This is an optimization exercise on Yosys and OpenROAD, whose aim is small area, a short achievable clock period and few clock cycles per item, not a production implementation. Where RTL was checked, it was by simulation tests only, not by an equivalence proof against the original. Some runs may be left out. An edit can pass the tests and still lose a function that they never use. No functional check of the RTL was part of runs 5 to 9.

$ cat flow/design.v
module vector_multiplier #(
    parameter BITWIDTH = 16,
    parameter MATSIZE  = 8
  )(
    input  logic clk,
    input  logic rstn,
    input  logic valid,
    input  logic [MATSIZE-1:0][BITWIDTH-1:0] k,
    input  logic [MATSIZE-1:0][BITWIDTH-1:0] x,
    output logic Flag,
    output logic [BITWIDTH-1:0] y
  );
  localparam CW = $clog2(MATSIZE/2) + 1;
  logic [MATSIZE-1:0][BITWIDTH-1:0] mul_vector;
  logic [BITWIDTH-1:0] sum1, sum2;
  logic [CW-1:0] counter;
  logic busy;
  always_ff @(posedge clk) begin
    if (valid)
      for (int c = 0; c < MATSIZE; c = c + 1)
        mul_vector[c] <= k[c] * x[c];
  end
  always_ff @(posedge clk) begin
    if (!rstn) begin
      busy <= 1'b0;
      Flag <= 1'b0;
    end else begin
      Flag <= 1'b0;
      if (valid) begin
        busy <= 1'b1;
      end else if (busy && counter == MATSIZE/2) begin
        busy <= 1'b0;
        Flag <= 1'b1;
      end
    end
  end
  always_ff @(posedge clk) begin
    if (valid) begin
      sum1    <= '0;
      sum2    <= '0;
      counter <= '0;
    end else if (busy) begin
      if (counter < MATSIZE/2) begin
        sum1    <= sum1 + mul_vector[counter];
        sum2    <= sum2 + mul_vector[counter + MATSIZE/2];
        counter <= counter + 1'b1;
      end else begin
        y <= sum1 + sum2;
      end
    end
  end
endmodule
module CacheBuffer #(
    parameter BITWIDTH = 16,
    parameter MATSIZE  = 8,
    parameter NPE      = 4
  )(
    input  logic Clk,
    input  logic WriteB,
    input  logic WriteA,
    input  logic [$clog2(MATSIZE)-1:0] Row,
    input  logic [$clog2(MATSIZE)-1:0] Col,
    input  logic [BITWIDTH-1:0] dataIn,
    input  logic [$clog2(MATSIZE/NPE+1)-1:0] Round,
    input  logic WriteOut,
    input  logic [NPE-1:0][BITWIDTH-1:0] PEData_In,
    output logic [MATSIZE-1:0][BITWIDTH-1:0] dataOutA,
    output logic [NPE-1:0][MATSIZE-1:0][BITWIDTH-1:0] dataOutB,
    output logic [MATSIZE-1:0][BITWIDTH-1:0] dataOut
  );
  logic [MATSIZE-1:0][MATSIZE-1:0][BITWIDTH-1:0] CacheB;
  always_ff @(posedge Clk) begin
    if (WriteB) CacheB[Col][Row] <= dataIn;
    if (WriteA) dataOutA[Col] <= dataIn;
    if (WriteOut)
      for (int p = 0; p < NPE; p = p + 1)
        dataOut[Round*NPE + p] <= PEData_In[p];
  end
  always_comb
    for (int p = 0; p < NPE; p = p + 1)
      dataOutB[p] = CacheB[Round*NPE + p];
endmodule
module AXIoutput #(
    parameter BITWIDTH = 16,
    parameter MATSIZE  = 8
  )(
    input  logic clk,
    input  logic rstn,
    input  logic [MATSIZE-1:0][BITWIDTH-1:0] data_in,
    output logic [BITWIDTH-1:0] data_out,
    output logic valid,
    input  logic data_ready,
    input  logic o_ready,
    output logic last_sent
  );
  logic [$clog2(MATSIZE+1)-1:0] counter;
  assign last_sent = valid && o_ready && (counter == MATSIZE);
  always_ff @(posedge clk) begin
    if (!rstn) begin
      valid   <= 1'b0;
      counter <= '0;
    end else begin
      if (!valid) begin
        if (data_ready) begin
          valid    <= 1'b1;
          data_out <= data_in[0];
          counter  <= 1;
        end
      end else if (o_ready) begin
        if (counter < MATSIZE) begin
          data_out <= data_in[counter];
          counter  <= counter + 1'b1;
        end else begin
          valid   <= 1'b0;
          counter <= '0;
        end
      end
    end
  end
endmodule
module PLcontroller #(
    parameter MATSIZE = 8,
    parameter NPE     = 4
  )(
    input  logic clk,
    input  logic rstn,
    input  logic i_valid,
    output logic i_ready,
    output logic WriteB,
    output logic WriteA,
    output logic [$clog2(MATSIZE)-1:0] Row,
    output logic [$clog2(MATSIZE)-1:0] Col,
    output logic [$clog2(MATSIZE/NPE+1)-1:0] Round,
    output logic mul_ready,
    input  logic flag,
    output logic WriteOut,
    output logic AXI_out,
    input  logic last_sent,
    output logic o_intr
  );
  localparam AW = $clog2(MATSIZE);
  localparam ROUNDS = MATSIZE / NPE;
  localparam [1:0] LOAD_B = 2'd0, LOAD_A = 2'd1, COMPUTE = 2'd2, SEND = 2'd3;
  logic [1:0] state;
  logic [AW-1:0] rowA;
  logic started;
  assign i_ready  = (state == LOAD_B) || (state == LOAD_A);
  assign WriteB   = (state == LOAD_B) && i_valid;
  assign WriteA   = (state == LOAD_A) && i_valid;
  assign WriteOut = (state == COMPUTE) && started && flag;
  always_ff @(posedge clk) begin
    if (!rstn) begin
      state     <= LOAD_B;
      Row       <= '0;
      Col       <= '0;
      rowA      <= '0;
      Round     <= '0;
      started   <= 1'b0;
      mul_ready <= 1'b0;
      AXI_out   <= 1'b0;
      o_intr    <= 1'b0;
    end else begin
      mul_ready <= 1'b0;
      AXI_out   <= 1'b0;
      o_intr    <= 1'b0;
      case (state)
        LOAD_B: if (i_valid) begin
          Col <= Col + 1'b1;
          if (Col == AW'(MATSIZE-1)) begin
            Row <= Row + 1'b1;
            if (Row == AW'(MATSIZE-1)) state <= LOAD_A;
          end
        end
        LOAD_A: if (i_valid) begin
          Col <= Col + 1'b1;
          if (Col == AW'(MATSIZE-1)) begin
            state   <= COMPUTE;
            Round   <= '0;
            started <= 1'b0;
          end
        end
        COMPUTE: begin
          if (!started) begin
            mul_ready <= 1'b1;
            started   <= 1'b1;
          end else if (flag) begin
            started <= 1'b0;
            Round   <= Round + 1'b1;
            if (Round == ROUNDS-1) begin
              state   <= SEND;
              AXI_out <= 1'b1;
            end
          end
        end
        SEND: if (last_sent) begin
          rowA <= rowA + 1'b1;
          if (rowA == AW'(MATSIZE-1)) begin
            state  <= LOAD_B;
            o_intr <= 1'b1;
          end else begin
            state <= LOAD_A;
          end
        end
      endcase
    end
  end
endmodule
module TopModule #(
    parameter BITWIDTH = 16,
    parameter MATSIZE  = 8
  )(
    input  logic rstn,
    input  logic [BITWIDTH-1:0] i_data,
    input  logic i_valid,
    output logic i_ready,
    output logic o_valid,
    input  logic o_ready,
    output logic [BITWIDTH-1:0] o_data,
    input  logic Clk,
    output logic o_intr
  );
  localparam NPE = 4;
  localparam AW  = $clog2(MATSIZE);
  logic [MATSIZE-1:0][BITWIDTH-1:0] dataOutA;
  logic [NPE-1:0][MATSIZE-1:0][BITWIDTH-1:0] dataOutB;
  logic [MATSIZE-1:0][BITWIDTH-1:0] outBus;
  logic [NPE-1:0][BITWIDTH-1:0] PEData_In;
  logic [NPE-1:0] flag;
  logic WriteB, WriteA, WriteOut, mul_ready, AXI_out, last_sent;
  logic [AW-1:0] Row, Col;
  logic [$clog2(MATSIZE/NPE+1)-1:0] Round;
  CacheBuffer #(.BITWIDTH(BITWIDTH), .MATSIZE(MATSIZE), .NPE(NPE)) CacheUnit (
    .Clk(Clk),
    .WriteB(WriteB),
    .WriteA(WriteA),
    .Row(Row),
    .Col(Col),
    .dataIn(i_data),
    .Round(Round),
    .WriteOut(WriteOut),
    .PEData_In(PEData_In),
    .dataOutA(dataOutA),
    .dataOutB(dataOutB),
    .dataOut(outBus)
  );
  genvar p;
  generate
    for (p = 0; p < NPE; p = p + 1) begin : PE
      vector_multiplier #(.BITWIDTH(BITWIDTH), .MATSIZE(MATSIZE)) u_pe (
        .clk(Clk),
        .rstn(rstn),
        .valid(mul_ready),
        .k(dataOutA),
        .x(dataOutB[p]),
        .Flag(flag[p]),
        .y(PEData_In[p])
      );
    end
  endgenerate
  PLcontroller #(.MATSIZE(MATSIZE), .NPE(NPE)) contoller (
    .clk(Clk),
    .rstn(rstn),
    .i_valid(i_valid),
    .i_ready(i_ready),
    .WriteB(WriteB),
    .WriteA(WriteA),
    .Row(Row),
    .Col(Col),
    .Round(Round),
    .mul_ready(mul_ready),
    .flag(flag[0]),
    .WriteOut(WriteOut),
    .AXI_out(AXI_out),
    .last_sent(last_sent),
    .o_intr(o_intr)
  );
  AXIoutput #(.BITWIDTH(BITWIDTH), .MATSIZE(MATSIZE)) AXIout (
    .clk(Clk),
    .rstn(rstn),
    .data_in(outBus),
    .data_out(o_data),
    .valid(o_valid),
    .data_ready(AXI_out),
    .o_ready(o_ready),
    .last_sent(last_sent)
  );
endmodule
$ cat flow/constraint.sdc
create_clock -name core_clock -period 10.0 [get_ports {Clk}]
set_input_delay 2.0000 -clock core_clock [delete_from_list [all_inputs] [get_ports {Clk}]]
set_output_delay 2.0000 -clock core_clock [all_outputs]
set_load 0.01 [all_outputs]
$ cat flow/config.mk
export PLATFORM = sky130hd
export DESIGN_NAME = TopModule
export DESIGN_NICKNAME = TopModule
export VERILOG_FILES = /design/flow/design.v
export SDC_FILE = /design/flow/constraint.sdc
export NUM_CORES = 4
export LEC_CHECK = 0
export CAP_MARGIN = 20
export CORE_MARGIN = 2
export CORE_UTILIZATION = 40
export PLACE_DENSITY = 0.6
export SLEW_MARGIN = 20
$ cat flow/run.sh
#!/bin/bash
# synth_recipe.tcl (not shown) runs the flow's synth.tcl, then flattens the netlist and writes it again
# the make line also repeats each setting of config.mk as NAME=value (left out here)
make -C /OpenROAD-flow-scripts/flow DESIGN_CONFIG=/design/flow/config.mk WORK_HOME=/design/flow/orfs CLKGATE_MAP_FILE= SYNTH_SCRIPT=/design/flow/synth_recipe.tcl finish
==> key figures, run 1 <==
Floorplanning
  – Initial Utilization: 40.20%
  – DIE AREA: 0.5703 mm^2
  – Die Span Y: 755.2 um
  – Top Ports: 39

Job
  – Max Cap Violations: 0

STA
  – Final setup viols: 0
  – RSZ-0062 raised after global routing: no
  – Slew Viols, Final: 0
  – Setup Skew: 0.08831 ns
  – Peak Freq: 127.6 MHz
  – Final period util: 78.37%
  – Final hold viol count: 0
  – Worst-margin pin slew: 1.198 ns

Routing
  – Routed len/inst: 23.32 um
  – Pre-antenna DRT Iters: 6
  – Drt drc: 0
  – Avg Vias per Cell: 5.299
  – Routed Antenna Nets: 0

Worst setup path
  – Worst Path Required: 10.72 ns
  – Worst Path Max Fanout: 59
  – Crit path DAT: 8.56 ns
  – CP dominant cell by count: fa_1
  – Worst path cell trace: buf_12 > buf_12 > mux2i_1 > nor2_1 > nand2_1 > fa_1 > inv_1 > fa_1 > inv_1 > fa_1 > fa_1 > inv_1 > fa_1 > inv_1 > fa_1 > inv_1 > ha_1 > and3_1 > a21oi_1 > o21ai_0 > o41ai_1 > xnor2_1
  – Crit path launch type: flip-flop
  – Slowest-stage cell, CP: nor2_1
  – Setup CP Type: flip-flop to flip-flop
  – Slowest stage delay, CP: 0.81 ns
  – Critical Path End Type: flip-flop

Clocking
  – Post-CTS Setup Inserts: 0
  – CTS H-Tree Depth: 5
  – CTS resizes: 0
  – Clk Latency, worst-skew pair: 1.01 ns
  – Root Driver: clkbuf_16
  – Num CTS Buffers: 268
  – Clock-pin slew on the worst setup and hold paths: 0.06 ns

Status
  – Status: complete, no violations

GRT
  – Vias in the first global route: 160,500
  – Total congestion overflow: 0
  – First-pass GRT wire length: 1,035,000 um
  – Initial antenna violation count: 71
  – All-Layer GR Usage: 24.04%

Synth
  – Synth warn: 4
  – Synth unique cells: 86
  – Prevailing post-synth register cell: edfxtp_1
  – EDFF count, synth: 1,872
  – Sequential fraction of the synthesis area: 26.38%
  – Ys async rst share: 0%
  – Netlist Area Pre-Place: 0.2257 mm^2
  – Syn nets: 26,690

Finish
  – Nets: 26,200
  – Commonest non-fill, non-tap cell in the layout: inv_1
  – Fraction of layout cells with a size suffix above 1: 9.893%

Min path
  – Worst min path class: flip-flop to flip-flop

Place
  – Buffers on Ports: 38
  – Placed insts: 29,040
Testbench counts for the RTL of run 1, summed over its fixed seeds: cycles 7,872, items 1,536.
## run 1: critical path: cells and delay by family, from the launching register on
kind            cells  cell delay, ns
xor+xnor            1            0.12
buf+inv             7            1.07
flops               1            0.80
fa+ha+maj           7            3.40
simple gates        3            1.20
mux                 1            0.14
compound gates      3            0.61
## run 1: routing by layer
metal | track usage [%] | vias up | part of all wire (%)
li1 | - | 69580 | -
met1 | 31.52 | 80370 | 41
met2 | 38.46 | 5482 | 46
met3 | 4.945 | 1195 | 8.0
met4 | 10.67 | 30 | 5.1
met5 | 0 | - | 0.031
## run 1: synthesized netlist by cell type (57+ instances only)
master	count	area, um^2
mux2i_1	538	5385
nor2b_1	130	813.3
a22o_1	126	1104
inv_1	4077	15300
dfxtp_1	167	3343
fa_1	2572	51490
buf_2	87	435.4
nand3_1	138	690.7
or3_1	57	356.6
nor3_1	121	605.6
a21o_1	127	953.4
o21bai_1	121	908.4
a21oi_1	385	1927
ha_1	1776	22220
nor2_2	120	750.7
o21ai_0	302	1511
mux2_2	1025	11540
xnor2_1	1023	8960
and2_1	1852	11590
nor2_1	785	2947
xor2_1	301	2636
nand2_1	2801	10510
clkbuf_1	903	3390
mux4_2	160	3603
edfxtp_1	1872	56210
## run 1: final timing paths
check                   startpoint                        end  slack, ns  depth (start not counted)
max             contoller.Round[0]  PE[3].u_pe.mul_vector[63]       2.16                         22
min reg2reg  PE[1].u_pe.counter[2]      PE[1].u_pe.counter[2]       0.47                          2
min          PE[1].u_pe.counter[2]      PE[1].u_pe.counter[2]       0.47                          2
max reg2reg     contoller.Round[0]  PE[3].u_pe.mul_vector[63]       2.16                         22
## run 1: sequential cells by signal, indices dropped and copies added, names as in the netlist, 2 cells and up
name and count:
CacheUnit.CacheB 1024, PE.u_pe.mul_vector 512, CacheUnit.dataOutA 128, CacheUnit.dataOut 128, PE.u_pe.sum1 64, PE.u_pe.sum2 64
PE.u_pe.y 64, AXIout.data_out 16, PE.u_pe.counter 12, AXIout.counter 4, PE.u_pe.busy 4, contoller.Col 3
contoller.Row 3, contoller.rowA 3, contoller.Round 2, contoller.state 2
## run 1: through the flow
step	instance area (um^2)	hold slack (ns)	setup slack [ns]
after global routing	242400	0.4979	1.794
after global placement	233300	0.4515	2.272
after floorplan	225700	0.4449	-0.3105
final	242400	0.4677	2.163
after detailed placement	233400	0.4592	2.253
after CTS	242300	0.4722	2.247
## run 1: kinds of logic after synthesis
logic type      share of synthesized area [%]
buf+inv                                 8.922
fa+ha+maj                               32.65
simple gates                            13.24
mux                                     9.438
compound gates                          3.885
flops                                   26.38
xor+xnor                                5.478
## run 1: final cells by class
| class | count | area (um^2) | area share (%) |
|---|---|---|---|
| repair buffers | 369 | 3068 | 1.265 |
| multi-input cells | 15080 | 146200 | 60.30 |
| clock inverters | 152 | 1753 | 0.7230 |
| flip-flops and latches | 2039 | 59580 | 24.57 |
| diodes | 48 | 120.1 | 0.04954 |
| inverters | 4077 | 15300 | 6.312 |
| well taps | 7479 | 9358 | 3.860 |
| clock buffers | 322 | 7057 | 2.911 |
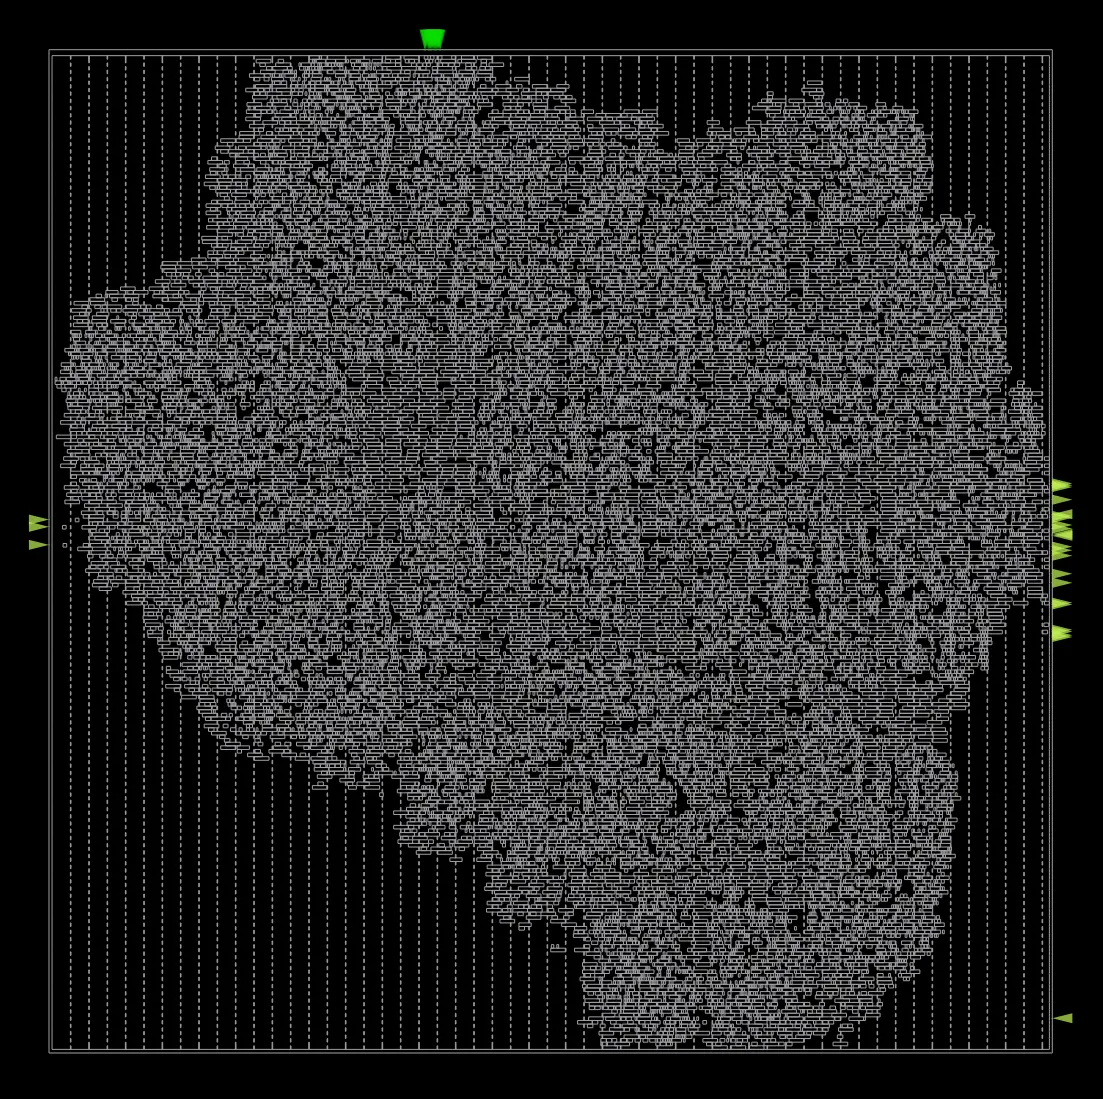
**Above:** run 1 (cell placement).
row count: 275
Seq Cell Count: 2,039
Util after Layout: 43.17%
fillcell total: 53,600

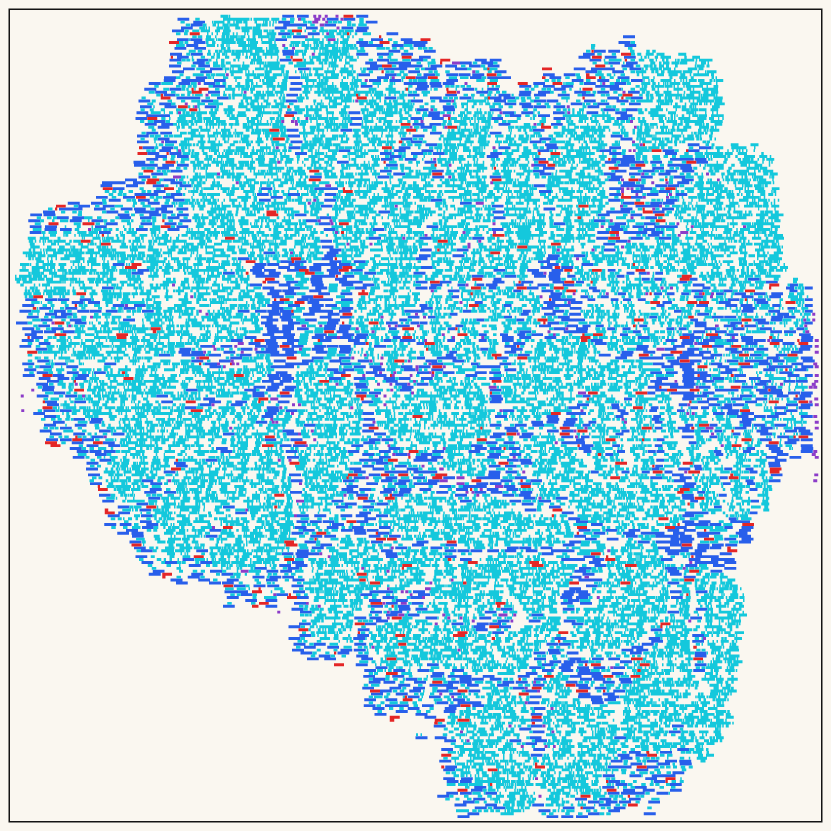
**Above:** run 1 (placed cells, one colour a class).
colour	class	cells
red	clock drivers and dummy loads	474
blue	flops	2,039
purple	other buffers and delay cells	369
cyan	combinational and other logic	19,154
sequential cell area share: 24.57%
core area: 0.5615 mm^2
post-route cell area: 0.2424 mm^2

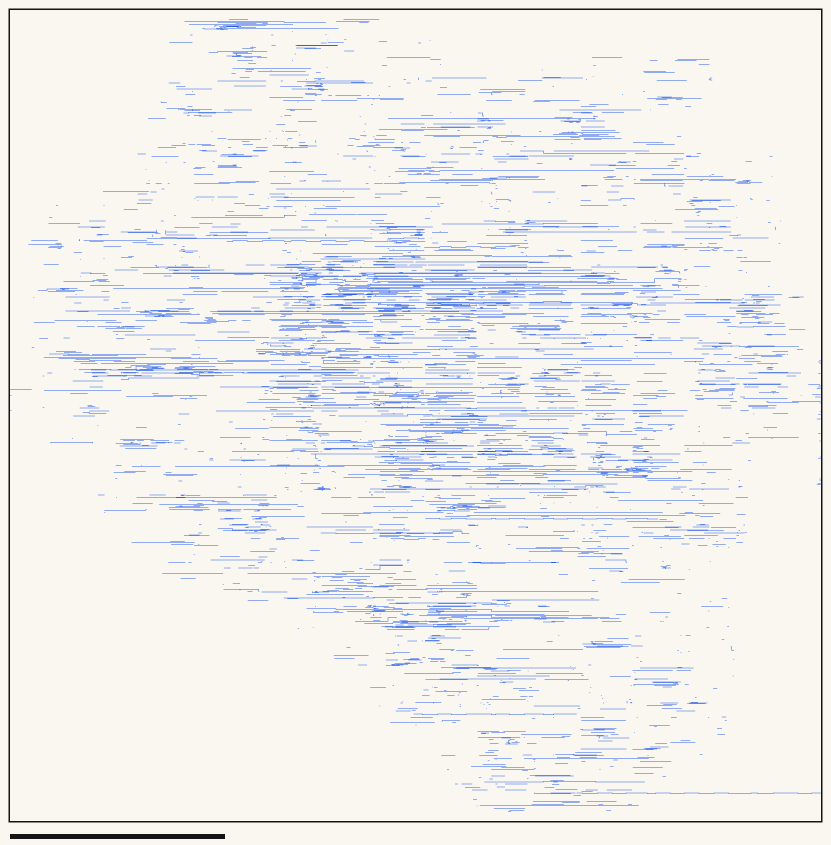
**Above:** run 1 (signal wires on met3).
Bar = 200 um.
main direction	horizontal
longest straight run	343 um
share of all routed wire	8.0%
wire length on this layer	55.4 mm
WL final: 689,400 um
Vias: 156,700
GR Util met3: 4.945%

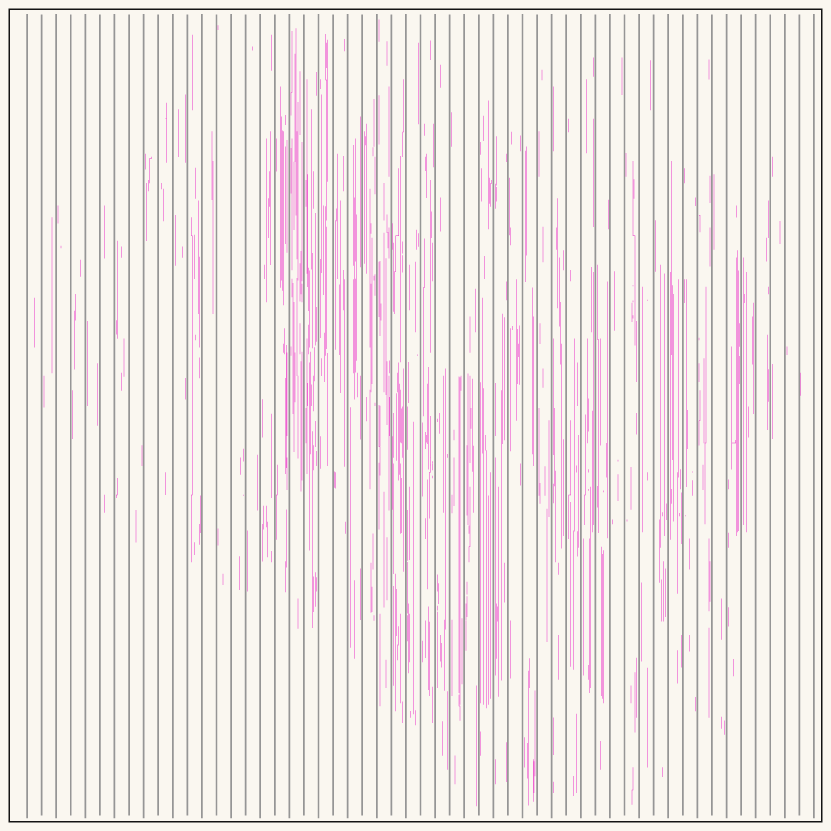
**Above:** run 1 (metal 4).
Supply wires on this layer in grey.
longest straight run	305 um
wire length on this layer	35.3 mm
main direction	vertical

==> run 2: too many edits to list; what changed since run 1 <==
flow/design.v: 287 -> 4262 lines; modules unchanged: 0
  vector_multiplier: edited, 52 -> 4048 lines
  CacheBuffer: edited, 30 -> 35 lines
  AXIoutput: edited, 38 -> 32 lines
  PLcontroller: edited, 87 -> 83 lines
  TopModule: edited, 80 -> 64 lines
==> module PLcontroller as of run 2 <==
module PLcontroller #(
    parameter BITWIDTH = 16,
    parameter MATSIZE  = 8,
    parameter LAT      = 2,
    parameter DEPTH    = LAT + 2
  )(
    input  logic clk,
    input  logic rstn,
    input  logic [BITWIDTH-1:0] i_data,
    input  logic i_valid,
    output logic i_ready,
    output logic [BITWIDTH-1:0] word,
    output logic WriteB,
    output logic [$clog2(MATSIZE)-1:0] RowB,
    output logic WriteA,
    output logic LoadCR,
    output logic LoadDirect,
    output logic push,
    input  logic pop,
    output logic o_intr
  );
  localparam AW = $clog2(MATSIZE);
  localparam CW = $clog2(DEPTH+1);
  logic [AW-1:0] ph;
  logic in_v, in_isA;
  logic [AW-1:0] in_hi, in_lo;
  logic [2*AW:0] w;
  logic fr_pend, cr_act;
  logic [AW-1:0] nextcol;
  logic [CW-1:0] resv;
  logic [LAT-1:0] vpipe;
  logic [2*AW-1:0] ocnt;
  logic [AW-1:0] colnow;
  logic commit, phok, colfree, wr, release_cr;
  assign colnow  = ph - 1'b1;
  assign commit  = cr_act && colnow == nextcol && resv < CW'(DEPTH);
  assign phok    = ph == in_lo + 1'b1;
  assign colfree = !cr_act || nextcol > in_lo || (nextcol == in_lo && commit);
  assign WriteB  = in_v && !in_isA && phok && !fr_pend && colfree;
  assign WriteA  = in_v && in_isA && phok && !fr_pend;
  assign wr      = WriteB || WriteA;
  assign RowB    = in_hi;
  assign i_ready = !in_v || wr;
  assign LoadDirect = WriteA && in_lo == AW'(MATSIZE-1);
  assign release_cr = !cr_act || (nextcol == AW'(MATSIZE-1) && commit);
  assign LoadCR  = ph == '0 && (LoadDirect || fr_pend) && release_cr;
  assign push    = vpipe[LAT-1];
  always_ff @(posedge clk) begin
    if (i_ready) begin
      word <= i_data;
      {in_isA, in_hi, in_lo} <= w;
    end
    if (!rstn) begin
      ph      <= '0;
      in_v    <= 1'b0;
      w       <= '0;
      fr_pend <= 1'b0;
      cr_act  <= 1'b0;
      nextcol <= '0;
      resv    <= '0;
      vpipe   <= '0;
      ocnt    <= '0;
      o_intr  <= 1'b0;
    end else begin
      ph <= ph + 1'b1;
      if (i_ready) in_v <= i_valid;
      if (i_valid && i_ready) w <= w + 1'b1;
      if (LoadCR) fr_pend <= 1'b0;
      else if (LoadDirect) fr_pend <= 1'b1;
      if (LoadCR) begin
        cr_act  <= 1'b1;
        nextcol <= '0;
      end else if (commit) begin
        nextcol <= nextcol + 1'b1;
        if (nextcol == AW'(MATSIZE-1)) cr_act <= 1'b0;
      end
      resv  <= resv + CW'(commit) - CW'(pop);
      vpipe <= {vpipe, commit};
      if (pop) ocnt <= ocnt + 1'b1;
      o_intr <= pop && ocnt == '1;
    end
  end
endmodule
==> module AXIoutput as of run 2 <==
module AXIoutput #(
    parameter BITWIDTH = 16,
    parameter DEPTH    = 4
  )(
    input  logic clk,
    input  logic rstn,
    input  logic push,
    input  logic [BITWIDTH-1:0] data_in,
    output logic [BITWIDTH-1:0] data_out,
    output logic valid,
    input  logic o_ready,
    output logic pop
  );
  localparam CW = $clog2(DEPTH+1);
  logic [DEPTH-1:0][BITWIDTH-1:0] q;
  logic [CW-1:0] count;
  assign valid    = (count != 0);
  assign pop      = valid && o_ready;
  assign data_out = q[0];
  always_ff @(posedge clk) begin
    for (int e = 0; e < DEPTH; e++) begin
      if (pop) begin
        if (push && count == CW'(e+1)) q[e] <= data_in;
        else if (e < DEPTH-1)          q[e] <= q[(e < DEPTH-1) ? e+1 : e];
      end else if (push && count == CW'(e)) begin
        q[e] <= data_in;
      end
    end
    if (!rstn) count <= '0;
    else count <= count + CW'(push) - CW'(pop);
  end
endmodule
==> module CacheBuffer as of run 2 <==
module CacheBuffer #(
    parameter BITWIDTH = 16,
    parameter MATSIZE  = 8
  )(
    input  logic Clk,
    input  logic [BITWIDTH-1:0] dataIn,
    input  logic WriteB,
    input  logic [$clog2(MATSIZE)-1:0] RowB,
    input  logic WriteA,
    input  logic LoadCR,
    input  logic LoadDirect,
    output logic [MATSIZE-1:0][BITWIDTH-1:0] rowA,
    output logic [MATSIZE-1:0][BITWIDTH-1:0] colB
  );
  logic [MATSIZE-1:0][MATSIZE-1:0][BITWIDTH-1:0] ringB;
  logic [MATSIZE-1:0][BITWIDTH-1:0] ringA;
  always_ff @(posedge Clk) begin
    for (int k = 0; k < MATSIZE; k++) begin
      for (int m = 0; m < MATSIZE-1; m++)
        ringB[k][m] <= ringB[k][m+1];
      ringB[k][MATSIZE-1] <= (WriteB && RowB == k) ? dataIn : ringB[k][0];
    end
    for (int m = 0; m < MATSIZE-1; m++)
      ringA[m] <= ringA[m+1];
    ringA[MATSIZE-1] <= WriteA ? dataIn : ringA[0];
    if (LoadCR) begin
      for (int k = 0; k < MATSIZE-1; k++)
        rowA[k] <= ringA[k+1];
      rowA[MATSIZE-1] <= LoadDirect ? dataIn : ringA[0];
    end
  end
  always_comb
    for (int k = 0; k < MATSIZE; k++)
      colB[k] = ringB[k][0];
endmodule
==> module TopModule as of run 2 <==
module TopModule #(
    parameter BITWIDTH = 16,
    parameter MATSIZE  = 8
  )(
    input  logic rstn,
    input  logic [BITWIDTH-1:0] i_data,
    input  logic i_valid,
    output logic i_ready,
    output logic o_valid,
    input  logic o_ready,
    output logic [BITWIDTH-1:0] o_data,
    input  logic Clk,
    output logic o_intr
  );
  localparam AW  = $clog2(MATSIZE);
  localparam LAT = 2;    
  logic [BITWIDTH-1:0] word, product;
  logic WriteB, WriteA, LoadCR, LoadDirect, push, pop;
  logic [AW-1:0] RowB;
  logic [MATSIZE-1:0][BITWIDTH-1:0] rowA, colB;
  PLcontroller #(.BITWIDTH(BITWIDTH), .MATSIZE(MATSIZE), .LAT(LAT)) controller (
    .clk(Clk),
    .rstn(rstn),
    .i_data(i_data),
    .i_valid(i_valid),
    .i_ready(i_ready),
    .word(word),
    .WriteB(WriteB),
    .RowB(RowB),
    .WriteA(WriteA),
    .LoadCR(LoadCR),
    .LoadDirect(LoadDirect),
    .push(push),
    .pop(pop),
    .o_intr(o_intr)
  );
  CacheBuffer #(.BITWIDTH(BITWIDTH), .MATSIZE(MATSIZE)) CacheUnit (
    .Clk(Clk),
    .dataIn(word),
    .WriteB(WriteB),
    .RowB(RowB),
    .WriteA(WriteA),
    .LoadCR(LoadCR),
    .LoadDirect(LoadDirect),
    .rowA(rowA),
    .colB(colB)
  );
  vector_multiplier u_mul (
    .clk(Clk),
    .a(rowA),
    .b(colB),
    .y(product)
  );
  AXIoutput #(.BITWIDTH(BITWIDTH), .DEPTH(LAT+2)) AXIout (
    .clk(Clk),
    .rstn(rstn),
    .push(push),
    .data_in(product),
    .data_out(o_data),
    .valid(o_valid),
    .o_ready(o_ready),
    .pop(pop)
  );
endmodule
--- a/flow/config.mk
+++ b/flow/config.mk
@@ -6,7 +6,9 @@
 export NUM_CORES = 4
 export LEC_CHECK = 0
+export ABC_CLOCK_PERIOD_IN_PS = 3000
 export CAP_MARGIN = 20
 export CORE_MARGIN = 2
 export CORE_UTILIZATION = 40
 export PLACE_DENSITY = 0.6
+export SETUP_SLACK_MARGIN = 5
 export SLEW_MARGIN = 20
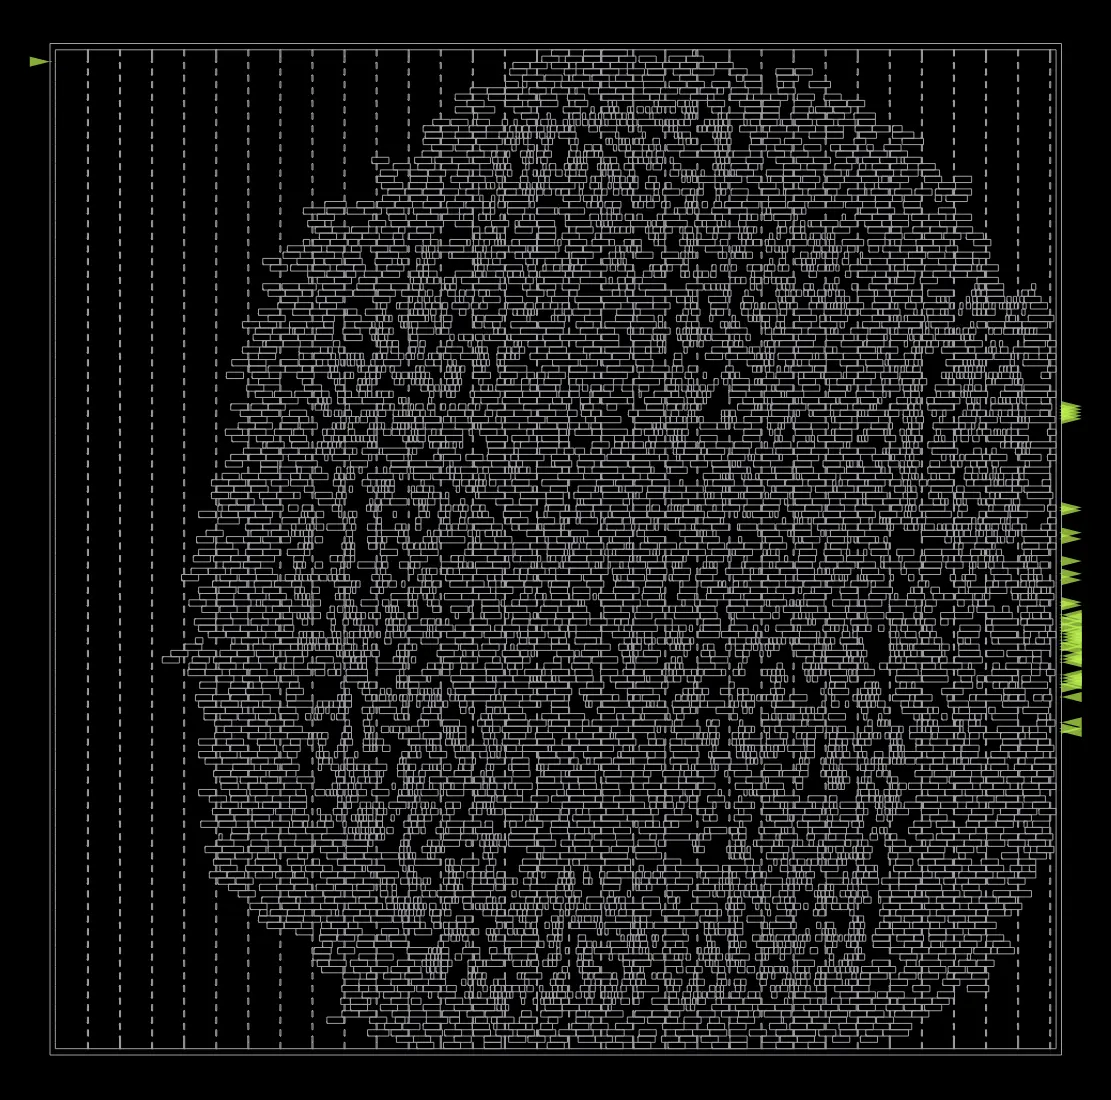
**Above:** run 2 (cell placement).
Util after Layout: 44.54%
tap cells: 2,480
sequential cell area share: 44.71%

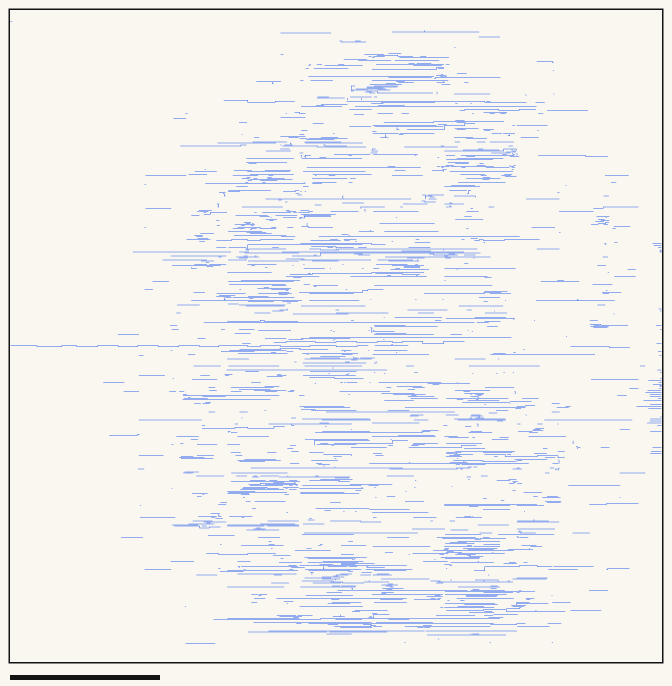
**Above:** run 2 (signal wires on met3).
Bar = 100 um.
share of all routed wire	8.9%
main direction	horizontal
Vias: 50,920
WL final: 222,900 um
GR Util met3: 4.921%

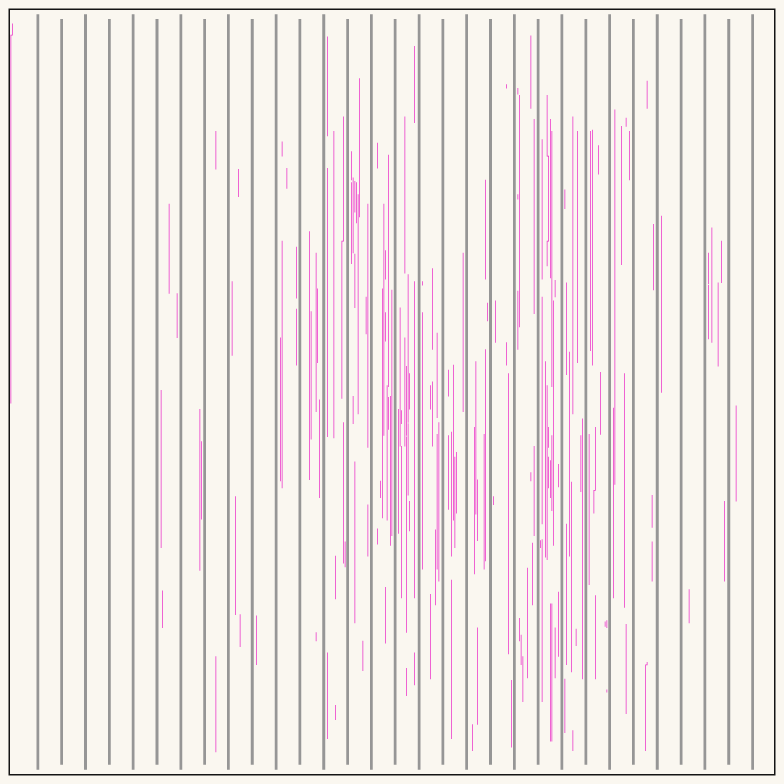
**Above:** run 2 (metal 4).
Supply wires on this layer in grey.
wire length on this layer	10,900 um
nets with wire on the layer	139
share of all routed wire	4.9%

==> run 2 against run 1 <==
Compared with the run above: via count shrank 67%; final cell count is 68% lower; clock skew decreased by 0.055 ns; worst hold slack worse by 0.15 ns; non-clock buffer count shrank 218; count of clock-buffer cells in the layout decreased by 87; area after synthesis shrank 67%; first-iteration DRC count decreased by 55%; global-route usage down 1.0 points; register-to-register slack better by 3.5 ns; critical endpoint is now i_ready.
==> key figures, run 2 <==
Synth
  – Top-count cell post-synth: dfxtp_1
  – Ys async rst share: 0%
  – Sequential fraction of the synthesis area: 49.54%
  – Prevailing post-synth register cell: dfxtp_1
  – Synth warn: 4
  – Area leader, netlist: dfxtp_1

STA
  – Final period util: 48.23%
  – RSZ-0062 raised after global routing: no
  – Peak Freq: 207.4 MHz
  – Final hold viol count: 0
  – Slew Viols, Final: 0

Clocking
  – Num CTS Buffers: 170
  – Clock-pin slew on the worst setup and hold paths: 0.07 ns

GRT
  – Total congestion overflow: 0
  – First-pass GRT wire length: 322,200 um

Floorplanning
  – Top Ports: 39
  – Row count: 158
  – Initial Utilization: 40.19%

Finish
  – Largest register FFs: 1,024
  – Commonest non-fill, non-tap cell in the layout: dfxtp_1
  – Top reg by flops: CacheUnit.ringB
  – Largest regs: CacheUnit.ringB (1024), u_mul.r1 (287)

Routing
  – Pre-antenna DRT Iters: 8
  – Routed Antenna Nets: 0

Worst setup path
  – Crit path launch type: flip-flop
  – Setup CP Type: flip-flop to primary output
  – Worst Path Max Fanout: 4
  – Critical Path End Type: primary output

Place
  – Pre-CTS setup slack: 4.685 ns
  – Buffers on Ports: 38
  – Dpl cell area: 0.07643 mm^2

Status
  – Status: complete, no violations

Min path
  – Worst min path class: flip-flop to flip-flop
Testbench counts for the RTL of run 2, summed over its fixed seeds: cycles 3,168, items 1,536.
[run 2: cell types whose count changed after synthesis, moves of 175 or more]
cell	delta
inv_1	-3519
nand2_1	-2412
fa_1	-2091
and2_1	-1735
ha_1	-1727
edfxtp_1	-1689
dfxtp_1	+1399
mux2_2	-876
xnor2_1	-774
mux2i_1	-505
clkbuf_1	-449
nor2_1	-409
a21oi_1	+230
o22ai_1	+175
[run 2: logic make-up (layout without fill, tap and decap cells)]
group           after synthesis  in the layout  share of synthesized area [%]
other cells                   0             19                              0
buf+inv                    1167           1041                          6.003
simple gates               1225           1225                          7.684
flops                      1749           1749                          49.54
mux                         202            202                          3.104
compound gates             1665           1665                          14.06
fa+ha+maj                   623            623                          15.02
xor+xnor                    386            386                          4.585
[run 2: per-layer routing]
layer	wire [um]	part of all wire [%]	vias to the layer above	track usage, %
li1	-	-	23120	-
met1	92860	42	24870	31.17
met2	99110	44	2488	34.98
met3	19910	8.9	433	4.921
met4	10940	4.9	8	11.32
met5	69	0.031	-	0
[run 2: stage by stage]
stage | util, % | instances
final | 44.54 | 9390
after global routing | 44.52 | 9376
after CTS | 44.51 | 9371
after detailed placement | 41.30 | 9046
after global placement | 41.30 | 9046
after floorplan | - | 7017
[run 2: final cells by class]
class                      instances  area share [%]
sequential                      1749           44.71
tap                             2480           3.765
timing repair buffer             151           1.553
inverter                         574           2.617
clock inverter                    81           1.070
multi-input combinational       4101           40.25
antenna                           19         0.05769
clock buffer                     235           5.977
[run 2: worst max-delay path, stage by stage (launching register included)]
cell and delay [ns]:
edfxtp_1 0.39, buf_4 0.16, ha_1 0.28, nand2b_1 0.15, a21o_1 0.17, a21oi_1 0.18
o21ai_2 0.12, a21o_1 0.21, buf_12 0.14, clkdlybuf4s15_2 0.21
[run 2: what timing repair did]
item                                    CTS  global route
pin swaps                                 3             1
endpoints found under the hold margin     0             0
endpoints found under the setup margin    1             1
resized for setup                        11             0
gates cloned                              1             0
setup buffers                             8             0
[run 2: path summary, 6_finish.rpt]
path	slack, ns	from	to
worst max-delay path	5.18	controller.in_lo[0]	i_ready
worst min-delay path	0.32	CacheUnit.ringB[241]	CacheUnit.ringB[225]
worst max register to register	5.67	CacheUnit.rowA[113]	u_mul.r1[283]
worst min register to register	0.32	CacheUnit.ringB[241]	CacheUnit.ringB[225]
## Run 3: what changed since run 2
--- a/flow/config.mk
+++ b/flow/config.mk
@@ -5,7 +5,6 @@
 export SDC_FILE = /design/flow/constraint.sdc
 export NUM_CORES = 4
 export LEC_CHECK = 0
-export ABC_CLOCK_PERIOD_IN_PS = 3000
 export CAP_MARGIN = 20
 export CORE_MARGIN = 2
 export CORE_UTILIZATION = 40
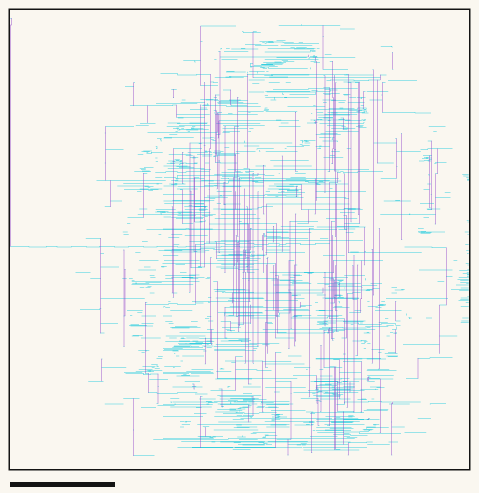
**Above:** run 3 (routed metal, one colour a layer).
Bar = 100 um. Two of the layers only.
colour	layer	wire length
purple	metal 4	10,900 um
cyan	metal 3	19,900 um
routed len/inst: 23.74 um
All-Layer GR Usage: 23.04%

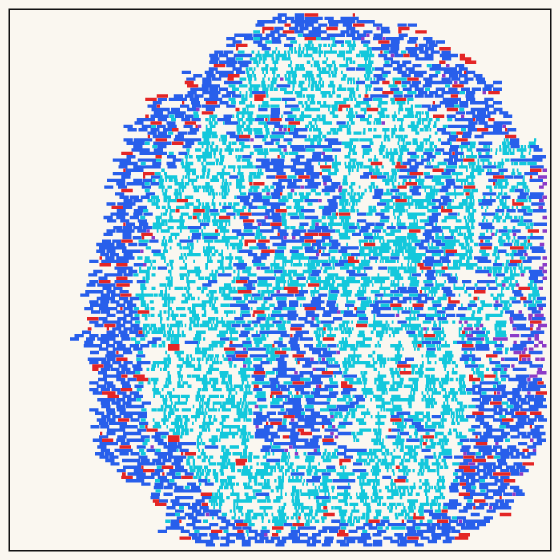
**Above:** run 3 (placed cells, one colour a class).
colour	class	cells
red	clock drivers and dummy loads	316
blue	flops	1,749
purple	other buffers and delay cells	151
cyan	combinational and other logic	4,675
post-route cell area: 0.08242 mm^2
core area: 0.1850 mm^2
row count: 158

==> run 3 against run 2 <==
Compared with the run above: fmax is the same; highest routed layer unchanged; still clean; count of clock-buffer cells in the layout stayed put; critical path type unchanged; final cell count unchanged; setup slack stayed put; critical endpoint unchanged.
==> key figures, run 3 <==
Synth
  – Synth warn: 4
  – Ys async rst share: 0%
  – Netlist Area Pre-Place: 0.07437 mm^2
  – Prevailing post-synth register cell: dfxtp_1
  – Area leader, netlist: dfxtp_1
  – Top-area cell type share of the netlist area: 42.16%

Clocking
  – Clock-pin slew on the worst setup and hold paths: 0.07 ns
  – Num CTS Buffers: 170
  – CTS H-Tree Depth: 4

Finish
  – Top reg by flops: CacheUnit.ringB
  – Nets: 7,297
  – Commonest non-fill, non-tap cell in the layout: dfxtp_1

Routing
  – Drt drc: 0
  – Routed Antenna Nets: 0
  – Pre-antenna DRT Iters: 8

Status
  – Status: complete, no violations

STA
  – Final setup viols: 0
  – Final period util: 48.23%
  – Worst-margin pin slew: 1.115 ns
  – Fin Hold WS: 0.3167 ns
  – Peak Freq: 207.4 MHz

Worst setup path
  – Slowest-stage cell, CP: edfxtp_1
  – Critical Path End Type: primary output
  – Setup CP Type: flip-flop to primary output

GRT
  – Initial antenna violation count: 29
  – Vias in the first global route: 46,810

Job
  – Max Cap Violations: 0

Place
  – Placed insts: 9,046

Floorplanning
  – DIE AREA: 0.1894 mm^2
==> run 3: cell counts after synthesis <==
Identical to the previous run, type by type.
==> run 3: per-layer routing <==
metal | share of wire [%] | track usage (%)
met5 | 0.031 | 0
met4 | 4.9 | 11.32
met3 | 8.9 | 4.921
met2 | 44 | 34.98
met1 | 42 | 31.17
==> run 3: final timing paths <==
kind,startpoint,to,slack [ns],depth (start not counted)
hold reg to reg,CacheUnit.ringB[241],CacheUnit.ringB[225],0.32,0
hold / removal,CacheUnit.ringB[241],CacheUnit.ringB[225],0.32,0
setup reg to reg,CacheUnit.rowA[113],u_mul.r1[283],5.67,15
setup / recovery,controller.in_lo[0],i_ready,5.18,9
==> run 3: layout make-up <==
class / count / area [um^2] / area share [%]
flip-flops and latches: 1749 / 36850 / 44.71
multi-input cells: 4101 / 33170 / 40.25
clock buffers: 235 / 4926 / 5.977
well taps: 2480 / 3103 / 3.765
inverters: 574 / 2157 / 2.617
repair buffers: 151 / 1280 / 1.553
clock inverters: 81 / 882.1 / 1.070
diodes: 19 / 47.55 / 0.05769
==> run 3: worst max-delay path: cells and delay by family, from the launching register on <==
| kind | cells | cell delay (ns) |
|---|---|---|
| AO/OA/AOI/OAI | 4 | 0.68 |
| flip-flops | 1 | 0.39 |
| AND/OR/NAND/NOR | 1 | 0.15 |
| adder cells (fa/ha/maj) | 1 | 0.28 |
| buffers and inverters | 3 | 0.51 |
==> run 3: cell families (layout without fill, tap and decap cells) <==
family	after synthesis	in the layout	share of synthesized area, %
buffers and inverters	1167	1041	6.003
muxes	202	202	3.104
AOI/OAI and AO/OA	1665	1665	14.06
adders and majority gates	623	623	15.02
DFF	1749	1749	49.54
other	0	19	0
xor gates and xnor gates	386	386	4.585
and+or+nand+nor	1225	1225	7.684
==> run 3: repair_timing <==
item	CTS	global route
setup endpoints to repair	1	1
setup buffers	8	0
gates cloned	1	0
pin swaps	3	1
resized for setup	11	0
==> run 3: through the flow <==
| stage | instance area (um^2) | setup WS, ns | utilization, % |
|---|---|---|---|
| finish | 82420 | 5.177 | 44.54 |
| global route | 82380 | 5.026 | 44.52 |
| CTS | 82370 | 5.065 | 44.51 |
| detailed placement | 76430 | 4.685 | 41.30 |
| global placement | 76430 | 4.657 | 41.30 |
| floorplan | 74460 | 3.878 | - |
## Run 4: what changed since run 3
--- a/flow/config.mk
+++ b/flow/config.mk
@@ -9,5 +9,4 @@
 export CORE_MARGIN = 2
 export CORE_UTILIZATION = 40
 export PLACE_DENSITY = 0.6
-export SETUP_SLACK_MARGIN = 5
 export SLEW_MARGIN = 20
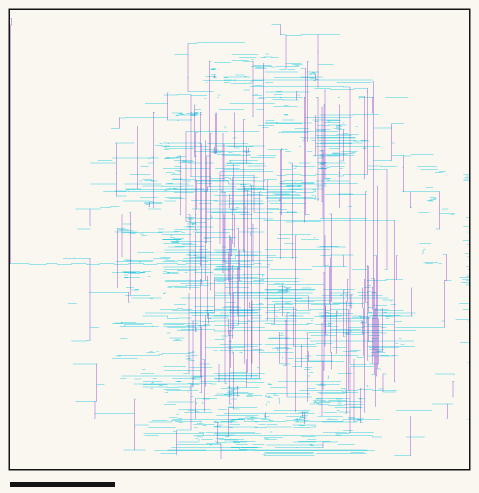
**Above:** run 4 (routed metal, one colour a layer).
Bar = 100 um. Two of the layers only.
colour	layer	wire length
cyan	metal 3	19,200 um
purple	metal 4	10,800 um
WL final: 221,100 um
Vias: 50,690
routed len/inst: 23.55 um

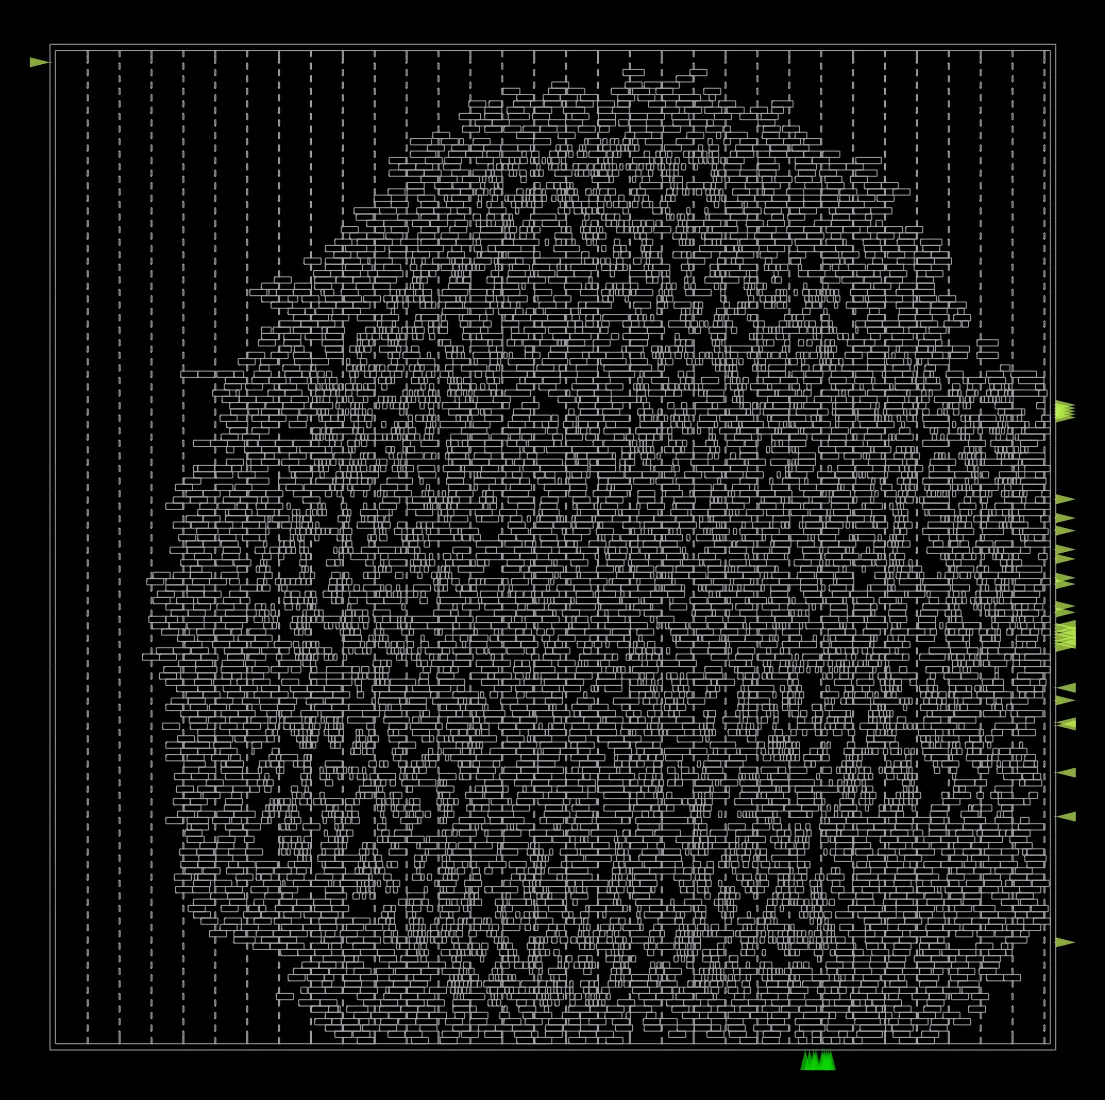
**Above:** run 4 (cell placement).
sequential cell area share: 44.68%
Non-Filler Instances: 9,391

==> run 4 against run 3 <==
Compared with the run above: global-route usage down 0.21 points; register-to-register slack worse by 0.22 ns; largest cell class unchanged; die area unchanged; count of clock-buffer cells in the layout rose by 4; sequential share of layout area about the same; still clean on timing, DRC and antenna; clock skew up 0.044 ns; core utilization about the same; worst hold slack worse by 0.044 ns; highest routed layer unchanged.
==> key figures, run 4 <==
Status
  – Status: complete, no violations

Clocking
  – Clock-pin slew on the worst setup and hold paths: 0.06 ns
  – Clk Latency, worst-skew pair: 0.86 ns
  – Root Driver: clkbuf_16
  – CTS H-Tree Depth: 4
  – Post-CTS Setup Inserts: 0

Synth
  – Area leader, netlist: dfxtp_1
  – Top-count cell post-synth: dfxtp_1
  – Netlist Area Pre-Place: 0.07437 mm^2
  – Most frequent cells after synthesis: dfxtp_1, a21oi_1, inv_1
  – Sequential fraction of the synthesis area: 49.54%
  – Synth warn: 4
  – Top-area cell type share of the netlist area: 42.16%
  – Syn nets: 7,567
  – EDFF count, synth: 183
  – Ys async rst share: 0%
  – Top cells by area, synth: dfxtp_1, fa_1, edfxtp_1
  – Synth unique cells: 69

Finish
  – Util after Layout: 44.57%
  – Fillcell total: 17,160
  – Largest regs: CacheUnit.ringB (1024), u_mul.r1 (287)
  – Nets: 7,293
  – Top reg by flops: CacheUnit.ringB
  – Largest register FFs: 1,024
  – Fraction of layout cells with a size suffix above 1: 8.422%
  – Commonest non-fill, non-tap cell in the layout: dfxtp_1

Worst setup path
  – Crit path DAT: 4.21 ns
  – Setup CP Type: flip-flop to primary output
  – Reg2reg setup slack: 5.45 ns
  – Critical path destination: i_ready
  – Worst Path Required: 8.00 ns
  – Critical Path Start: controller.in_lo[0]
  – Reg-to-reg endpoint: CacheUnit.rowA[96]
  – Worst Path Max Fanout: 17
  – Critical Path End Type: primary output

Floorplanning
  – Core area: 0.1850 mm^2
  – Initial Utilization: 40.19%
  – Die Span Y: 435.2 um
  – DIE AREA: 0.1894 mm^2

GRT
  – Vias in the first global route: 46,630
  – Initial antenna violation count: 29
  – First-pass GRT wire length: 319,200 um
  – All-Layer GR Usage: 22.83%

Routing
  – Pre-antenna DRT Iters: 8
  – Avg Vias per Cell: 5.398
  – Drt drc: 0
  – Routed Antenna Nets: 0

Place
  – Buffers on Ports: 38
  – Pre-CTS setup slack: 4.581 ns

STA
  – Setup ws final: 3.785 ns
  – Final hold viol count: 0
  – Worst-margin pin slew: 1.105 ns
  – RSZ-0062 raised after global routing: no

Job
  – Max Cap Violations: 0
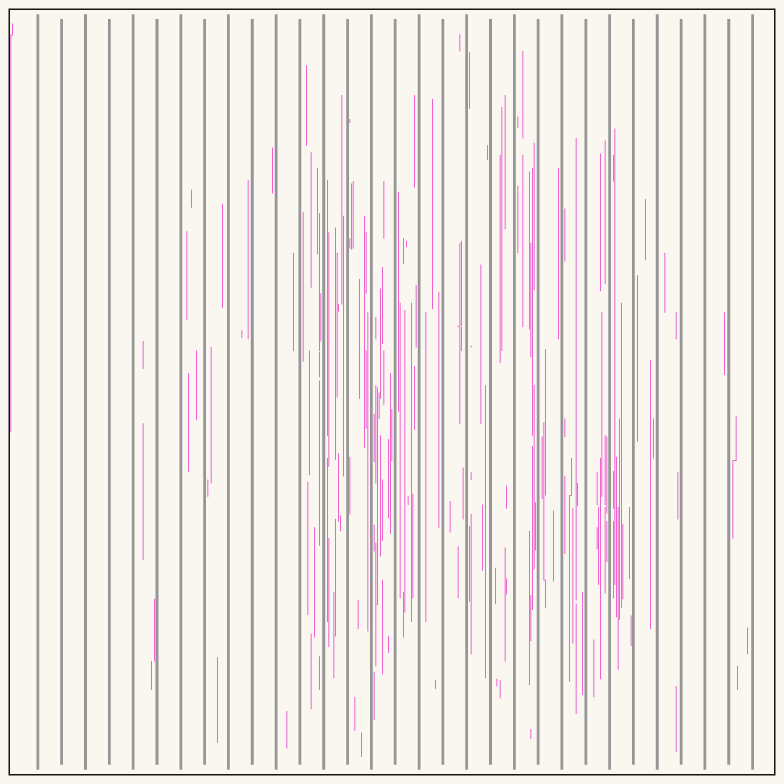
**Above:** run 4 (metal 4).
Supply wires on this layer in grey.
wire length on this layer	10,800 um
longest straight run	263 um

run 4: kinds of logic (layout without fill, tap and decap cells):
family                   count (synthesis)  in the layout  share of synthesized area [%]
AO/OA/AOI/OAI                         1665           1665                          14.06
XOR/XNOR                               386            386                          4.585
adder cells (fa/ha/maj)                623            623                          15.02
buffers and inverters                 1167           1037                          6.003
flip-flops                            1749           1749                          49.54
multiplexers                           202            202                          3.104
other                                    0             24                              0
AND/OR/NAND/NOR                       1225           1225                          7.684
run 4: final cells by class:
cell class,instances,area (um^2),area share (%)
Sequential cell,1749,36850,44.68
Multi-Input combinational cell,4101,33090,40.12
Clock buffer,239,4995,6.056
Tap cell,2480,3103,3.762
Inverter,574,2155,2.612
Timing Repair Buffer,146,1191,1.444
Clock inverter,78,1032,1.252
Antenna cell,24,60.06,0.07282
run 4: critical path, cell delays in order (launching register included):
cell and delay [ns]:
edfxtp_1 0.43, ha_1 0.23, ha_1 0.30, xor2_1 0.14
nor4_1 0.49, nand2_1 0.76, nand2_1 0.27, a21o_1 0.19
clkdlybuf4s50_1 0.57
run 4: layer usage:
| metal | global-route usage, % | vias up | wire length (um) |
|---|---|---|---|
| met5 | 0 | - | 40 |
| met4 | 10.36 | 6 | 10790 |
| met3 | 4.134 | 406 | 19190 |
| met2 | 34.14 | 2392 | 96720 |
| met1 | 32.13 | 24790 | 94370 |
| li1 | - | 23100 | - |
run 4: metrics by stage:
stage / cells / instance area (um^2)
after detailed placement: 9050 / 76380
after floorplan: 7017 / 74370
after global routing: 9369 / 82420
after global placement: 9050 / 76380
final: 9391 / 82470
after CTS: 9367 / 82400
run 4: how the worst min path moves through the flow:
| stage | start | end | slack (ns) | cells after the start |
|---|---|---|---|---|
| after floorplan | CacheUnit.ringB[16] | CacheUnit.ringB[0] | 0.31 | 0 |
| after global placement | CacheUnit.ringB[659] | CacheUnit.ringB[643] | 0.31 | 0 |
| after detailed placement | CacheUnit.ringB[254] | CacheUnit.ringB[238] | 0.31 | 0 |
| after CTS | CacheUnit.ringB[757] | CacheUnit.ringB[741] | 0.27 | 0 |
| after global routing | CacheUnit.ringB[949] | CacheUnit.ringB[933] | 0.28 | 0 |
| final | CacheUnit.ringB[757] | CacheUnit.ringB[741] | 0.27 | 0 |
## Run 5: what changed since run 4
--- a/flow/design.v
+++ b/flow/design.v
@@ -4094,23 +4094,36 @@
     input  logic o_ready,
     output logic pop
   );
-  localparam CW = $clog2(DEPTH+1);
-  logic [DEPTH-1:0][BITWIDTH-1:0] q;
-  logic [CW-1:0] count;
-  assign valid    = (count != 0);
-  assign pop      = valid && o_ready;
-  assign data_out = q[0];
+  localparam NF = DEPTH - 1;
+  localparam PW = (NF > 1) ? $clog2(NF) : 1;
+  localparam CW = $clog2(NF+1);
+  logic [NF-1:0][BITWIDTH-1:0] fifo;
+  logic [PW-1:0] wp, rp;
+  logic [CW-1:0] fc;
+  logic take, fnext, bypass, fwrite;
+  assign pop    = valid && o_ready;
+  assign take   = !valid || o_ready;         
+  assign fnext  = fc != '0;
+  assign bypass = take && !fnext;            
+  assign fwrite = push && !bypass;
+  function automatic logic [PW-1:0] inc(input logic [PW-1:0] p);
+    inc = p + 1'b1;
+    if (p == PW'(NF-1)) inc = {PW{1'b0}};
+  endfunction
   always_ff @(posedge clk) begin
-    for (int e = 0; e < DEPTH; e++) begin
-      if (pop) begin
-        if (push && count == CW'(e+1)) q[e] <= data_in;
-        else if (e < DEPTH-1)          q[e] <= q[(e < DEPTH-1) ? e+1 : e];
-      end else if (push && count == CW'(e)) begin
-        q[e] <= data_in;
-      end
+    if (push) fifo[wp] <= data_in;
+    if (take) data_out <= fnext ? fifo[rp] : data_in;
+    if (!rstn) begin
+      valid <= 1'b0;
+      wp    <= '0;
+      rp    <= '0;
+      fc    <= '0;
+    end else begin
+      if (take) valid <= fnext || push;
+      if (fwrite) wp <= inc(wp);
+      if (take && fnext) rp <= inc(rp);
+      fc <= fc + CW'(fwrite) - CW'(take && fnext);
     end
-    if (!rstn) count <= '0;
-    else count <= count + CW'(push) - CW'(pop);
   end
 endmodule
 module PLcontroller #(
@@ -4136,60 +4149,90 @@
   );
   localparam AW = $clog2(MATSIZE);
   localparam CW = $clog2(DEPTH+1);
+  typedef struct packed {
+    logic isA;
+    logic [AW-1:0] hi;
+    logic [AW-1:0] lo;
+    logic [AW-1:0] ph;
+  } tag_t;
   logic [AW-1:0] ph;
-  logic in_v, in_isA;
-  logic [AW-1:0] in_hi, in_lo;
-  logic [2*AW:0] w;
+  logic ph0;                        
+  logic h_v, s_v;                   
+  tag_t h_t, s_t, w_t;
+  logic [BITWIDTH-1:0] s_d;
+  logic phok;                       
+  logic [2*AW:0] w;                 
   logic fr_pend, cr_act;
-  logic [AW-1:0] nextcol;
-  logic [CW-1:0] resv;
+  logic [AW-1:0] nextcol, nextph;   
+  logic [CW-1:0] resv;              
+  logic room;                       
   logic [LAT-1:0] vpipe;
   logic [2*AW-1:0] ocnt;
-  logic [AW-1:0] colnow;
-  logic commit, phok, colfree, wr, release_cr;
-  assign colnow  = ph - 1'b1;
-  assign commit  = cr_act && colnow == nextcol && resv < CW'(DEPTH);
-  assign phok    = ph == in_lo + 1'b1;
-  assign colfree = !cr_act || nextcol > in_lo || (nextcol == in_lo && commit);
-  assign WriteB  = in_v && !in_isA && phok && !fr_pend && colfree;
-  assign WriteA  = in_v && in_isA && phok && !fr_pend;
+  logic accept, commit, colfree, wr, hfree, release_cr;
+  logic [CW-1:0] resv_n;
+  tag_t h_t_n;
+  assign w_t     = {w[2*AW], w[2*AW-1:AW], w[AW-1:0], AW'(w[AW-1:0] + 1'b1)};
+  assign accept  = i_valid && i_ready;
+  assign commit  = cr_act && ph == nextph && room;
+  assign colfree = !cr_act || h_t.lo < nextcol || (h_t.lo == nextcol && room);
+  assign WriteB  = h_v && phok && !fr_pend && !h_t.isA && colfree;
+  assign WriteA  = h_v && phok && !fr_pend && h_t.isA;
   assign wr      = WriteB || WriteA;
-  assign RowB    = in_hi;
-  assign i_ready = !in_v || wr;
-  assign LoadDirect = WriteA && in_lo == AW'(MATSIZE-1);
-  assign release_cr = !cr_act || (nextcol == AW'(MATSIZE-1) && commit);
-  assign LoadCR  = ph == '0 && (LoadDirect || fr_pend) && release_cr;
+  assign hfree   = !h_v || wr;
+  assign RowB    = h_t.hi;
+  assign LoadDirect = WriteA && h_t.lo == AW'(MATSIZE-1);
+  assign release_cr = !cr_act || (nextph == '0 && room);
+  assign LoadCR  = ph0 && (LoadDirect || fr_pend) && release_cr;
   assign push    = vpipe[LAT-1];
+  assign resv_n  = resv + CW'(commit) - CW'(pop);
+  assign h_t_n   = !hfree ? h_t : s_v ? s_t : w_t;
   always_ff @(posedge clk) begin
-    if (i_ready) begin
-      word <= i_data;
-      {in_isA, in_hi, in_lo} <= w;
+    if (hfree) begin
+      word <= s_v ? s_d : i_data;
+      h_t  <= h_t_n;
+    end
+    if (!hfree && accept) begin
+      s_d <= i_data;
+      s_t <= w_t;
     end
     if (!rstn) begin
       ph      <= '0;
-      in_v    <= 1'b0;
+      ph0     <= 1'b0;
+      phok    <= 1'b0;
+      h_v     <= 1'b0;
+      s_v     <= 1'b0;
+      i_ready <= 1'b1;
       w       <= '0;
       fr_pend <= 1'b0;
       cr_act  <= 1'b0;
       nextcol <= '0;
+      nextph  <= '0;
       resv    <= '0;
+      room    <= 1'b0;
       vpipe   <= '0;
       ocnt    <= '0;
       o_intr  <= 1'b0;
     end else begin
-      ph <= ph + 1'b1;
-      if (i_ready) in_v <= i_valid;
-      if (i_valid && i_ready) w <= w + 1'b1;
+      ph   <= ph + 1'b1;
+      ph0  <= ph == AW'(MATSIZE-1);
+      phok <= ph + 1'b1 == h_t_n.ph;
+      if (hfree) h_v <= s_v || i_valid;
+      s_v     <= !hfree && (s_v || accept);
+      i_ready <= hfree || !(s_v || accept);
+      if (accept) w <= w + 1'b1;
       if (LoadCR) fr_pend <= 1'b0;
       else if (LoadDirect) fr_pend <= 1'b1;
       if (LoadCR) begin
         cr_act  <= 1'b1;
         nextcol <= '0;
+        nextph  <= AW'(1);
       end else if (commit) begin
         nextcol <= nextcol + 1'b1;
+        nextph  <= nextph + 1'b1;
         if (nextcol == AW'(MATSIZE-1)) cr_act <= 1'b0;
       end
-      resv  <= resv + CW'(commit) - CW'(pop);
+      resv  <= resv_n;
+      room  <= resv_n < CW'(DEPTH);
       vpipe <= {vpipe, commit};
       if (pop) ocnt <= ocnt + 1'b1;
       o_intr <= pop && ocnt == '1;
--- a/flow/config.mk
+++ b/flow/config.mk
@@ -5,8 +5,10 @@
 export SDC_FILE = /design/flow/constraint.sdc
 export NUM_CORES = 4
 export LEC_CHECK = 0
+export ABC_AREA = 1
 export CAP_MARGIN = 20
 export CORE_MARGIN = 2
-export CORE_UTILIZATION = 40
-export PLACE_DENSITY = 0.6
+export CORE_UTILIZATION = 60
+export PLACE_DENSITY = 0.7
+export SETUP_SLACK_MARGIN = 5
 export SLEW_MARGIN = 20
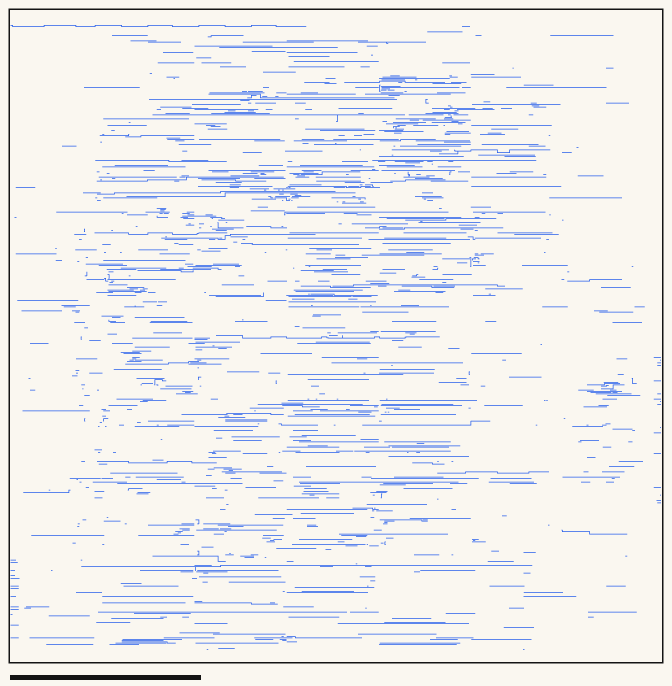
**Above:** run 5 (signal wires on met3).
Bar = 100 um.
share of all routed wire	8.3%
longest straight run	163 um
wire length on this layer	15,100 um
nets with wire on the layer	650
main direction	horizontal
GR Util met3: 4.900%
WL final: 182,200 um

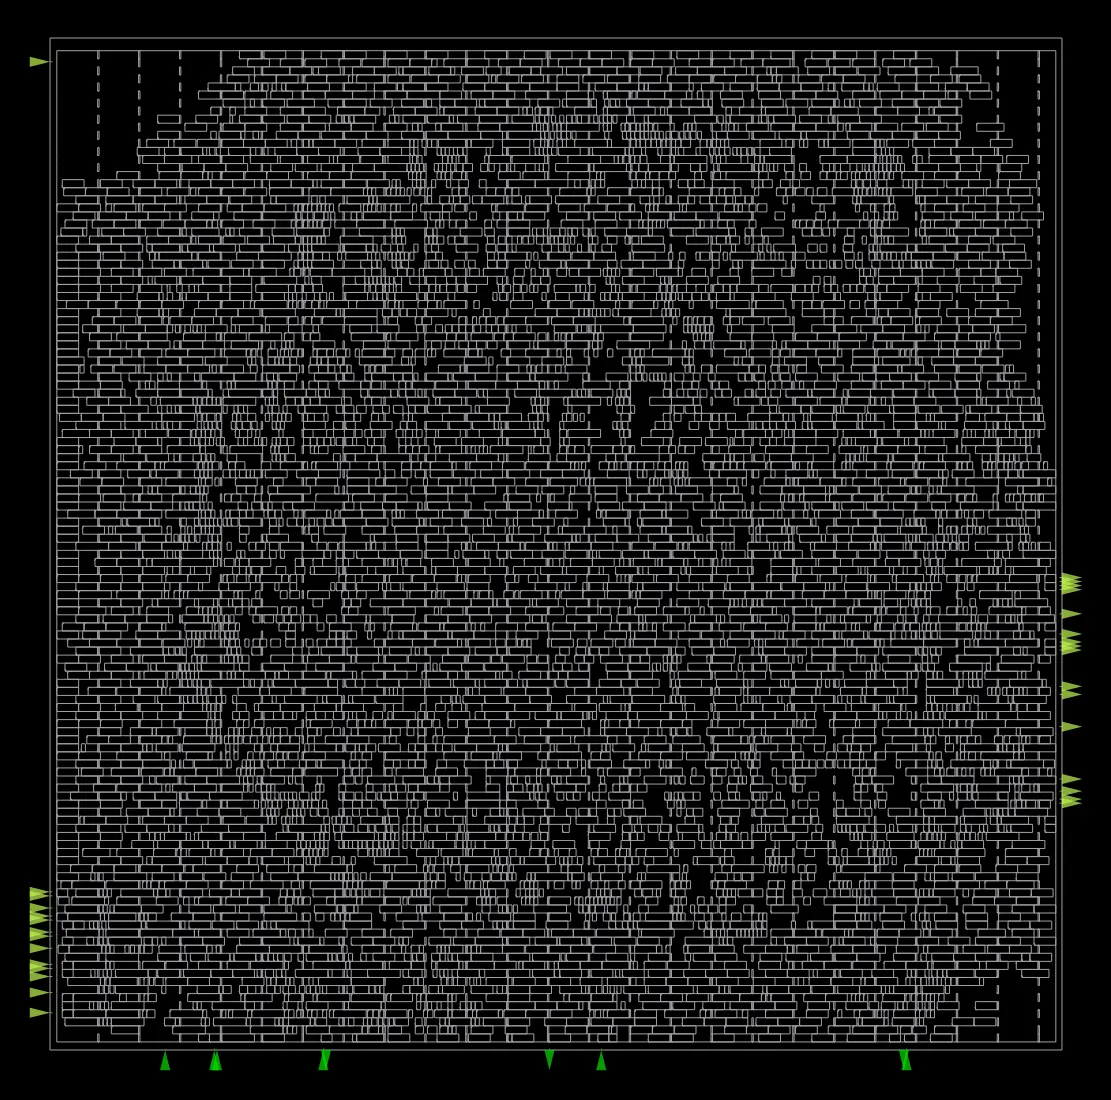
**Above:** run 5 (cell placement).
core area: 0.1128 mm^2
fillcell total: 8,391

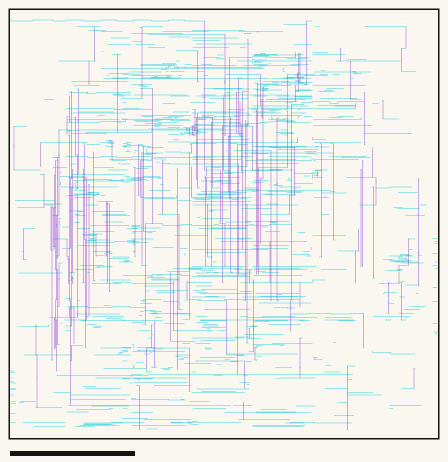
**Above:** run 5 (routed metal, one colour a layer).
Bar = 100 um. Two of the layers only.
colour	layer	wire length
purple	metal 4	8,500 um
cyan	metal 3	15,100 um
All-Layer GR Usage: 31.51%
Vias: 43,260

==> run 5 against run 4 <==
Compared with the run above: fmax up 51%; critical endpoint is now u_mul.r1[264]; via count down 15%; critical path depth up 3; largest cell class unchanged; count of clock-buffer cells in the layout up 6; final cell count down 16%; final area down 8.4%; synthesized cell count down 12%; highest routed layer unchanged; worst hold slack better by 0.047 ns.
==> key figures, run 5 <==
Status
  – Status: complete, no violations

Worst setup path
  – Setup CP Type: flip-flop to flip-flop
  – Slowest-stage cell, CP: edfxtp_1
  – Crit path launch type: flip-flop

Routing
  – Routed len/inst: 23.15 um
  – Routed Antenna Nets: 0

STA
  – RSZ-0062 raised after global routing: no
  – Final hold viol count: 0
  – Peak Freq: 243.6 MHz
  – Slew Viols, Final: 0
  – Final period util: 41.05%

Finish
  – Area of the multi-input gates: 0.02558 mm^2
  – Top reg by flops: CacheUnit.ringB
  – Largest regs: CacheUnit.ringB (1024), u_mul.r1 (287)
  – Fraction of layout cells with a size suffix above 1: 6.053%
  – Nets: 6,773

Clocking
  – Root Driver: clkbuf_16
  – Post-CTS Setup Inserts: 0
  – Num CTS Buffers: 167
  – Clk Latency, worst-skew pair: 0.78 ns

Synth
  – Top cells by area, synth: dfxtp_1, fa_1, edfxtp_1
  – Netlist Area Pre-Place: 0.06837 mm^2
  – Synth warn: 4
  – EDFF count, synth: 244
  – Prevailing post-synth register cell: dfxtp_1
  – Largest family of logic cells by synthesized area: adder cells
  – Post-synthesis compound-gate area fraction: 7.483%
  – Sequential fraction of the synthesis area: 55.99%
  – Synth unique cells: 49

GRT
  – Initial antenna violation count: 27

Min path
  – Worst min path class: flip-flop to flip-flop

Place
  – Dpl cell area: 0.06988 mm^2
-- run 5: cell count changes after synthesis, moves of 278 or more --
cell / before / now
a21oi_1: 615 / 43
inv_1: 558 / 874
xor2_1: 135 / 513
nand2_1: 389 / 935
clkbuf_1: 454 / 135
o22ai_1: 199 / 477
-- run 5: cell families after synthesis --
logic type	after synthesis
flops	1790
simple gates	1305
buf+inv	1142
compound gates	866
xor+xnor	552
fa+ha+maj	531
-- run 5: worst paths after layout --
kind | startpoint | endpoint | slack [ns]
worst max-delay path | CacheUnit.rowA[1] | u_mul.r1[264] | 5.90
worst min register to register | CacheUnit.ringB[456] | CacheUnit.ringB[440] | 0.32
worst min-delay path | CacheUnit.ringB[456] | CacheUnit.ringB[440] | 0.32
worst max register to register | CacheUnit.rowA[1] | u_mul.r1[264] | 5.90
-- run 5: final cells by class --
cell class | count | share of cell area [%]
Antenna cell | 12 | 0.03976
Clock buffer | 245 | 6.538
Clock inverter | 62 | 0.8764
Inverter | 942 | 4.712
Multi-Input combinational cell | 3254 | 33.87
Sequential cell | 1790 | 50.69
Tap cell | 1500 | 2.485
Timing Repair Buffer | 67 | 0.7919
-- run 5: worst max-delay path, delay by kind of cell, from the launching register on --
family / cells / cell delay [ns]
flops: 1 / 0.75
compound gates: 1 / 0.15
buf+inv: 2 / 0.25
xor+xnor: 1 / 0.18
fa+ha+maj: 4 / 2.11
simple gates: 3 / 0.55
-- run 5: per-layer routing --
layer,GRT usage (%),up-vias,routed length (um)
met5,0,-,53
met4,14.25,8,8495
met3,4.900,363,15130
met2,47.12,1933,79870
met1,45.60,21220,78700
li1,-,19730,-
-- run 5: per-stage QoR --
stage	utilization [%]	setup WS (ns)	hold WS, ns
after detailed placement	61.95	5.803	0.3121
after global placement	61.95	5.822	0.3096
after CTS	66.91	5.897	0.3132
after floorplan	-	5.167	0.3096
final	66.95	5.895	0.3196
after global routing	66.92	5.651	0.3214
## Run 6: what changed since run 5
--- a/flow/config.mk
+++ b/flow/config.mk
@@ -8,7 +8,7 @@
 export ABC_AREA = 1
 export CAP_MARGIN = 20
 export CORE_MARGIN = 2
-export CORE_UTILIZATION = 60
-export PLACE_DENSITY = 0.7
+export CORE_UTILIZATION = 40
+export PLACE_DENSITY = 0.6
 export SETUP_SLACK_MARGIN = 5
 export SLEW_MARGIN = 20
==> run 6 against run 5 <==
Compared with the run above: synthesized cell count is the same; highest routed layer unchanged; routed wire length up 2.8%; sequential share of layout area decreased by 0.98 points; area after synthesis unchanged; still clean on timing, DRC and antenna; critical path type unchanged; worst hold slack got worse by 0.025 ns; critical endpoint unchanged; via count is 2.3% lower; clock skew is 0.031 ns higher.
==> key figures, run 6 <==
STA
  – Fin Hold WS: 0.2942 ns
  – Slew Viols, Final: 0
  – Setup Skew: 0.05851 ns
  – Final period util: 42.53%
  – Final setup viols: 0

Worst setup path
  – Worst Path Required: 10.67 ns
  – Crit path DAT: 4.93 ns
  – Depth of the most critical reg-to-reg path: 11
  – Crit path launch type: flip-flop
  – Worst Path Max Fanout: 14
  – Crit Reg-Reg Startpoint: CacheUnit.rowA[1]

Clocking
  – Clk Latency, worst-skew pair: 0.82 ns
  – Post-CTS Setup Inserts: 0
  – CTS H-Tree Depth: 4
  – Root Driver: clkbuf_16

Synth
  – Top cells by area, synth: dfxtp_1, fa_1, edfxtp_1
  – Synth warn: 4
  – Netlist Area Pre-Place: 0.06837 mm^2

Status
  – Status: complete, no violations

Routing
  – Pre-antenna DRT Iters: 6
  – Avg Vias per Cell: 4.910

Min path
  – Hold path cells: 0

GRT
  – First-pass GRT wire length: 272,400 um
  – Initial antenna violation count: 17

Floorplanning
  – Top Ports: 39
  – Die Span Y: 417.4 um

Place
  – Buffers on Ports: 38

Finish
  – Largest regs: CacheUnit.ringB (1024), u_mul.r1 (287)
run 6: logic make-up (layout without fill, tap and decap cells):
| group | Yosys count | count (layout) | synth area share [%] |
|---|---|---|---|
| flops | 1790 | 1790 | 55.99 |
| compound gates | 866 | 866 | 7.483 |
| fa+ha+maj | 531 | 531 | 14.99 |
| buf+inv | 1142 | 1337 | 6.616 |
| xor+xnor | 552 | 552 | 7.093 |
| simple gates | 1305 | 1305 | 7.833 |
| other cells | 0 | 5 | 0 |
run 6: critical path, stage by stage (launching register included):
cell      delay (ns)
edfxtp_1        0.80
inv_2           0.21
nand2_1         0.15
nand2_1         0.06
nand2_1         0.42
o22ai_1         0.15
xor2_1          0.19
fa_1            0.56
inv_1           0.07
fa_1            0.58
fa_1            0.46
fa_1            0.47
run 6: path summary, 6_finish.rpt:
check,end,slack (ns)
min reg2reg,CacheUnit.ringB[280],0.29
max reg2reg,u_mul.r1[264],5.75
max,u_mul.r1[264],5.75
min,CacheUnit.ringB[280],0.29
run 6: through the flow:
stage / worst slack (ns) / cells / instance area (um^2)
global placement: 5.305 / 8272 / 70800
CTS: 5.185 / 8597 / 76970
global route: 5.481 / 8599 / 76990
finish: 5.747 / 8604 / 77010
detailed placement: 5.211 / 8272 / 70800
floorplan: 5.167 / 6186 / 68370
run 6: layout make-up:
cell class	instances	area [um^2]
Tap cell	2218	2775
Multi-Input combinational cell	3254	25580
Timing Repair Buffer	70	628.1
Sequential cell	1790	38280
Clock inverter	78	929.6
Antenna cell	5	12.51
Fill cell	15590	92660
Clock buffer	247	5244
Inverter	942	3558
run 6: layer usage:
layer / up-vias / routed length (um) / track usage [%]
li1: 19770 / - / -
met1: 20690 / 84010 / 30.22
met2: 1498 / 83370 / 32.89
met3: 287 / 13420 / 4.140
met4: 4 / 6538 / 7.551
met5: - / 25 / 0
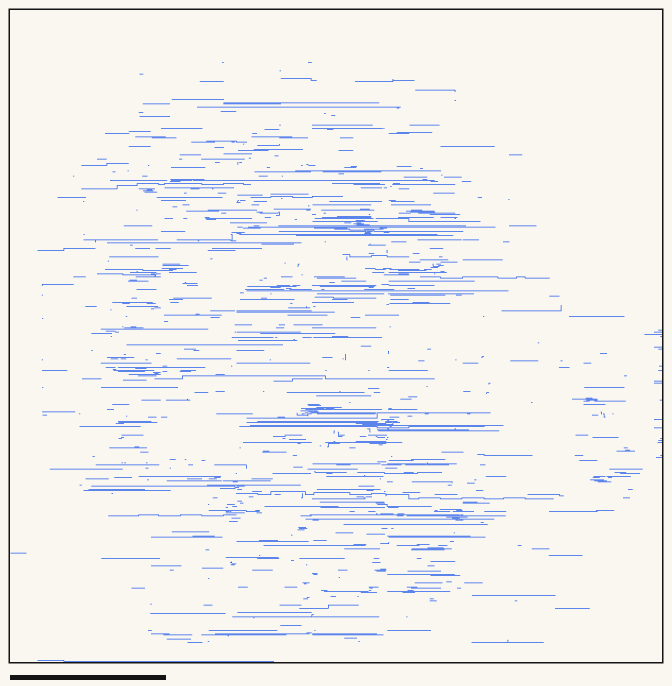
**Above:** run 6 (signal wires on met3).
Bar = 100 um.
main direction	horizontal
share of all routed wire	7.2%
Vias: 42,240
GR Util met3: 4.140%
WL final: 187,400 um

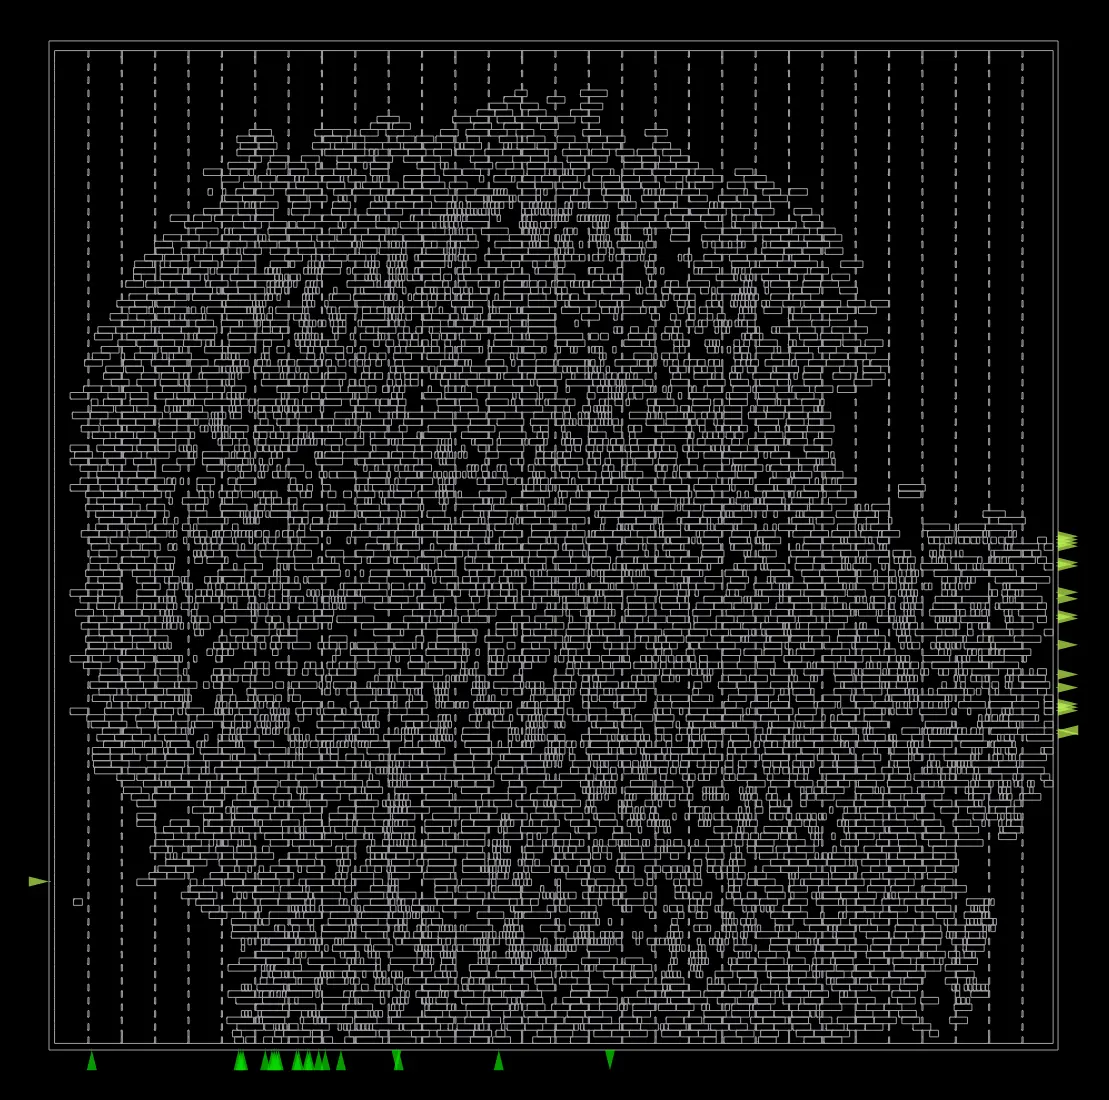
**Above:** run 6 (cell placement).
tap cells: 2,218
fillcell total: 15,590
Util after Layout: 45.39%
core area: 0.1697 mm^2
row count: 151

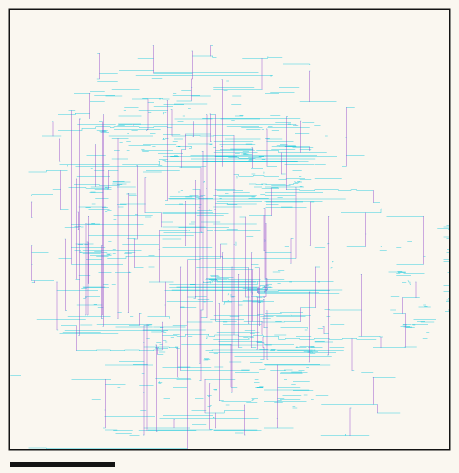
**Above:** run 6 (routed metal, one colour a layer).
Bar = 100 um. Two of the layers only.
colour	layer	wire length
cyan	metal 3	13,400 um
purple	metal 4	6,540 um
routed len/inst: 21.78 um
All-Layer GR Usage: 21.43%

## Run 7: large edit since run 6, in outline
flow/design.v: 4305 -> 4414 lines; modules unchanged: 4
  vector_multiplier: edited, 4048 -> 4157 lines
--- a/flow/config.mk
+++ b/flow/config.mk
@@ -9,6 +9,6 @@
 export CAP_MARGIN = 20
 export CORE_MARGIN = 2
-export CORE_UTILIZATION = 40
-export PLACE_DENSITY = 0.6
+export CORE_UTILIZATION = 60
+export PLACE_DENSITY = 0.7
 export SETUP_SLACK_MARGIN = 5
 export SLEW_MARGIN = 20
==> run 7 against run 6 <==
Compared with the run above: critical path depth fell by 10; global-route usage rose by 8.5 points; final cell count fell by 6.2%; synthesized cell count rose by 2.7%; die area fell by 31%; count of clock-buffer cells in the layout rose by 2; critical endpoint is now i_ready.
==> key figures, run 7 <==
Worst setup path
  – Worst Path Required: 8.00 ns
  – Worst path cell trace: clkdlybuf4s50_1
  – CP bufs+invs: 1
  – Crit path DAT: 1.73 ns
  – Depth of the most critical reg-to-reg path: 9
  – Crit path launch type: flip-flop
  – Worst Path Max Fanout: 2
  – Slowest stage delay, CP: 0.55 ns
  – Crit Reg-Reg Startpoint: CacheUnit.rowA[3]
  – Reg-to-reg endpoint: u_mul.r1[359]
  – Reg2reg setup slack: 6.41 ns

Synth
  – Area leader, netlist: dfxtp_1
  – Top cells by area, synth: dfxtp_1, fa_1, edfxtp_1
  – Top-area cell type share of the netlist area: 46.83%
  – Ys async rst share: 0%
  – Synth unique cells: 55
  – Top-count cell post-synth: dfxtp_1
  – Netlist Area Pre-Place: 0.07074 mm^2
  – EDFF count, synth: 244
  – Synth warn: 4
  – Most frequent cells after synthesis: dfxtp_1, nand2_1, inv_1

Clocking
  – Root Driver: clkbuf_16
  – CTS resizes: 0
  – Clk Latency, worst-skew pair: 0.85 ns
  – Clock-pin slew on the worst setup and hold paths: 0.06 ns

STA
  – Worst-margin pin slew: 1.144 ns
  – Setup Skew: 0.04753 ns
  – Slew Viols, Final: 0
  – Final period util: 37.33%

Min path
  – Worst min path class: flip-flop to flip-flop
  – Min-Delay Endpoint: CacheUnit.ringB[749]
  – Hold path cells: 0
  – Worst Hold Launch: CacheUnit.ringB[765]

Job
  – Max Cap Violations: 0

Floorplanning
  – Core area: 0.1165 mm^2
  – Initial Utilization: 60.71%
  – DIE AREA: 0.1207 mm^2
  – Die Span Y: 347.4 um

Finish
  – Largest register FFs: 1,024
  – Area of the multi-input gates: 0.02565 mm^2
  – Nets: 6,934
  – Top reg by flops: CacheUnit.ringB

Routing
  – Drt drc: 0
  – Pre-antenna DRT Iters: 8
  – Avg Vias per Cell: 5.419
  – Routed len/inst: 22.08 um

Status
  – Status: complete, no violations

GRT
  – Vias in the first global route: 42,710
  – Total congestion overflow: 0

Place
  – Buffers on Ports: 38
  – Placed insts: 7,729
## run 7: changes by cell type after synthesis, moves of 7 or more
cell | before | now
nand4_1 | 17 | 6
dfxtp_1 | 1546 | 1655
nor2_1 | 109 | 124
buf_2 | 18 | 41
and2_1 | 7 | 0
buf_6 | 18 | 9
nand2_2 | 19 | 11
or2_1 | 9 | 16
nand3_1 | 176 | 165
o21ai_0 | 282 | 266
inv_1 | 874 | 932
inv_2 | 34 | 27
## run 7: stage by stage
step	hold slack [ns]	utilization (%)	worst slack, ns
3_3_place_gp	0.3095	62.06	5.417
6_report	0.2979	67.51	6.267
4_1_cts	0.2968	67.47	6.198
3_5_place_dp	0.3121	62.06	5.501
2_1_floorplan	0.3096	-	5.258
5_1_grt	0.2991	67.49	6.097
## run 7: area by class of cell
class	count	area share, %
multi-input combinational	3253	32.61
antenna	10	0.03181
clock buffer	249	6.721
sequential	1899	51.44
timing repair buffer	67	0.7651
inverter	987	4.719
clock inverter	80	1.296
tap	1524	2.424
## run 7: per-layer routing
layer,track usage [%],vias up,part of all wire (%)
met2,44.65,1928,44
met3,5.872,392,8.7
met4,15.19,4,5.1
met5,0,-,0.015
met1,41.91,21260,42
li1,-,20140,-
## run 7: worst max-delay path by stage
stage	startpoint	slack, ns	endpoint	depth (start not counted)
after floorplan	controller.fr_pend	5.26	controller.cr_act	7
final	controller.i_ready	6.27	i_ready	1
after detailed placement	o_ready	5.50	controller.room	12
after global routing	o_ready	6.10	controller.room	12
after global placement	o_ready	5.42	controller.room	12
after CTS	controller.i_ready	6.20	i_ready	1
## run 7: cells by family after synthesis
logic type,share of synthesized area (%)
adder cells (fa/ha/maj),14.49
flip-flops,57.19
XOR/XNOR,6.990
buffers and inverters,6.590
AO/OA/AOI/OAI,7.269
AND/OR/NAND/NOR,7.474
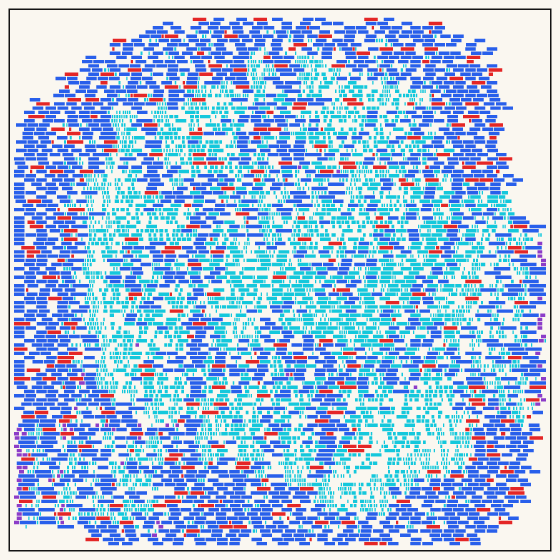
**Above:** run 7 (placed cells, one colour a class).
colour	class	cells
red	clock drivers and dummy loads	329
blue	flops	1,899
cyan	combinational and other logic	4,240
purple	other buffers and delay cells	67
post-route cell area: 0.07866 mm^2
Util after Layout: 67.51%

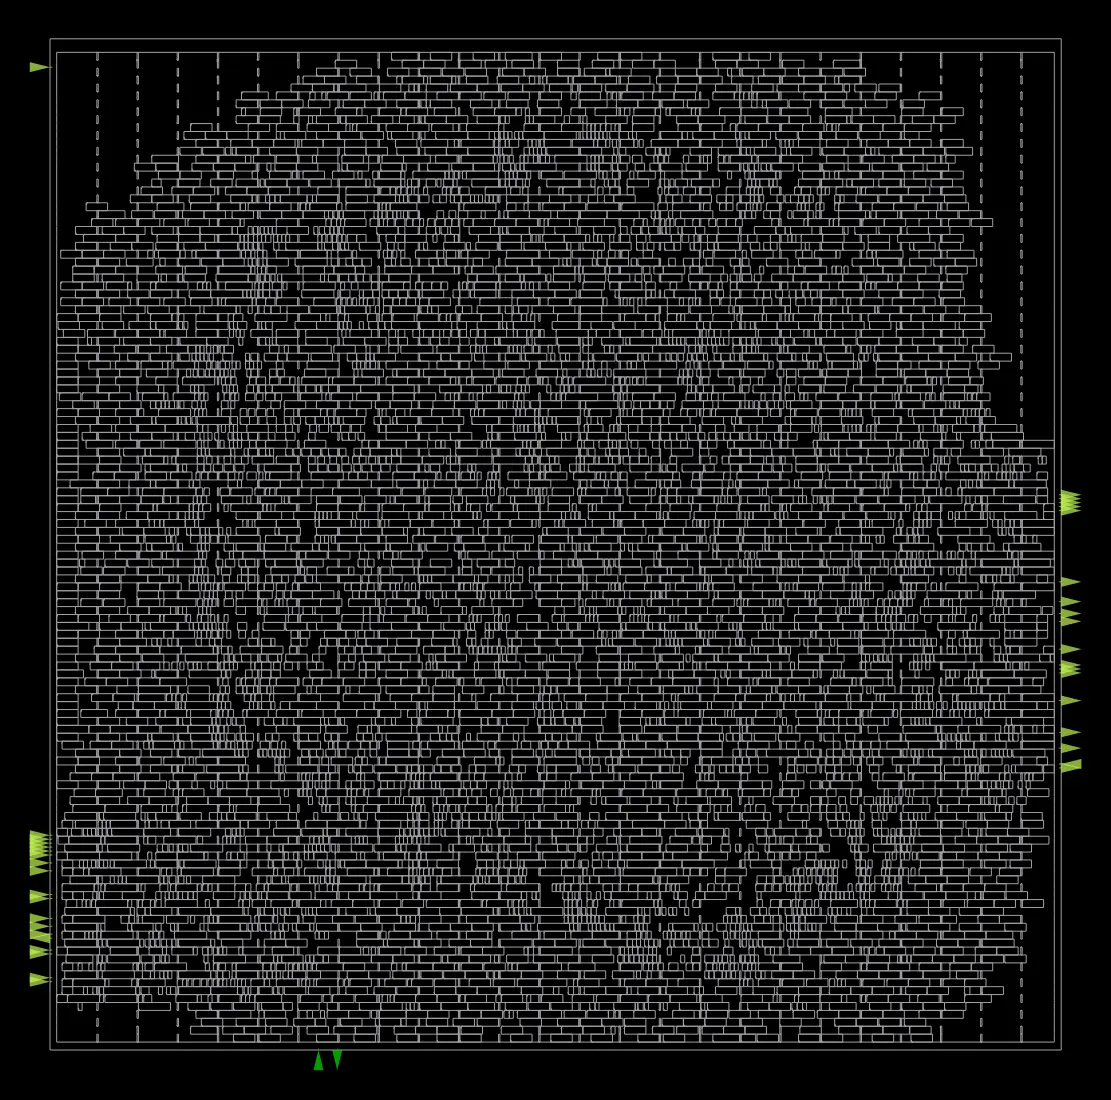
**Above:** run 7 (cell placement).
sequential cell area share: 51.44%
row count: 125
fillcell total: 8,521
Non-Filler Instances: 8,069

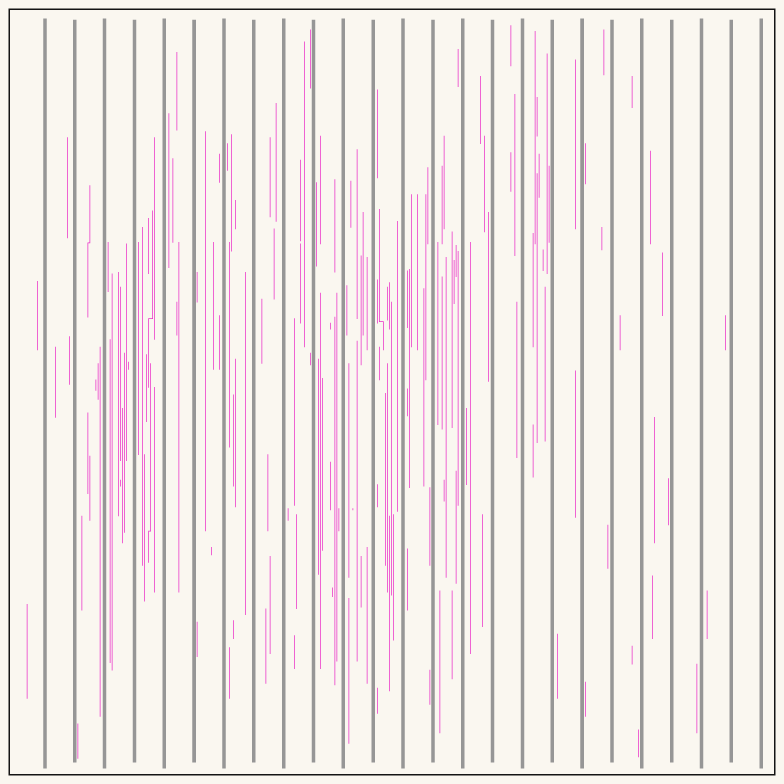
**Above:** run 7 (metal 4).
Supply wires on this layer in grey.
longest straight run	187 um
wire length on this layer	9,170 um
share of all routed wire	5.1%
main direction	vertical
Vias: 43,730
WL final: 178,100 um

**Run 7: signal wires on met3**

Bar = 100 um.
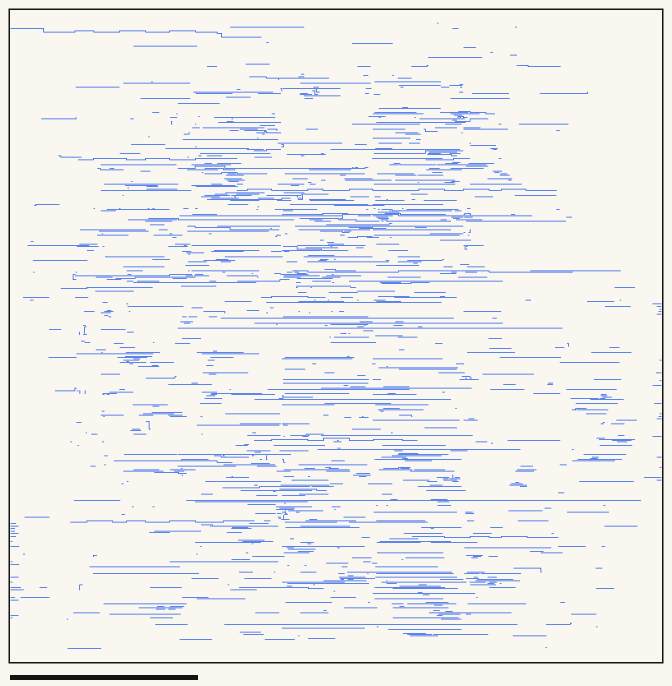

## Run 8: what changed since run 7
==> flow/flow/run.sh (new file) <==
#!/bin/bash
set -euo pipefail
bash standard.sh SETUP_SLACK_MARGIN=6.6 finish > standard.log 2>&1
==> flow/standard.sh (new file) <==
#!/bin/bash
# synth_recipe.tcl (not shown) runs the flow's synth.tcl, then flattens the netlist and writes it again
# the make line also repeats each setting of config.mk as NAME=value (left out here)
make -C /OpenROAD-flow-scripts/flow DESIGN_CONFIG=/design/flow/config.mk WORK_HOME=/design/flow/orfs CLKGATE_MAP_FILE= SYNTH_SCRIPT=/design/flow/synth_recipe.tcl "${@:-finish}"
removed: flow/run.sh
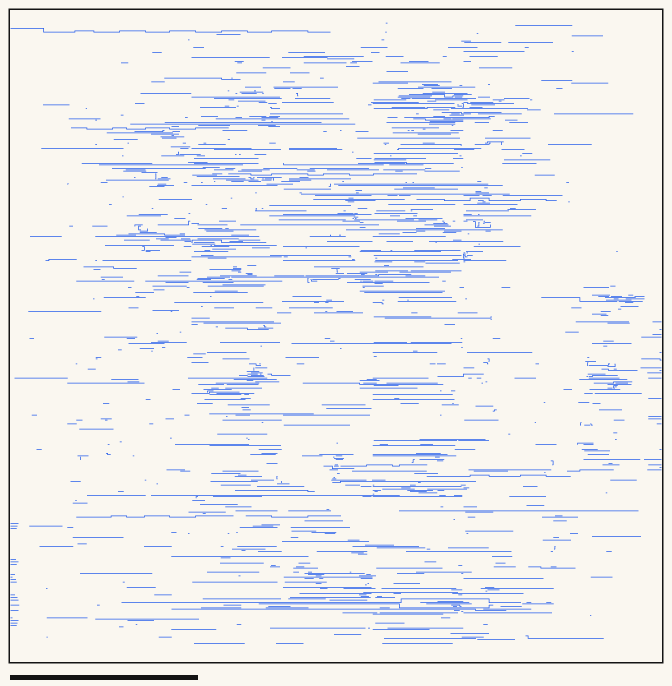
**Above:** run 8 (signal wires on met3).
Bar = 100 um.
longest straight run	162 um
nets with wire on the layer	677
wire length on this layer	15,900 um
WL final: 185,800 um
Vias: 44,040
GR Util met3: 5.974%

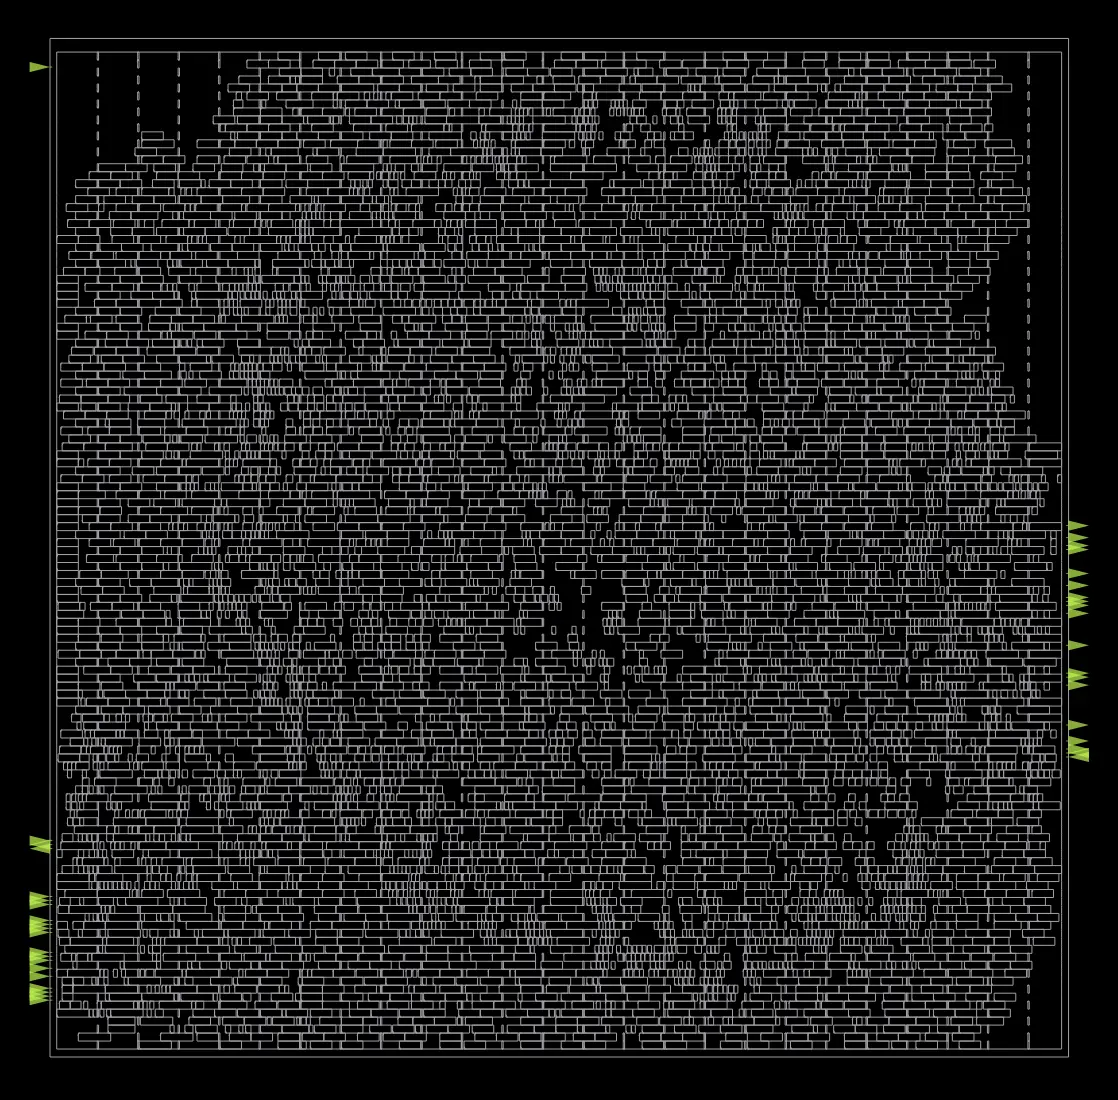
**Above:** run 8 (cell placement).
Util after Layout: 67.66%
sequential cell area share: 51.32%
tap cells: 1,524

==> run 8 against run 7 <==
Compared with the run above: via count grew 0.72%; sequential cell count is the same; synthesized cell count is the same; clock skew grew 0.0063 ns; first-iteration DRC count grew 14%; die area is the same; final area grew 0.23%; sequential share of layout area shrank 0.11 points; worst hold slack gained 0.0022 ns.
==> key figures, run 8 <==
Finish
  – Largest regs: CacheUnit.ringB (1024), u_mul.r1 (396)
  – Non-Filler Instances: 8,099
  – Fraction of layout cells with a size suffix above 1: 7.404%
  – Commonest non-fill, non-tap cell in the layout: dfxtp_1
  – Nets: 6,962
  – Post-route cell area: 0.07884 mm^2

Synth
  – Sequential fraction of the synthesis area: 57.19%
  – Most frequent cells after synthesis: dfxtp_1, nand2_1, inv_1
  – Synth warn: 4
  – Area leader, netlist: dfxtp_1
  – Ys async rst share: 0%
  – Top-count cell post-synth: dfxtp_1
  – EDFF count, synth: 244
  – Top-area cell type share of the netlist area: 46.83%

STA
  – Setup Skew: 0.05381 ns
  – Worst-margin pin slew: 1.204 ns
  – RSZ-0062 raised after global routing: yes
  – Peak Freq: 297.8 MHz
  – Final period util: 33.57%
  – Slew Viols, Final: 0

Clocking
  – CTS H-Tree Depth: 4
  – Num CTS Buffers: 175

Routing
  – Avg Vias per Cell: 5.438
  – Routed Antenna Nets: 0
  – Pre-antenna DRT Iters: 6

Job
  – Max Cap Violations: 0

Place
  – Placed insts: 7,728
  – Dpl cell area: 0.07234 mm^2
  – Buffers on Ports: 38
  – Pre-CTS setup slack: 5.821 ns

Worst setup path
  – Crit path DAT: 4.05 ns
  – Crit path launch type: flip-flop
  – Critical Path End Type: flip-flop

Min path
  – Worst min path class: flip-flop to flip-flop

Floorplanning
  – Die Span Y: 347.4 um
  – Initial Utilization: 60.71%
  – Row count: 125
  – Top Ports: 39

Status
  – Status: complete, no violations
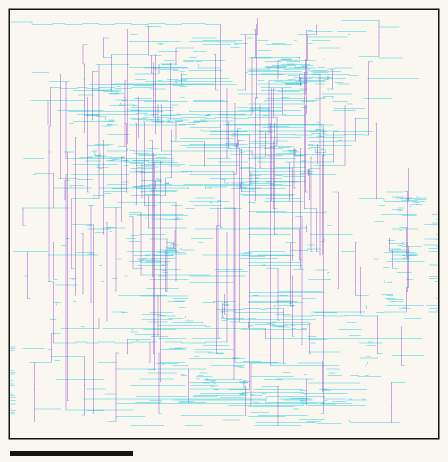
**Above:** run 8 (routed metal, one colour a layer).
Bar = 100 um. Two of the layers only.
colour	layer	wire length
cyan	metal 3	15,900 um
purple	metal 4	8,610 um
All-Layer GR Usage: 30.93%
routed len/inst: 22.94 um

[run 8: cell counts after synthesis]
No cell type changed its count.
[run 8: final timing paths]
check,from,endpoint,slack (ns),cells after the start
hold / removal,CacheUnit.ringB[183],CacheUnit.ringB[167],0.30,0
setup reg to reg,u_mul.r1[131],u_mul.r2[31],6.64,7
setup / recovery,u_mul.r1[131],u_mul.r2[31],6.64,7
hold reg to reg,CacheUnit.ringB[183],CacheUnit.ringB[167],0.30,0
[run 8: cell type report]
cell class              count  area, um^2  area share (%)
well taps                1524        1907           2.419
clock buffers             256        5300           6.723
clock inverters            74       908.4           1.152
diodes                     11       27.53         0.03492
inverters                 987        3722           4.721
flip-flops and latches   1899       40460           51.32
repair buffers             95       740.7          0.9395
multi-input cells        3253       25770           32.69
[run 8: logic make-up after synthesis]
group	count (synthesis)	share of synthesized area (%)
and+or+nand+nor	1298	7.474
buffers and inverters	1198	6.590
xor gates and xnor gates	562	6.990
AOI/OAI and AO/OA	862	7.269
DFF	1899	57.19
adders and majority gates	531	14.49
[run 8: metrics by stage]
step / hold slack [ns] / util (%)
final: 0.3001 / 67.66
after CTS: 0.3091 / 67.40
after floorplan: 0.3096 / -
after global placement: 0.3095 / 62.08
after detailed placement: 0.3121 / 62.08
after global routing: 0.3149 / 67.64
[run 8: what timing repair did]
action / CTS / global route
pin swaps: 0 / 6
buffers inserted: 9 / 21
setup endpoints to repair: 22 / 60
gates resized for setup: 77 / 28
cloned: 0 / 0
[run 8: worst max-delay path: stages, from the launching register on]
cell and delay (ns):
dfxtp_1 0.33, fa_1 0.70, inv_1 0.10, fa_1 0.58, inv_1 0.06, fa_1 0.42
fa_1 0.59, fa_1 0.42
[run 8: layer usage]
layer  share of wire (%)  global-route usage [%]
met4                 4.6                   14.01
met5               0.041                       0
met2                  44                   46.77
met1                  42                   43.48
met3                 8.6                   5.974
**Run 8: placed cells, one colour a class**

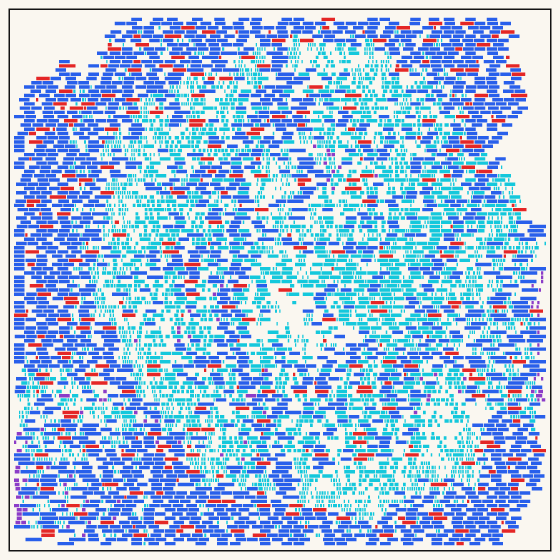

## Run 9: large edit since run 8, in outline
flow/design.v: 4414 -> 4119 lines; modules unchanged: 2
  vector_multiplier: edited, 4157 -> 3861 lines
  AXIoutput: edited, 45 -> 46 lines
  PLcontroller: edited, 113 -> 113 lines
==> module AXIoutput as of run 9 <==
module AXIoutput #(
    parameter BITWIDTH = 16,
    parameter DEPTH    = 4
  )(
    input  logic clk,
    input  logic rstn,
    input  logic push,
    input  logic [BITWIDTH-1:0] data_in,
    output logic [BITWIDTH-1:0] data_out,
    output logic valid,
    input  logic o_ready,
    output logic pop
  );
  localparam NF = DEPTH - 1;
  localparam PW = (NF > 1) ? $clog2(NF) : 1;
  localparam CW = $clog2(NF+1);
  logic [NF-1:0][BITWIDTH-1:0] fifo;
  logic [PW-1:0] wp, rp;
  logic [CW-1:0] fc;
  logic take, fnext, bypass, fwrite;
  assign pop    = valid && o_ready;
  assign take   = !valid || o_ready;         
  assign fnext  = fc != '0;
  assign bypass = take && !fnext;            
  assign fwrite = push && !bypass;
  function automatic logic [PW-1:0] inc(input logic [PW-1:0] p);
    inc = p + 1'b1;
    if (p == PW'(NF-1)) inc = {PW{1'b0}};
  endfunction
  always_ff @(posedge clk) begin
    if (push) fifo[wp] <= data_in;
    if (take) data_out <= fnext ? fifo[rp] : data_in;
    if (!rstn) begin
      valid <= 1'b0;
      wp    <= '0;
      rp    <= '0;
      fc    <= '0;
    end else begin
      if (take) valid <= fnext || push;
      if (fwrite) wp <= inc(wp);
      if (take && fnext) rp <= inc(rp);
      if (!valid || o_ready) fc <= fc + CW'(push && fnext) - CW'(fnext);
      else                   fc <= fc + CW'(push);
    end
  end
endmodule
==> flow/flow/run.sh (replaced) <==
#!/bin/bash
set -euo pipefail
bash standard.sh SETUP_SLACK_MARGIN=6.6 CTS_CLUSTER_SIZE=24 CTS_CLUSTER_DIAMETER=100 finish > standard.log 2>&1
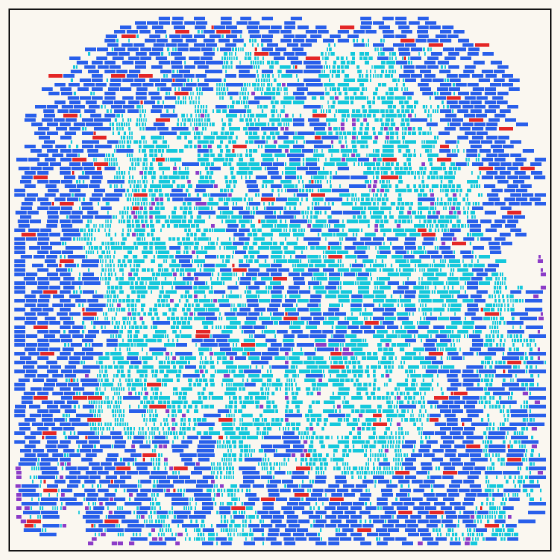
**Above:** run 9 (placed cells, one colour a class).
colour	class	cells
cyan	combinational and other logic	4,135
red	clock drivers and dummy loads	128
blue	flops	1,643
purple	other buffers and delay cells	181
row count: 120
sequential cell area share: 50.44%
core area: 0.1072 mm^2
post-route cell area: 0.07006 mm^2
Util after Layout: 65.36%

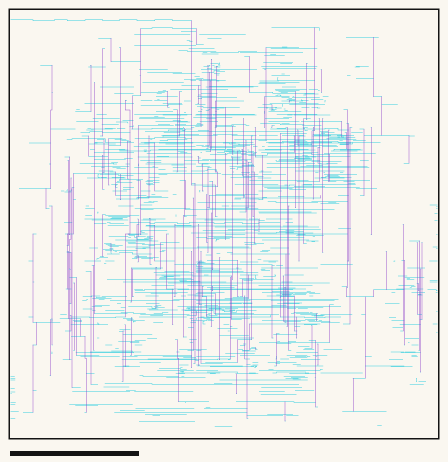
**Above:** run 9 (routed metal, one colour a layer).
Bar = 100 um. Two of the layers only.
colour	layer	wire length
cyan	metal 3	16,600 um
purple	metal 4	8,800 um
routed len/inst: 22.96 um
Vias: 41,900
WL final: 172,400 um
All-Layer GR Usage: 30.97%

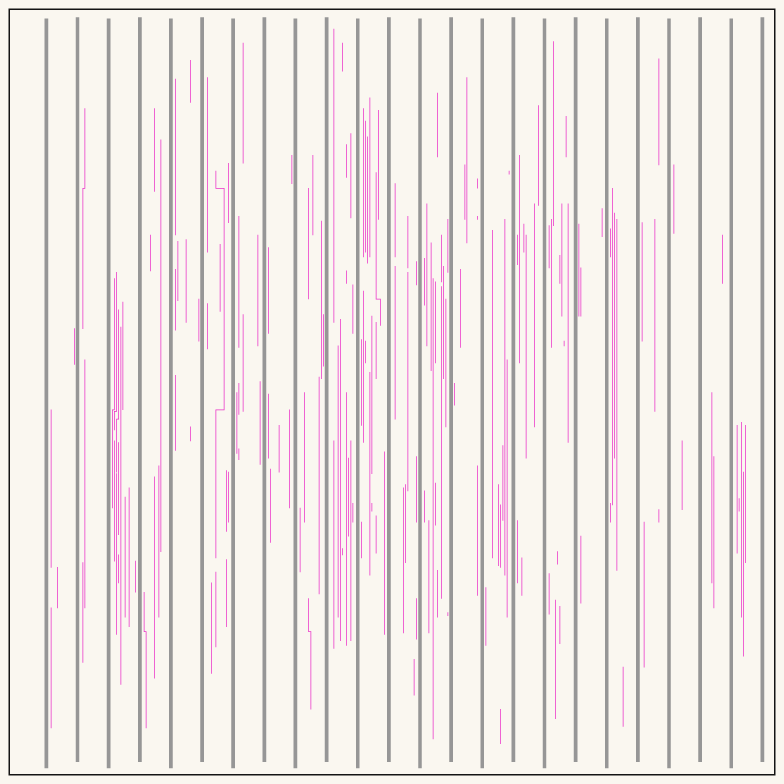
**Above:** run 9 (metal 4).
Supply wires on this layer in grey.
nets with wire on the layer	134
longest straight run	201 um

==> run 9 against run 8 <==
Compared with the run above: critical path depth rose by 3; final area fell by 11%; routed wire length fell by 7.2%; largest cell class unchanged; non-clock buffer count rose by 86; synthesized cell count fell by 6.0%; global-route usage barely moved; worst hold slack improved by 0.0036 ns; highest routed layer unchanged; critical endpoint is now u_mul.r1[57].
==> key figures, run 9 <==
Status
  – Status: complete, no violations

GRT
  – Total congestion overflow: 0
  – First-pass GRT wire length: 252,700 um
  – Initial antenna violation count: 14
  – Vias in the first global route: 39,850

Synth
  – Top cells by area, synth: dfxtp_1, fa_1, edfxtp_1
  – Post-synthesis simple-gate area fraction: 8.005%
  – Prevailing post-synth register cell: dfxtp_1
  – Post-synthesis mux area share: 0%
  – Netlist Area Pre-Place: 0.06496 mm^2
  – Most frequent cells after synthesis: dfxtp_1, nand2_1, inv_1
  – Synth warn: 4
  – Area leader, netlist: dfxtp_1
  – Post-synthesis compound-gate area fraction: 7.807%
  – Largest family of logic cells by synthesized area: adder cells

Routing
  – Drt drc: 0

Clocking
  – CTS H-Tree Depth: 3
  – Root Driver: clkbuf_16
  – Clk Latency, worst-skew pair: 0.74 ns

Floorplanning
  – DIE AREA: 0.1109 mm^2
  – Die Span Y: 333.0 um

Worst setup path
  – Worst Path Required: 10.60 ns
  – Crit path DAT: 4.01 ns
  – Reg2reg setup slack: 6.59 ns
  – Critical Path End Type: flip-flop
  – Slowest-stage cell, CP: fa_1
  – Crit Reg-Reg Startpoint: CacheUnit.rowA[117]
  – CP dominant cell by count: fa_1
  – Depth of the most critical reg-to-reg path: 10

Finish
  – Top reg by flops: CacheUnit.ringB
  – Fraction of layout cells with a size suffix above 1: 6.752%
  – Nets: 6,576
  – Commonest non-fill, non-tap cell in the layout: dfxtp_1

STA
  – Final setup viols: 0
  – Worst-margin pin slew: 1.021 ns
  – Setup Skew: 0.04518 ns
  – Final period util: 34.13%

Min path
  – Min-Delay Endpoint: CacheUnit.ringB[860]
  – Worst min path class: flip-flop to flip-flop
  – Worst Hold Launch: CacheUnit.ringB[876]

Job
  – Max Cap Violations: 0
==> run 9: changes by cell type in the layout (fill, tap and decap cells not counted), moves of 34 or more <==
cell / before / now
dfxtp_1: 1652 / 1394
clkbuf_16: 188 / 82
inv_1: 925 / 831
nand2_1: 935 / 850
buf_4: 55 / 137
clkbuf_8: 34 / 0
==> run 9: worst max-delay path, delay by kind of cell, from the launching register on <==
| kind | cells | cell delay, ns |
|---|---|---|
| xor gates and xnor gates | 1 | 0.20 |
| DFF | 1 | 0.53 |
| buffers and inverters | 3 | 0.48 |
| and+or+nand+nor | 2 | 0.35 |
| AOI/OAI and AO/OA | 1 | 0.14 |
| adders and majority gates | 3 | 1.58 |
==> run 9: how the worst max path moves through the flow <==
stage | endpoint | slack [ns] | cells after the start
2_1_floorplan | controller.nextph[2] | 6.67 | 11
5_1_grt | u_mul.r1[26] | 6.49 | 8
4_1_cts | u_mul.r1[57] | 6.58 | 12
3_5_place_dp | AXIout.wp[0] | 6.20 | 7
3_3_place_gp | AXIout.wp[1] | 6.17 | 7
6_report | u_mul.r1[57] | 6.59 | 10
==> run 9: stage by stage <==
| step | worst slack, ns | hold WS (ns) |
|---|---|---|
| after global placement | 6.166 | 0.3095 |
| after global routing | 6.491 | 0.3286 |
| after floorplan | 6.667 | 0.3096 |
| final | 6.587 | 0.3037 |
| after detailed placement | 6.199 | 0.3121 |
| after CTS | 6.578 | 0.3130 |
==> run 9: routing by layer <==
layer	global-route usage, %	part of all wire [%]	wire, um	vias to the layer above
met3	6.140	9.6	16580	400
met5	0	0.0075	13	-
met1	44.08	42	72670	20310
met4	14.63	5.1	8801	2
li1	-	-	-	19060
met2	45.86	43	74370	2137
==> run 9: kinds of logic (layout without fill, tap and decap cells) <==
group           after synthesis  in the layout
other cells                   0             21
simple gates               1275           1276
xor+xnor                    558            558
buf+inv                    1116           1231
compound gates              865            865
flops                      1643           1643
fa+ha+maj                   514            514
==> run 9: final cells by class <==
type / count / area (um^2) / share of cell area, %
well taps: 1403 / 1755 / 2.505
multi-input cells: 3213 / 25480 / 36.37
inverters: 920 / 3556 / 5.075
flip-flops and latches: 1643 / 35340 / 50.44
clock inverters: 14 / 226.5 / 0.3232
clock buffers: 114 / 2172 / 3.100
diodes: 21 / 52.55 / 0.07500
repair inverters: 2 / 12.51 / 0.01786
repair buffers: 181 / 1465 / 2.091
==> run 9: timing repair <==
item | CTS | global route
endpoints found under the hold margin | 0 | 0
gates resized for setup | 67 | 95
pin swaps | 0 | 12
endpoints found under the setup margin | 140 | 163
setup buffers | 61 | 51
gates cloned | 0 | 3

==> notes/layouts.md <==
Pictures saved along the way, in no particular order.

Placed cells, one colour a class.
Plate I
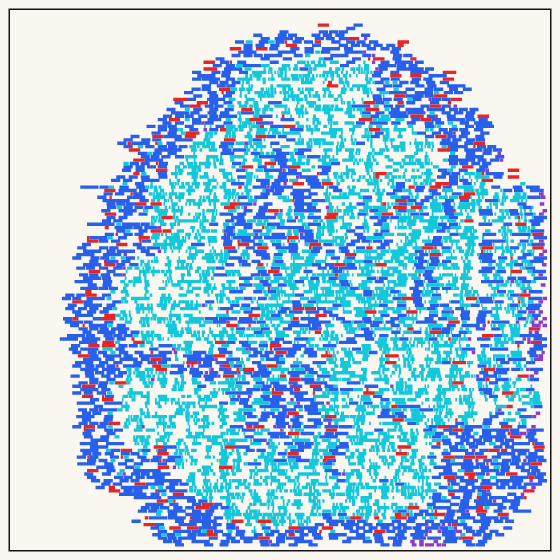
Plate II
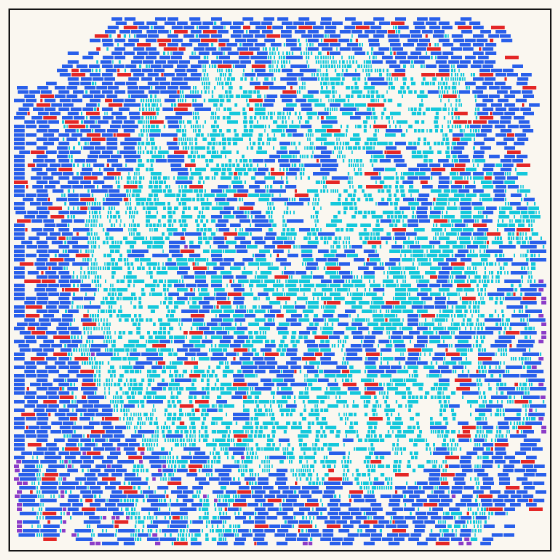
Plate III
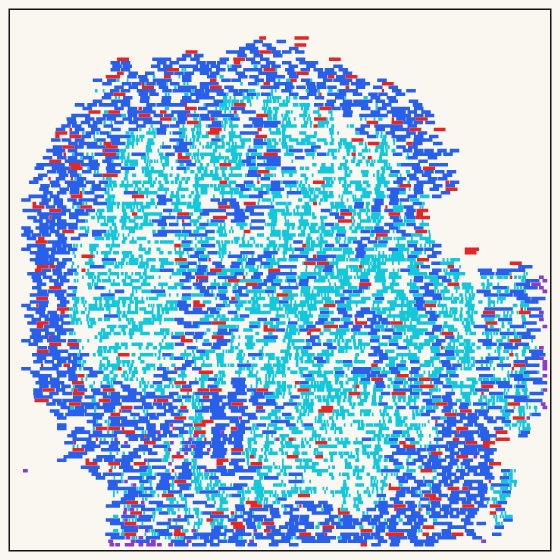
The one with the highest utilization is Plate II.
| picture | from |
|---|---|
| Plate II | run 5 |
| Plate III | run 6 |
| Plate I | run 4 |

Key to Plate III:
colour	class	cells
purple	other buffers and delay cells	70
blue	flops	1,790
cyan	combinational and other logic	4,196
red	clock drivers and dummy loads	325


==> notes/layouts.md <==
Pictures saved along the way, in no particular order.

Metal 4.
Supply wires on this layer in grey.
picture 1
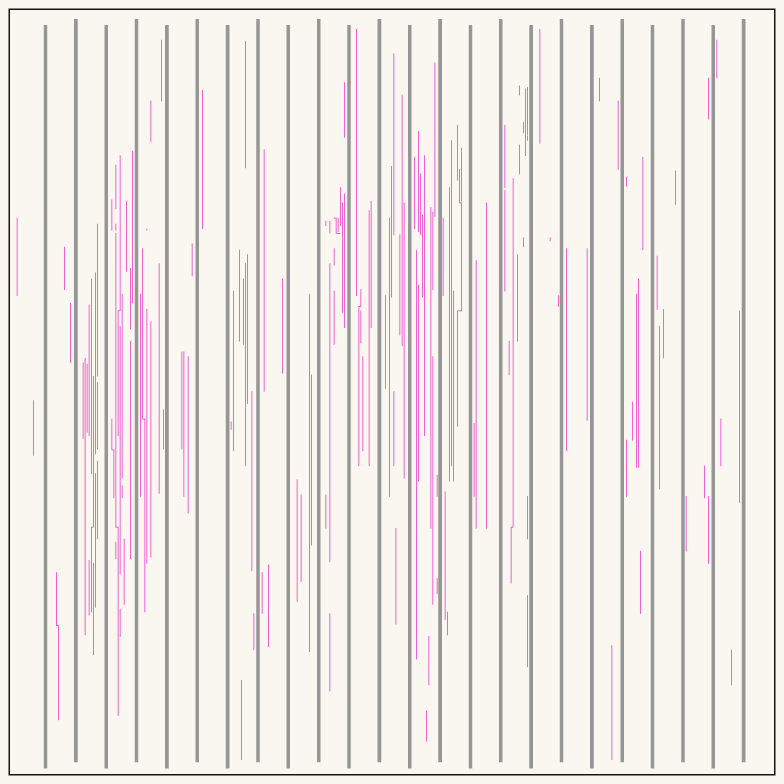
picture 2
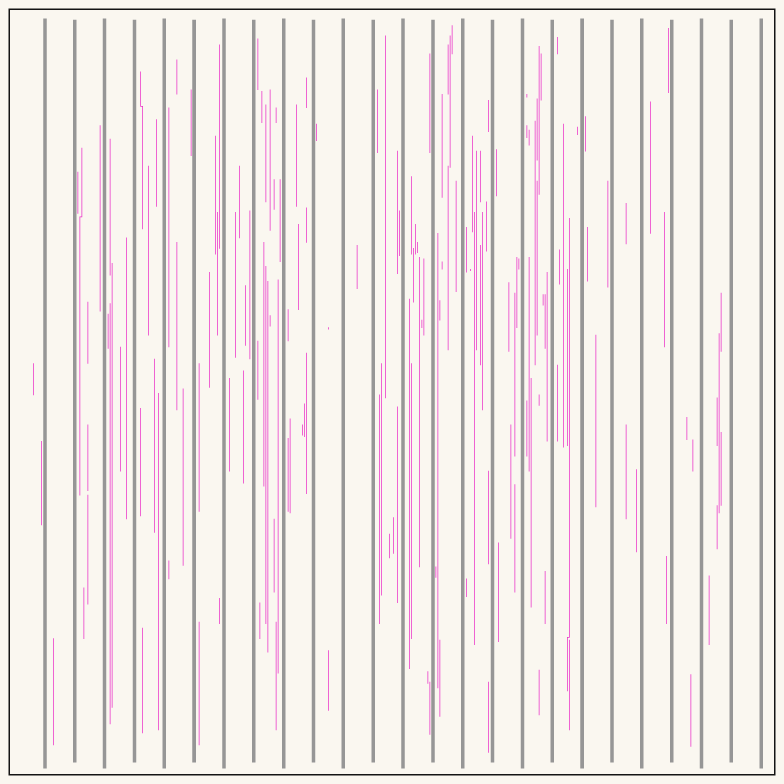
picture 3
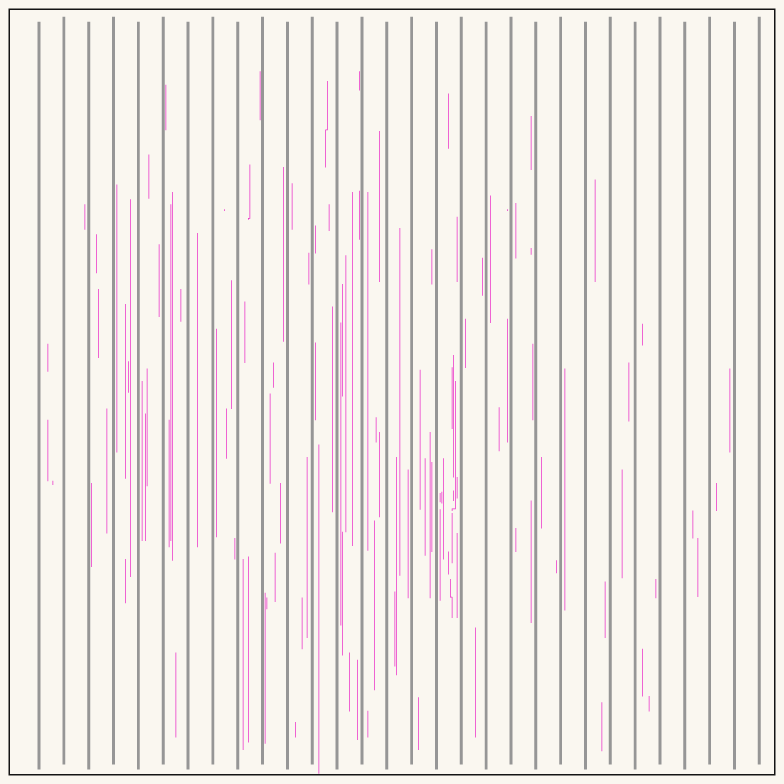
run 8 -> picture 2
run 5 -> picture 1
run 6 -> picture 3

Key to picture 2:
nets with wire on the layer	117
longest straight run	207 um
wire length on this layer	8,610 um
main direction	vertical

[port drivers added, routing unchanged]
How much do the figures lean on ideal ports? The routed layouts below were timed once more, with nothing changed but the port constraints.
Step 1: set_driving_cell puts a clkbuf_16 on Clk and a buf_2 on each other input, an assumption about the parent block.
Step 2 also shifts input and output timing later by t, the mid clock arrival at the registers, as if the neighbouring blocks saw the same clock.
Slacks: ideal / step 1 / step 2; pairs: ideal / step 1.
| run | t (ns) | setup slack, ns | worst slew at a driven data input, ns |
|---|---|---|---|
| run 1 | 1.108 | 2.163 / 2.163 / 2.163 | 0.15 |
| run 2 | 0.903 | 5.177 / 5.091 / 5.672 | 0.05 |
| run 3 | 0.903 | 5.177 / 5.091 / 5.672 | 0.05 |
| run 4 | 0.904 | 3.785 / 3.696 / 4.600 | 0.04 |
| run 5 | 0.847 | 5.895 / 5.895 / 5.726 | 0.03 |
| run 6 | 0.871 | 5.747 / 5.747 / 5.747 | 0.04 |
| run 7 | 0.897 | 6.267 / 6.191 / 5.460 | 0.03 |
| run 8 | 0.895 | 6.643 / 6.581 / 6.154 | 0.03 |
| run 9 | 0.789 | 6.587 / 6.562 / 6.200 | 0.03 |
After both steps every run listed still meets setup and hold. For run 7, which loses most, drivers alone change the setup slack by -0.076 ns; drivers and shift together by -0.807 ns.
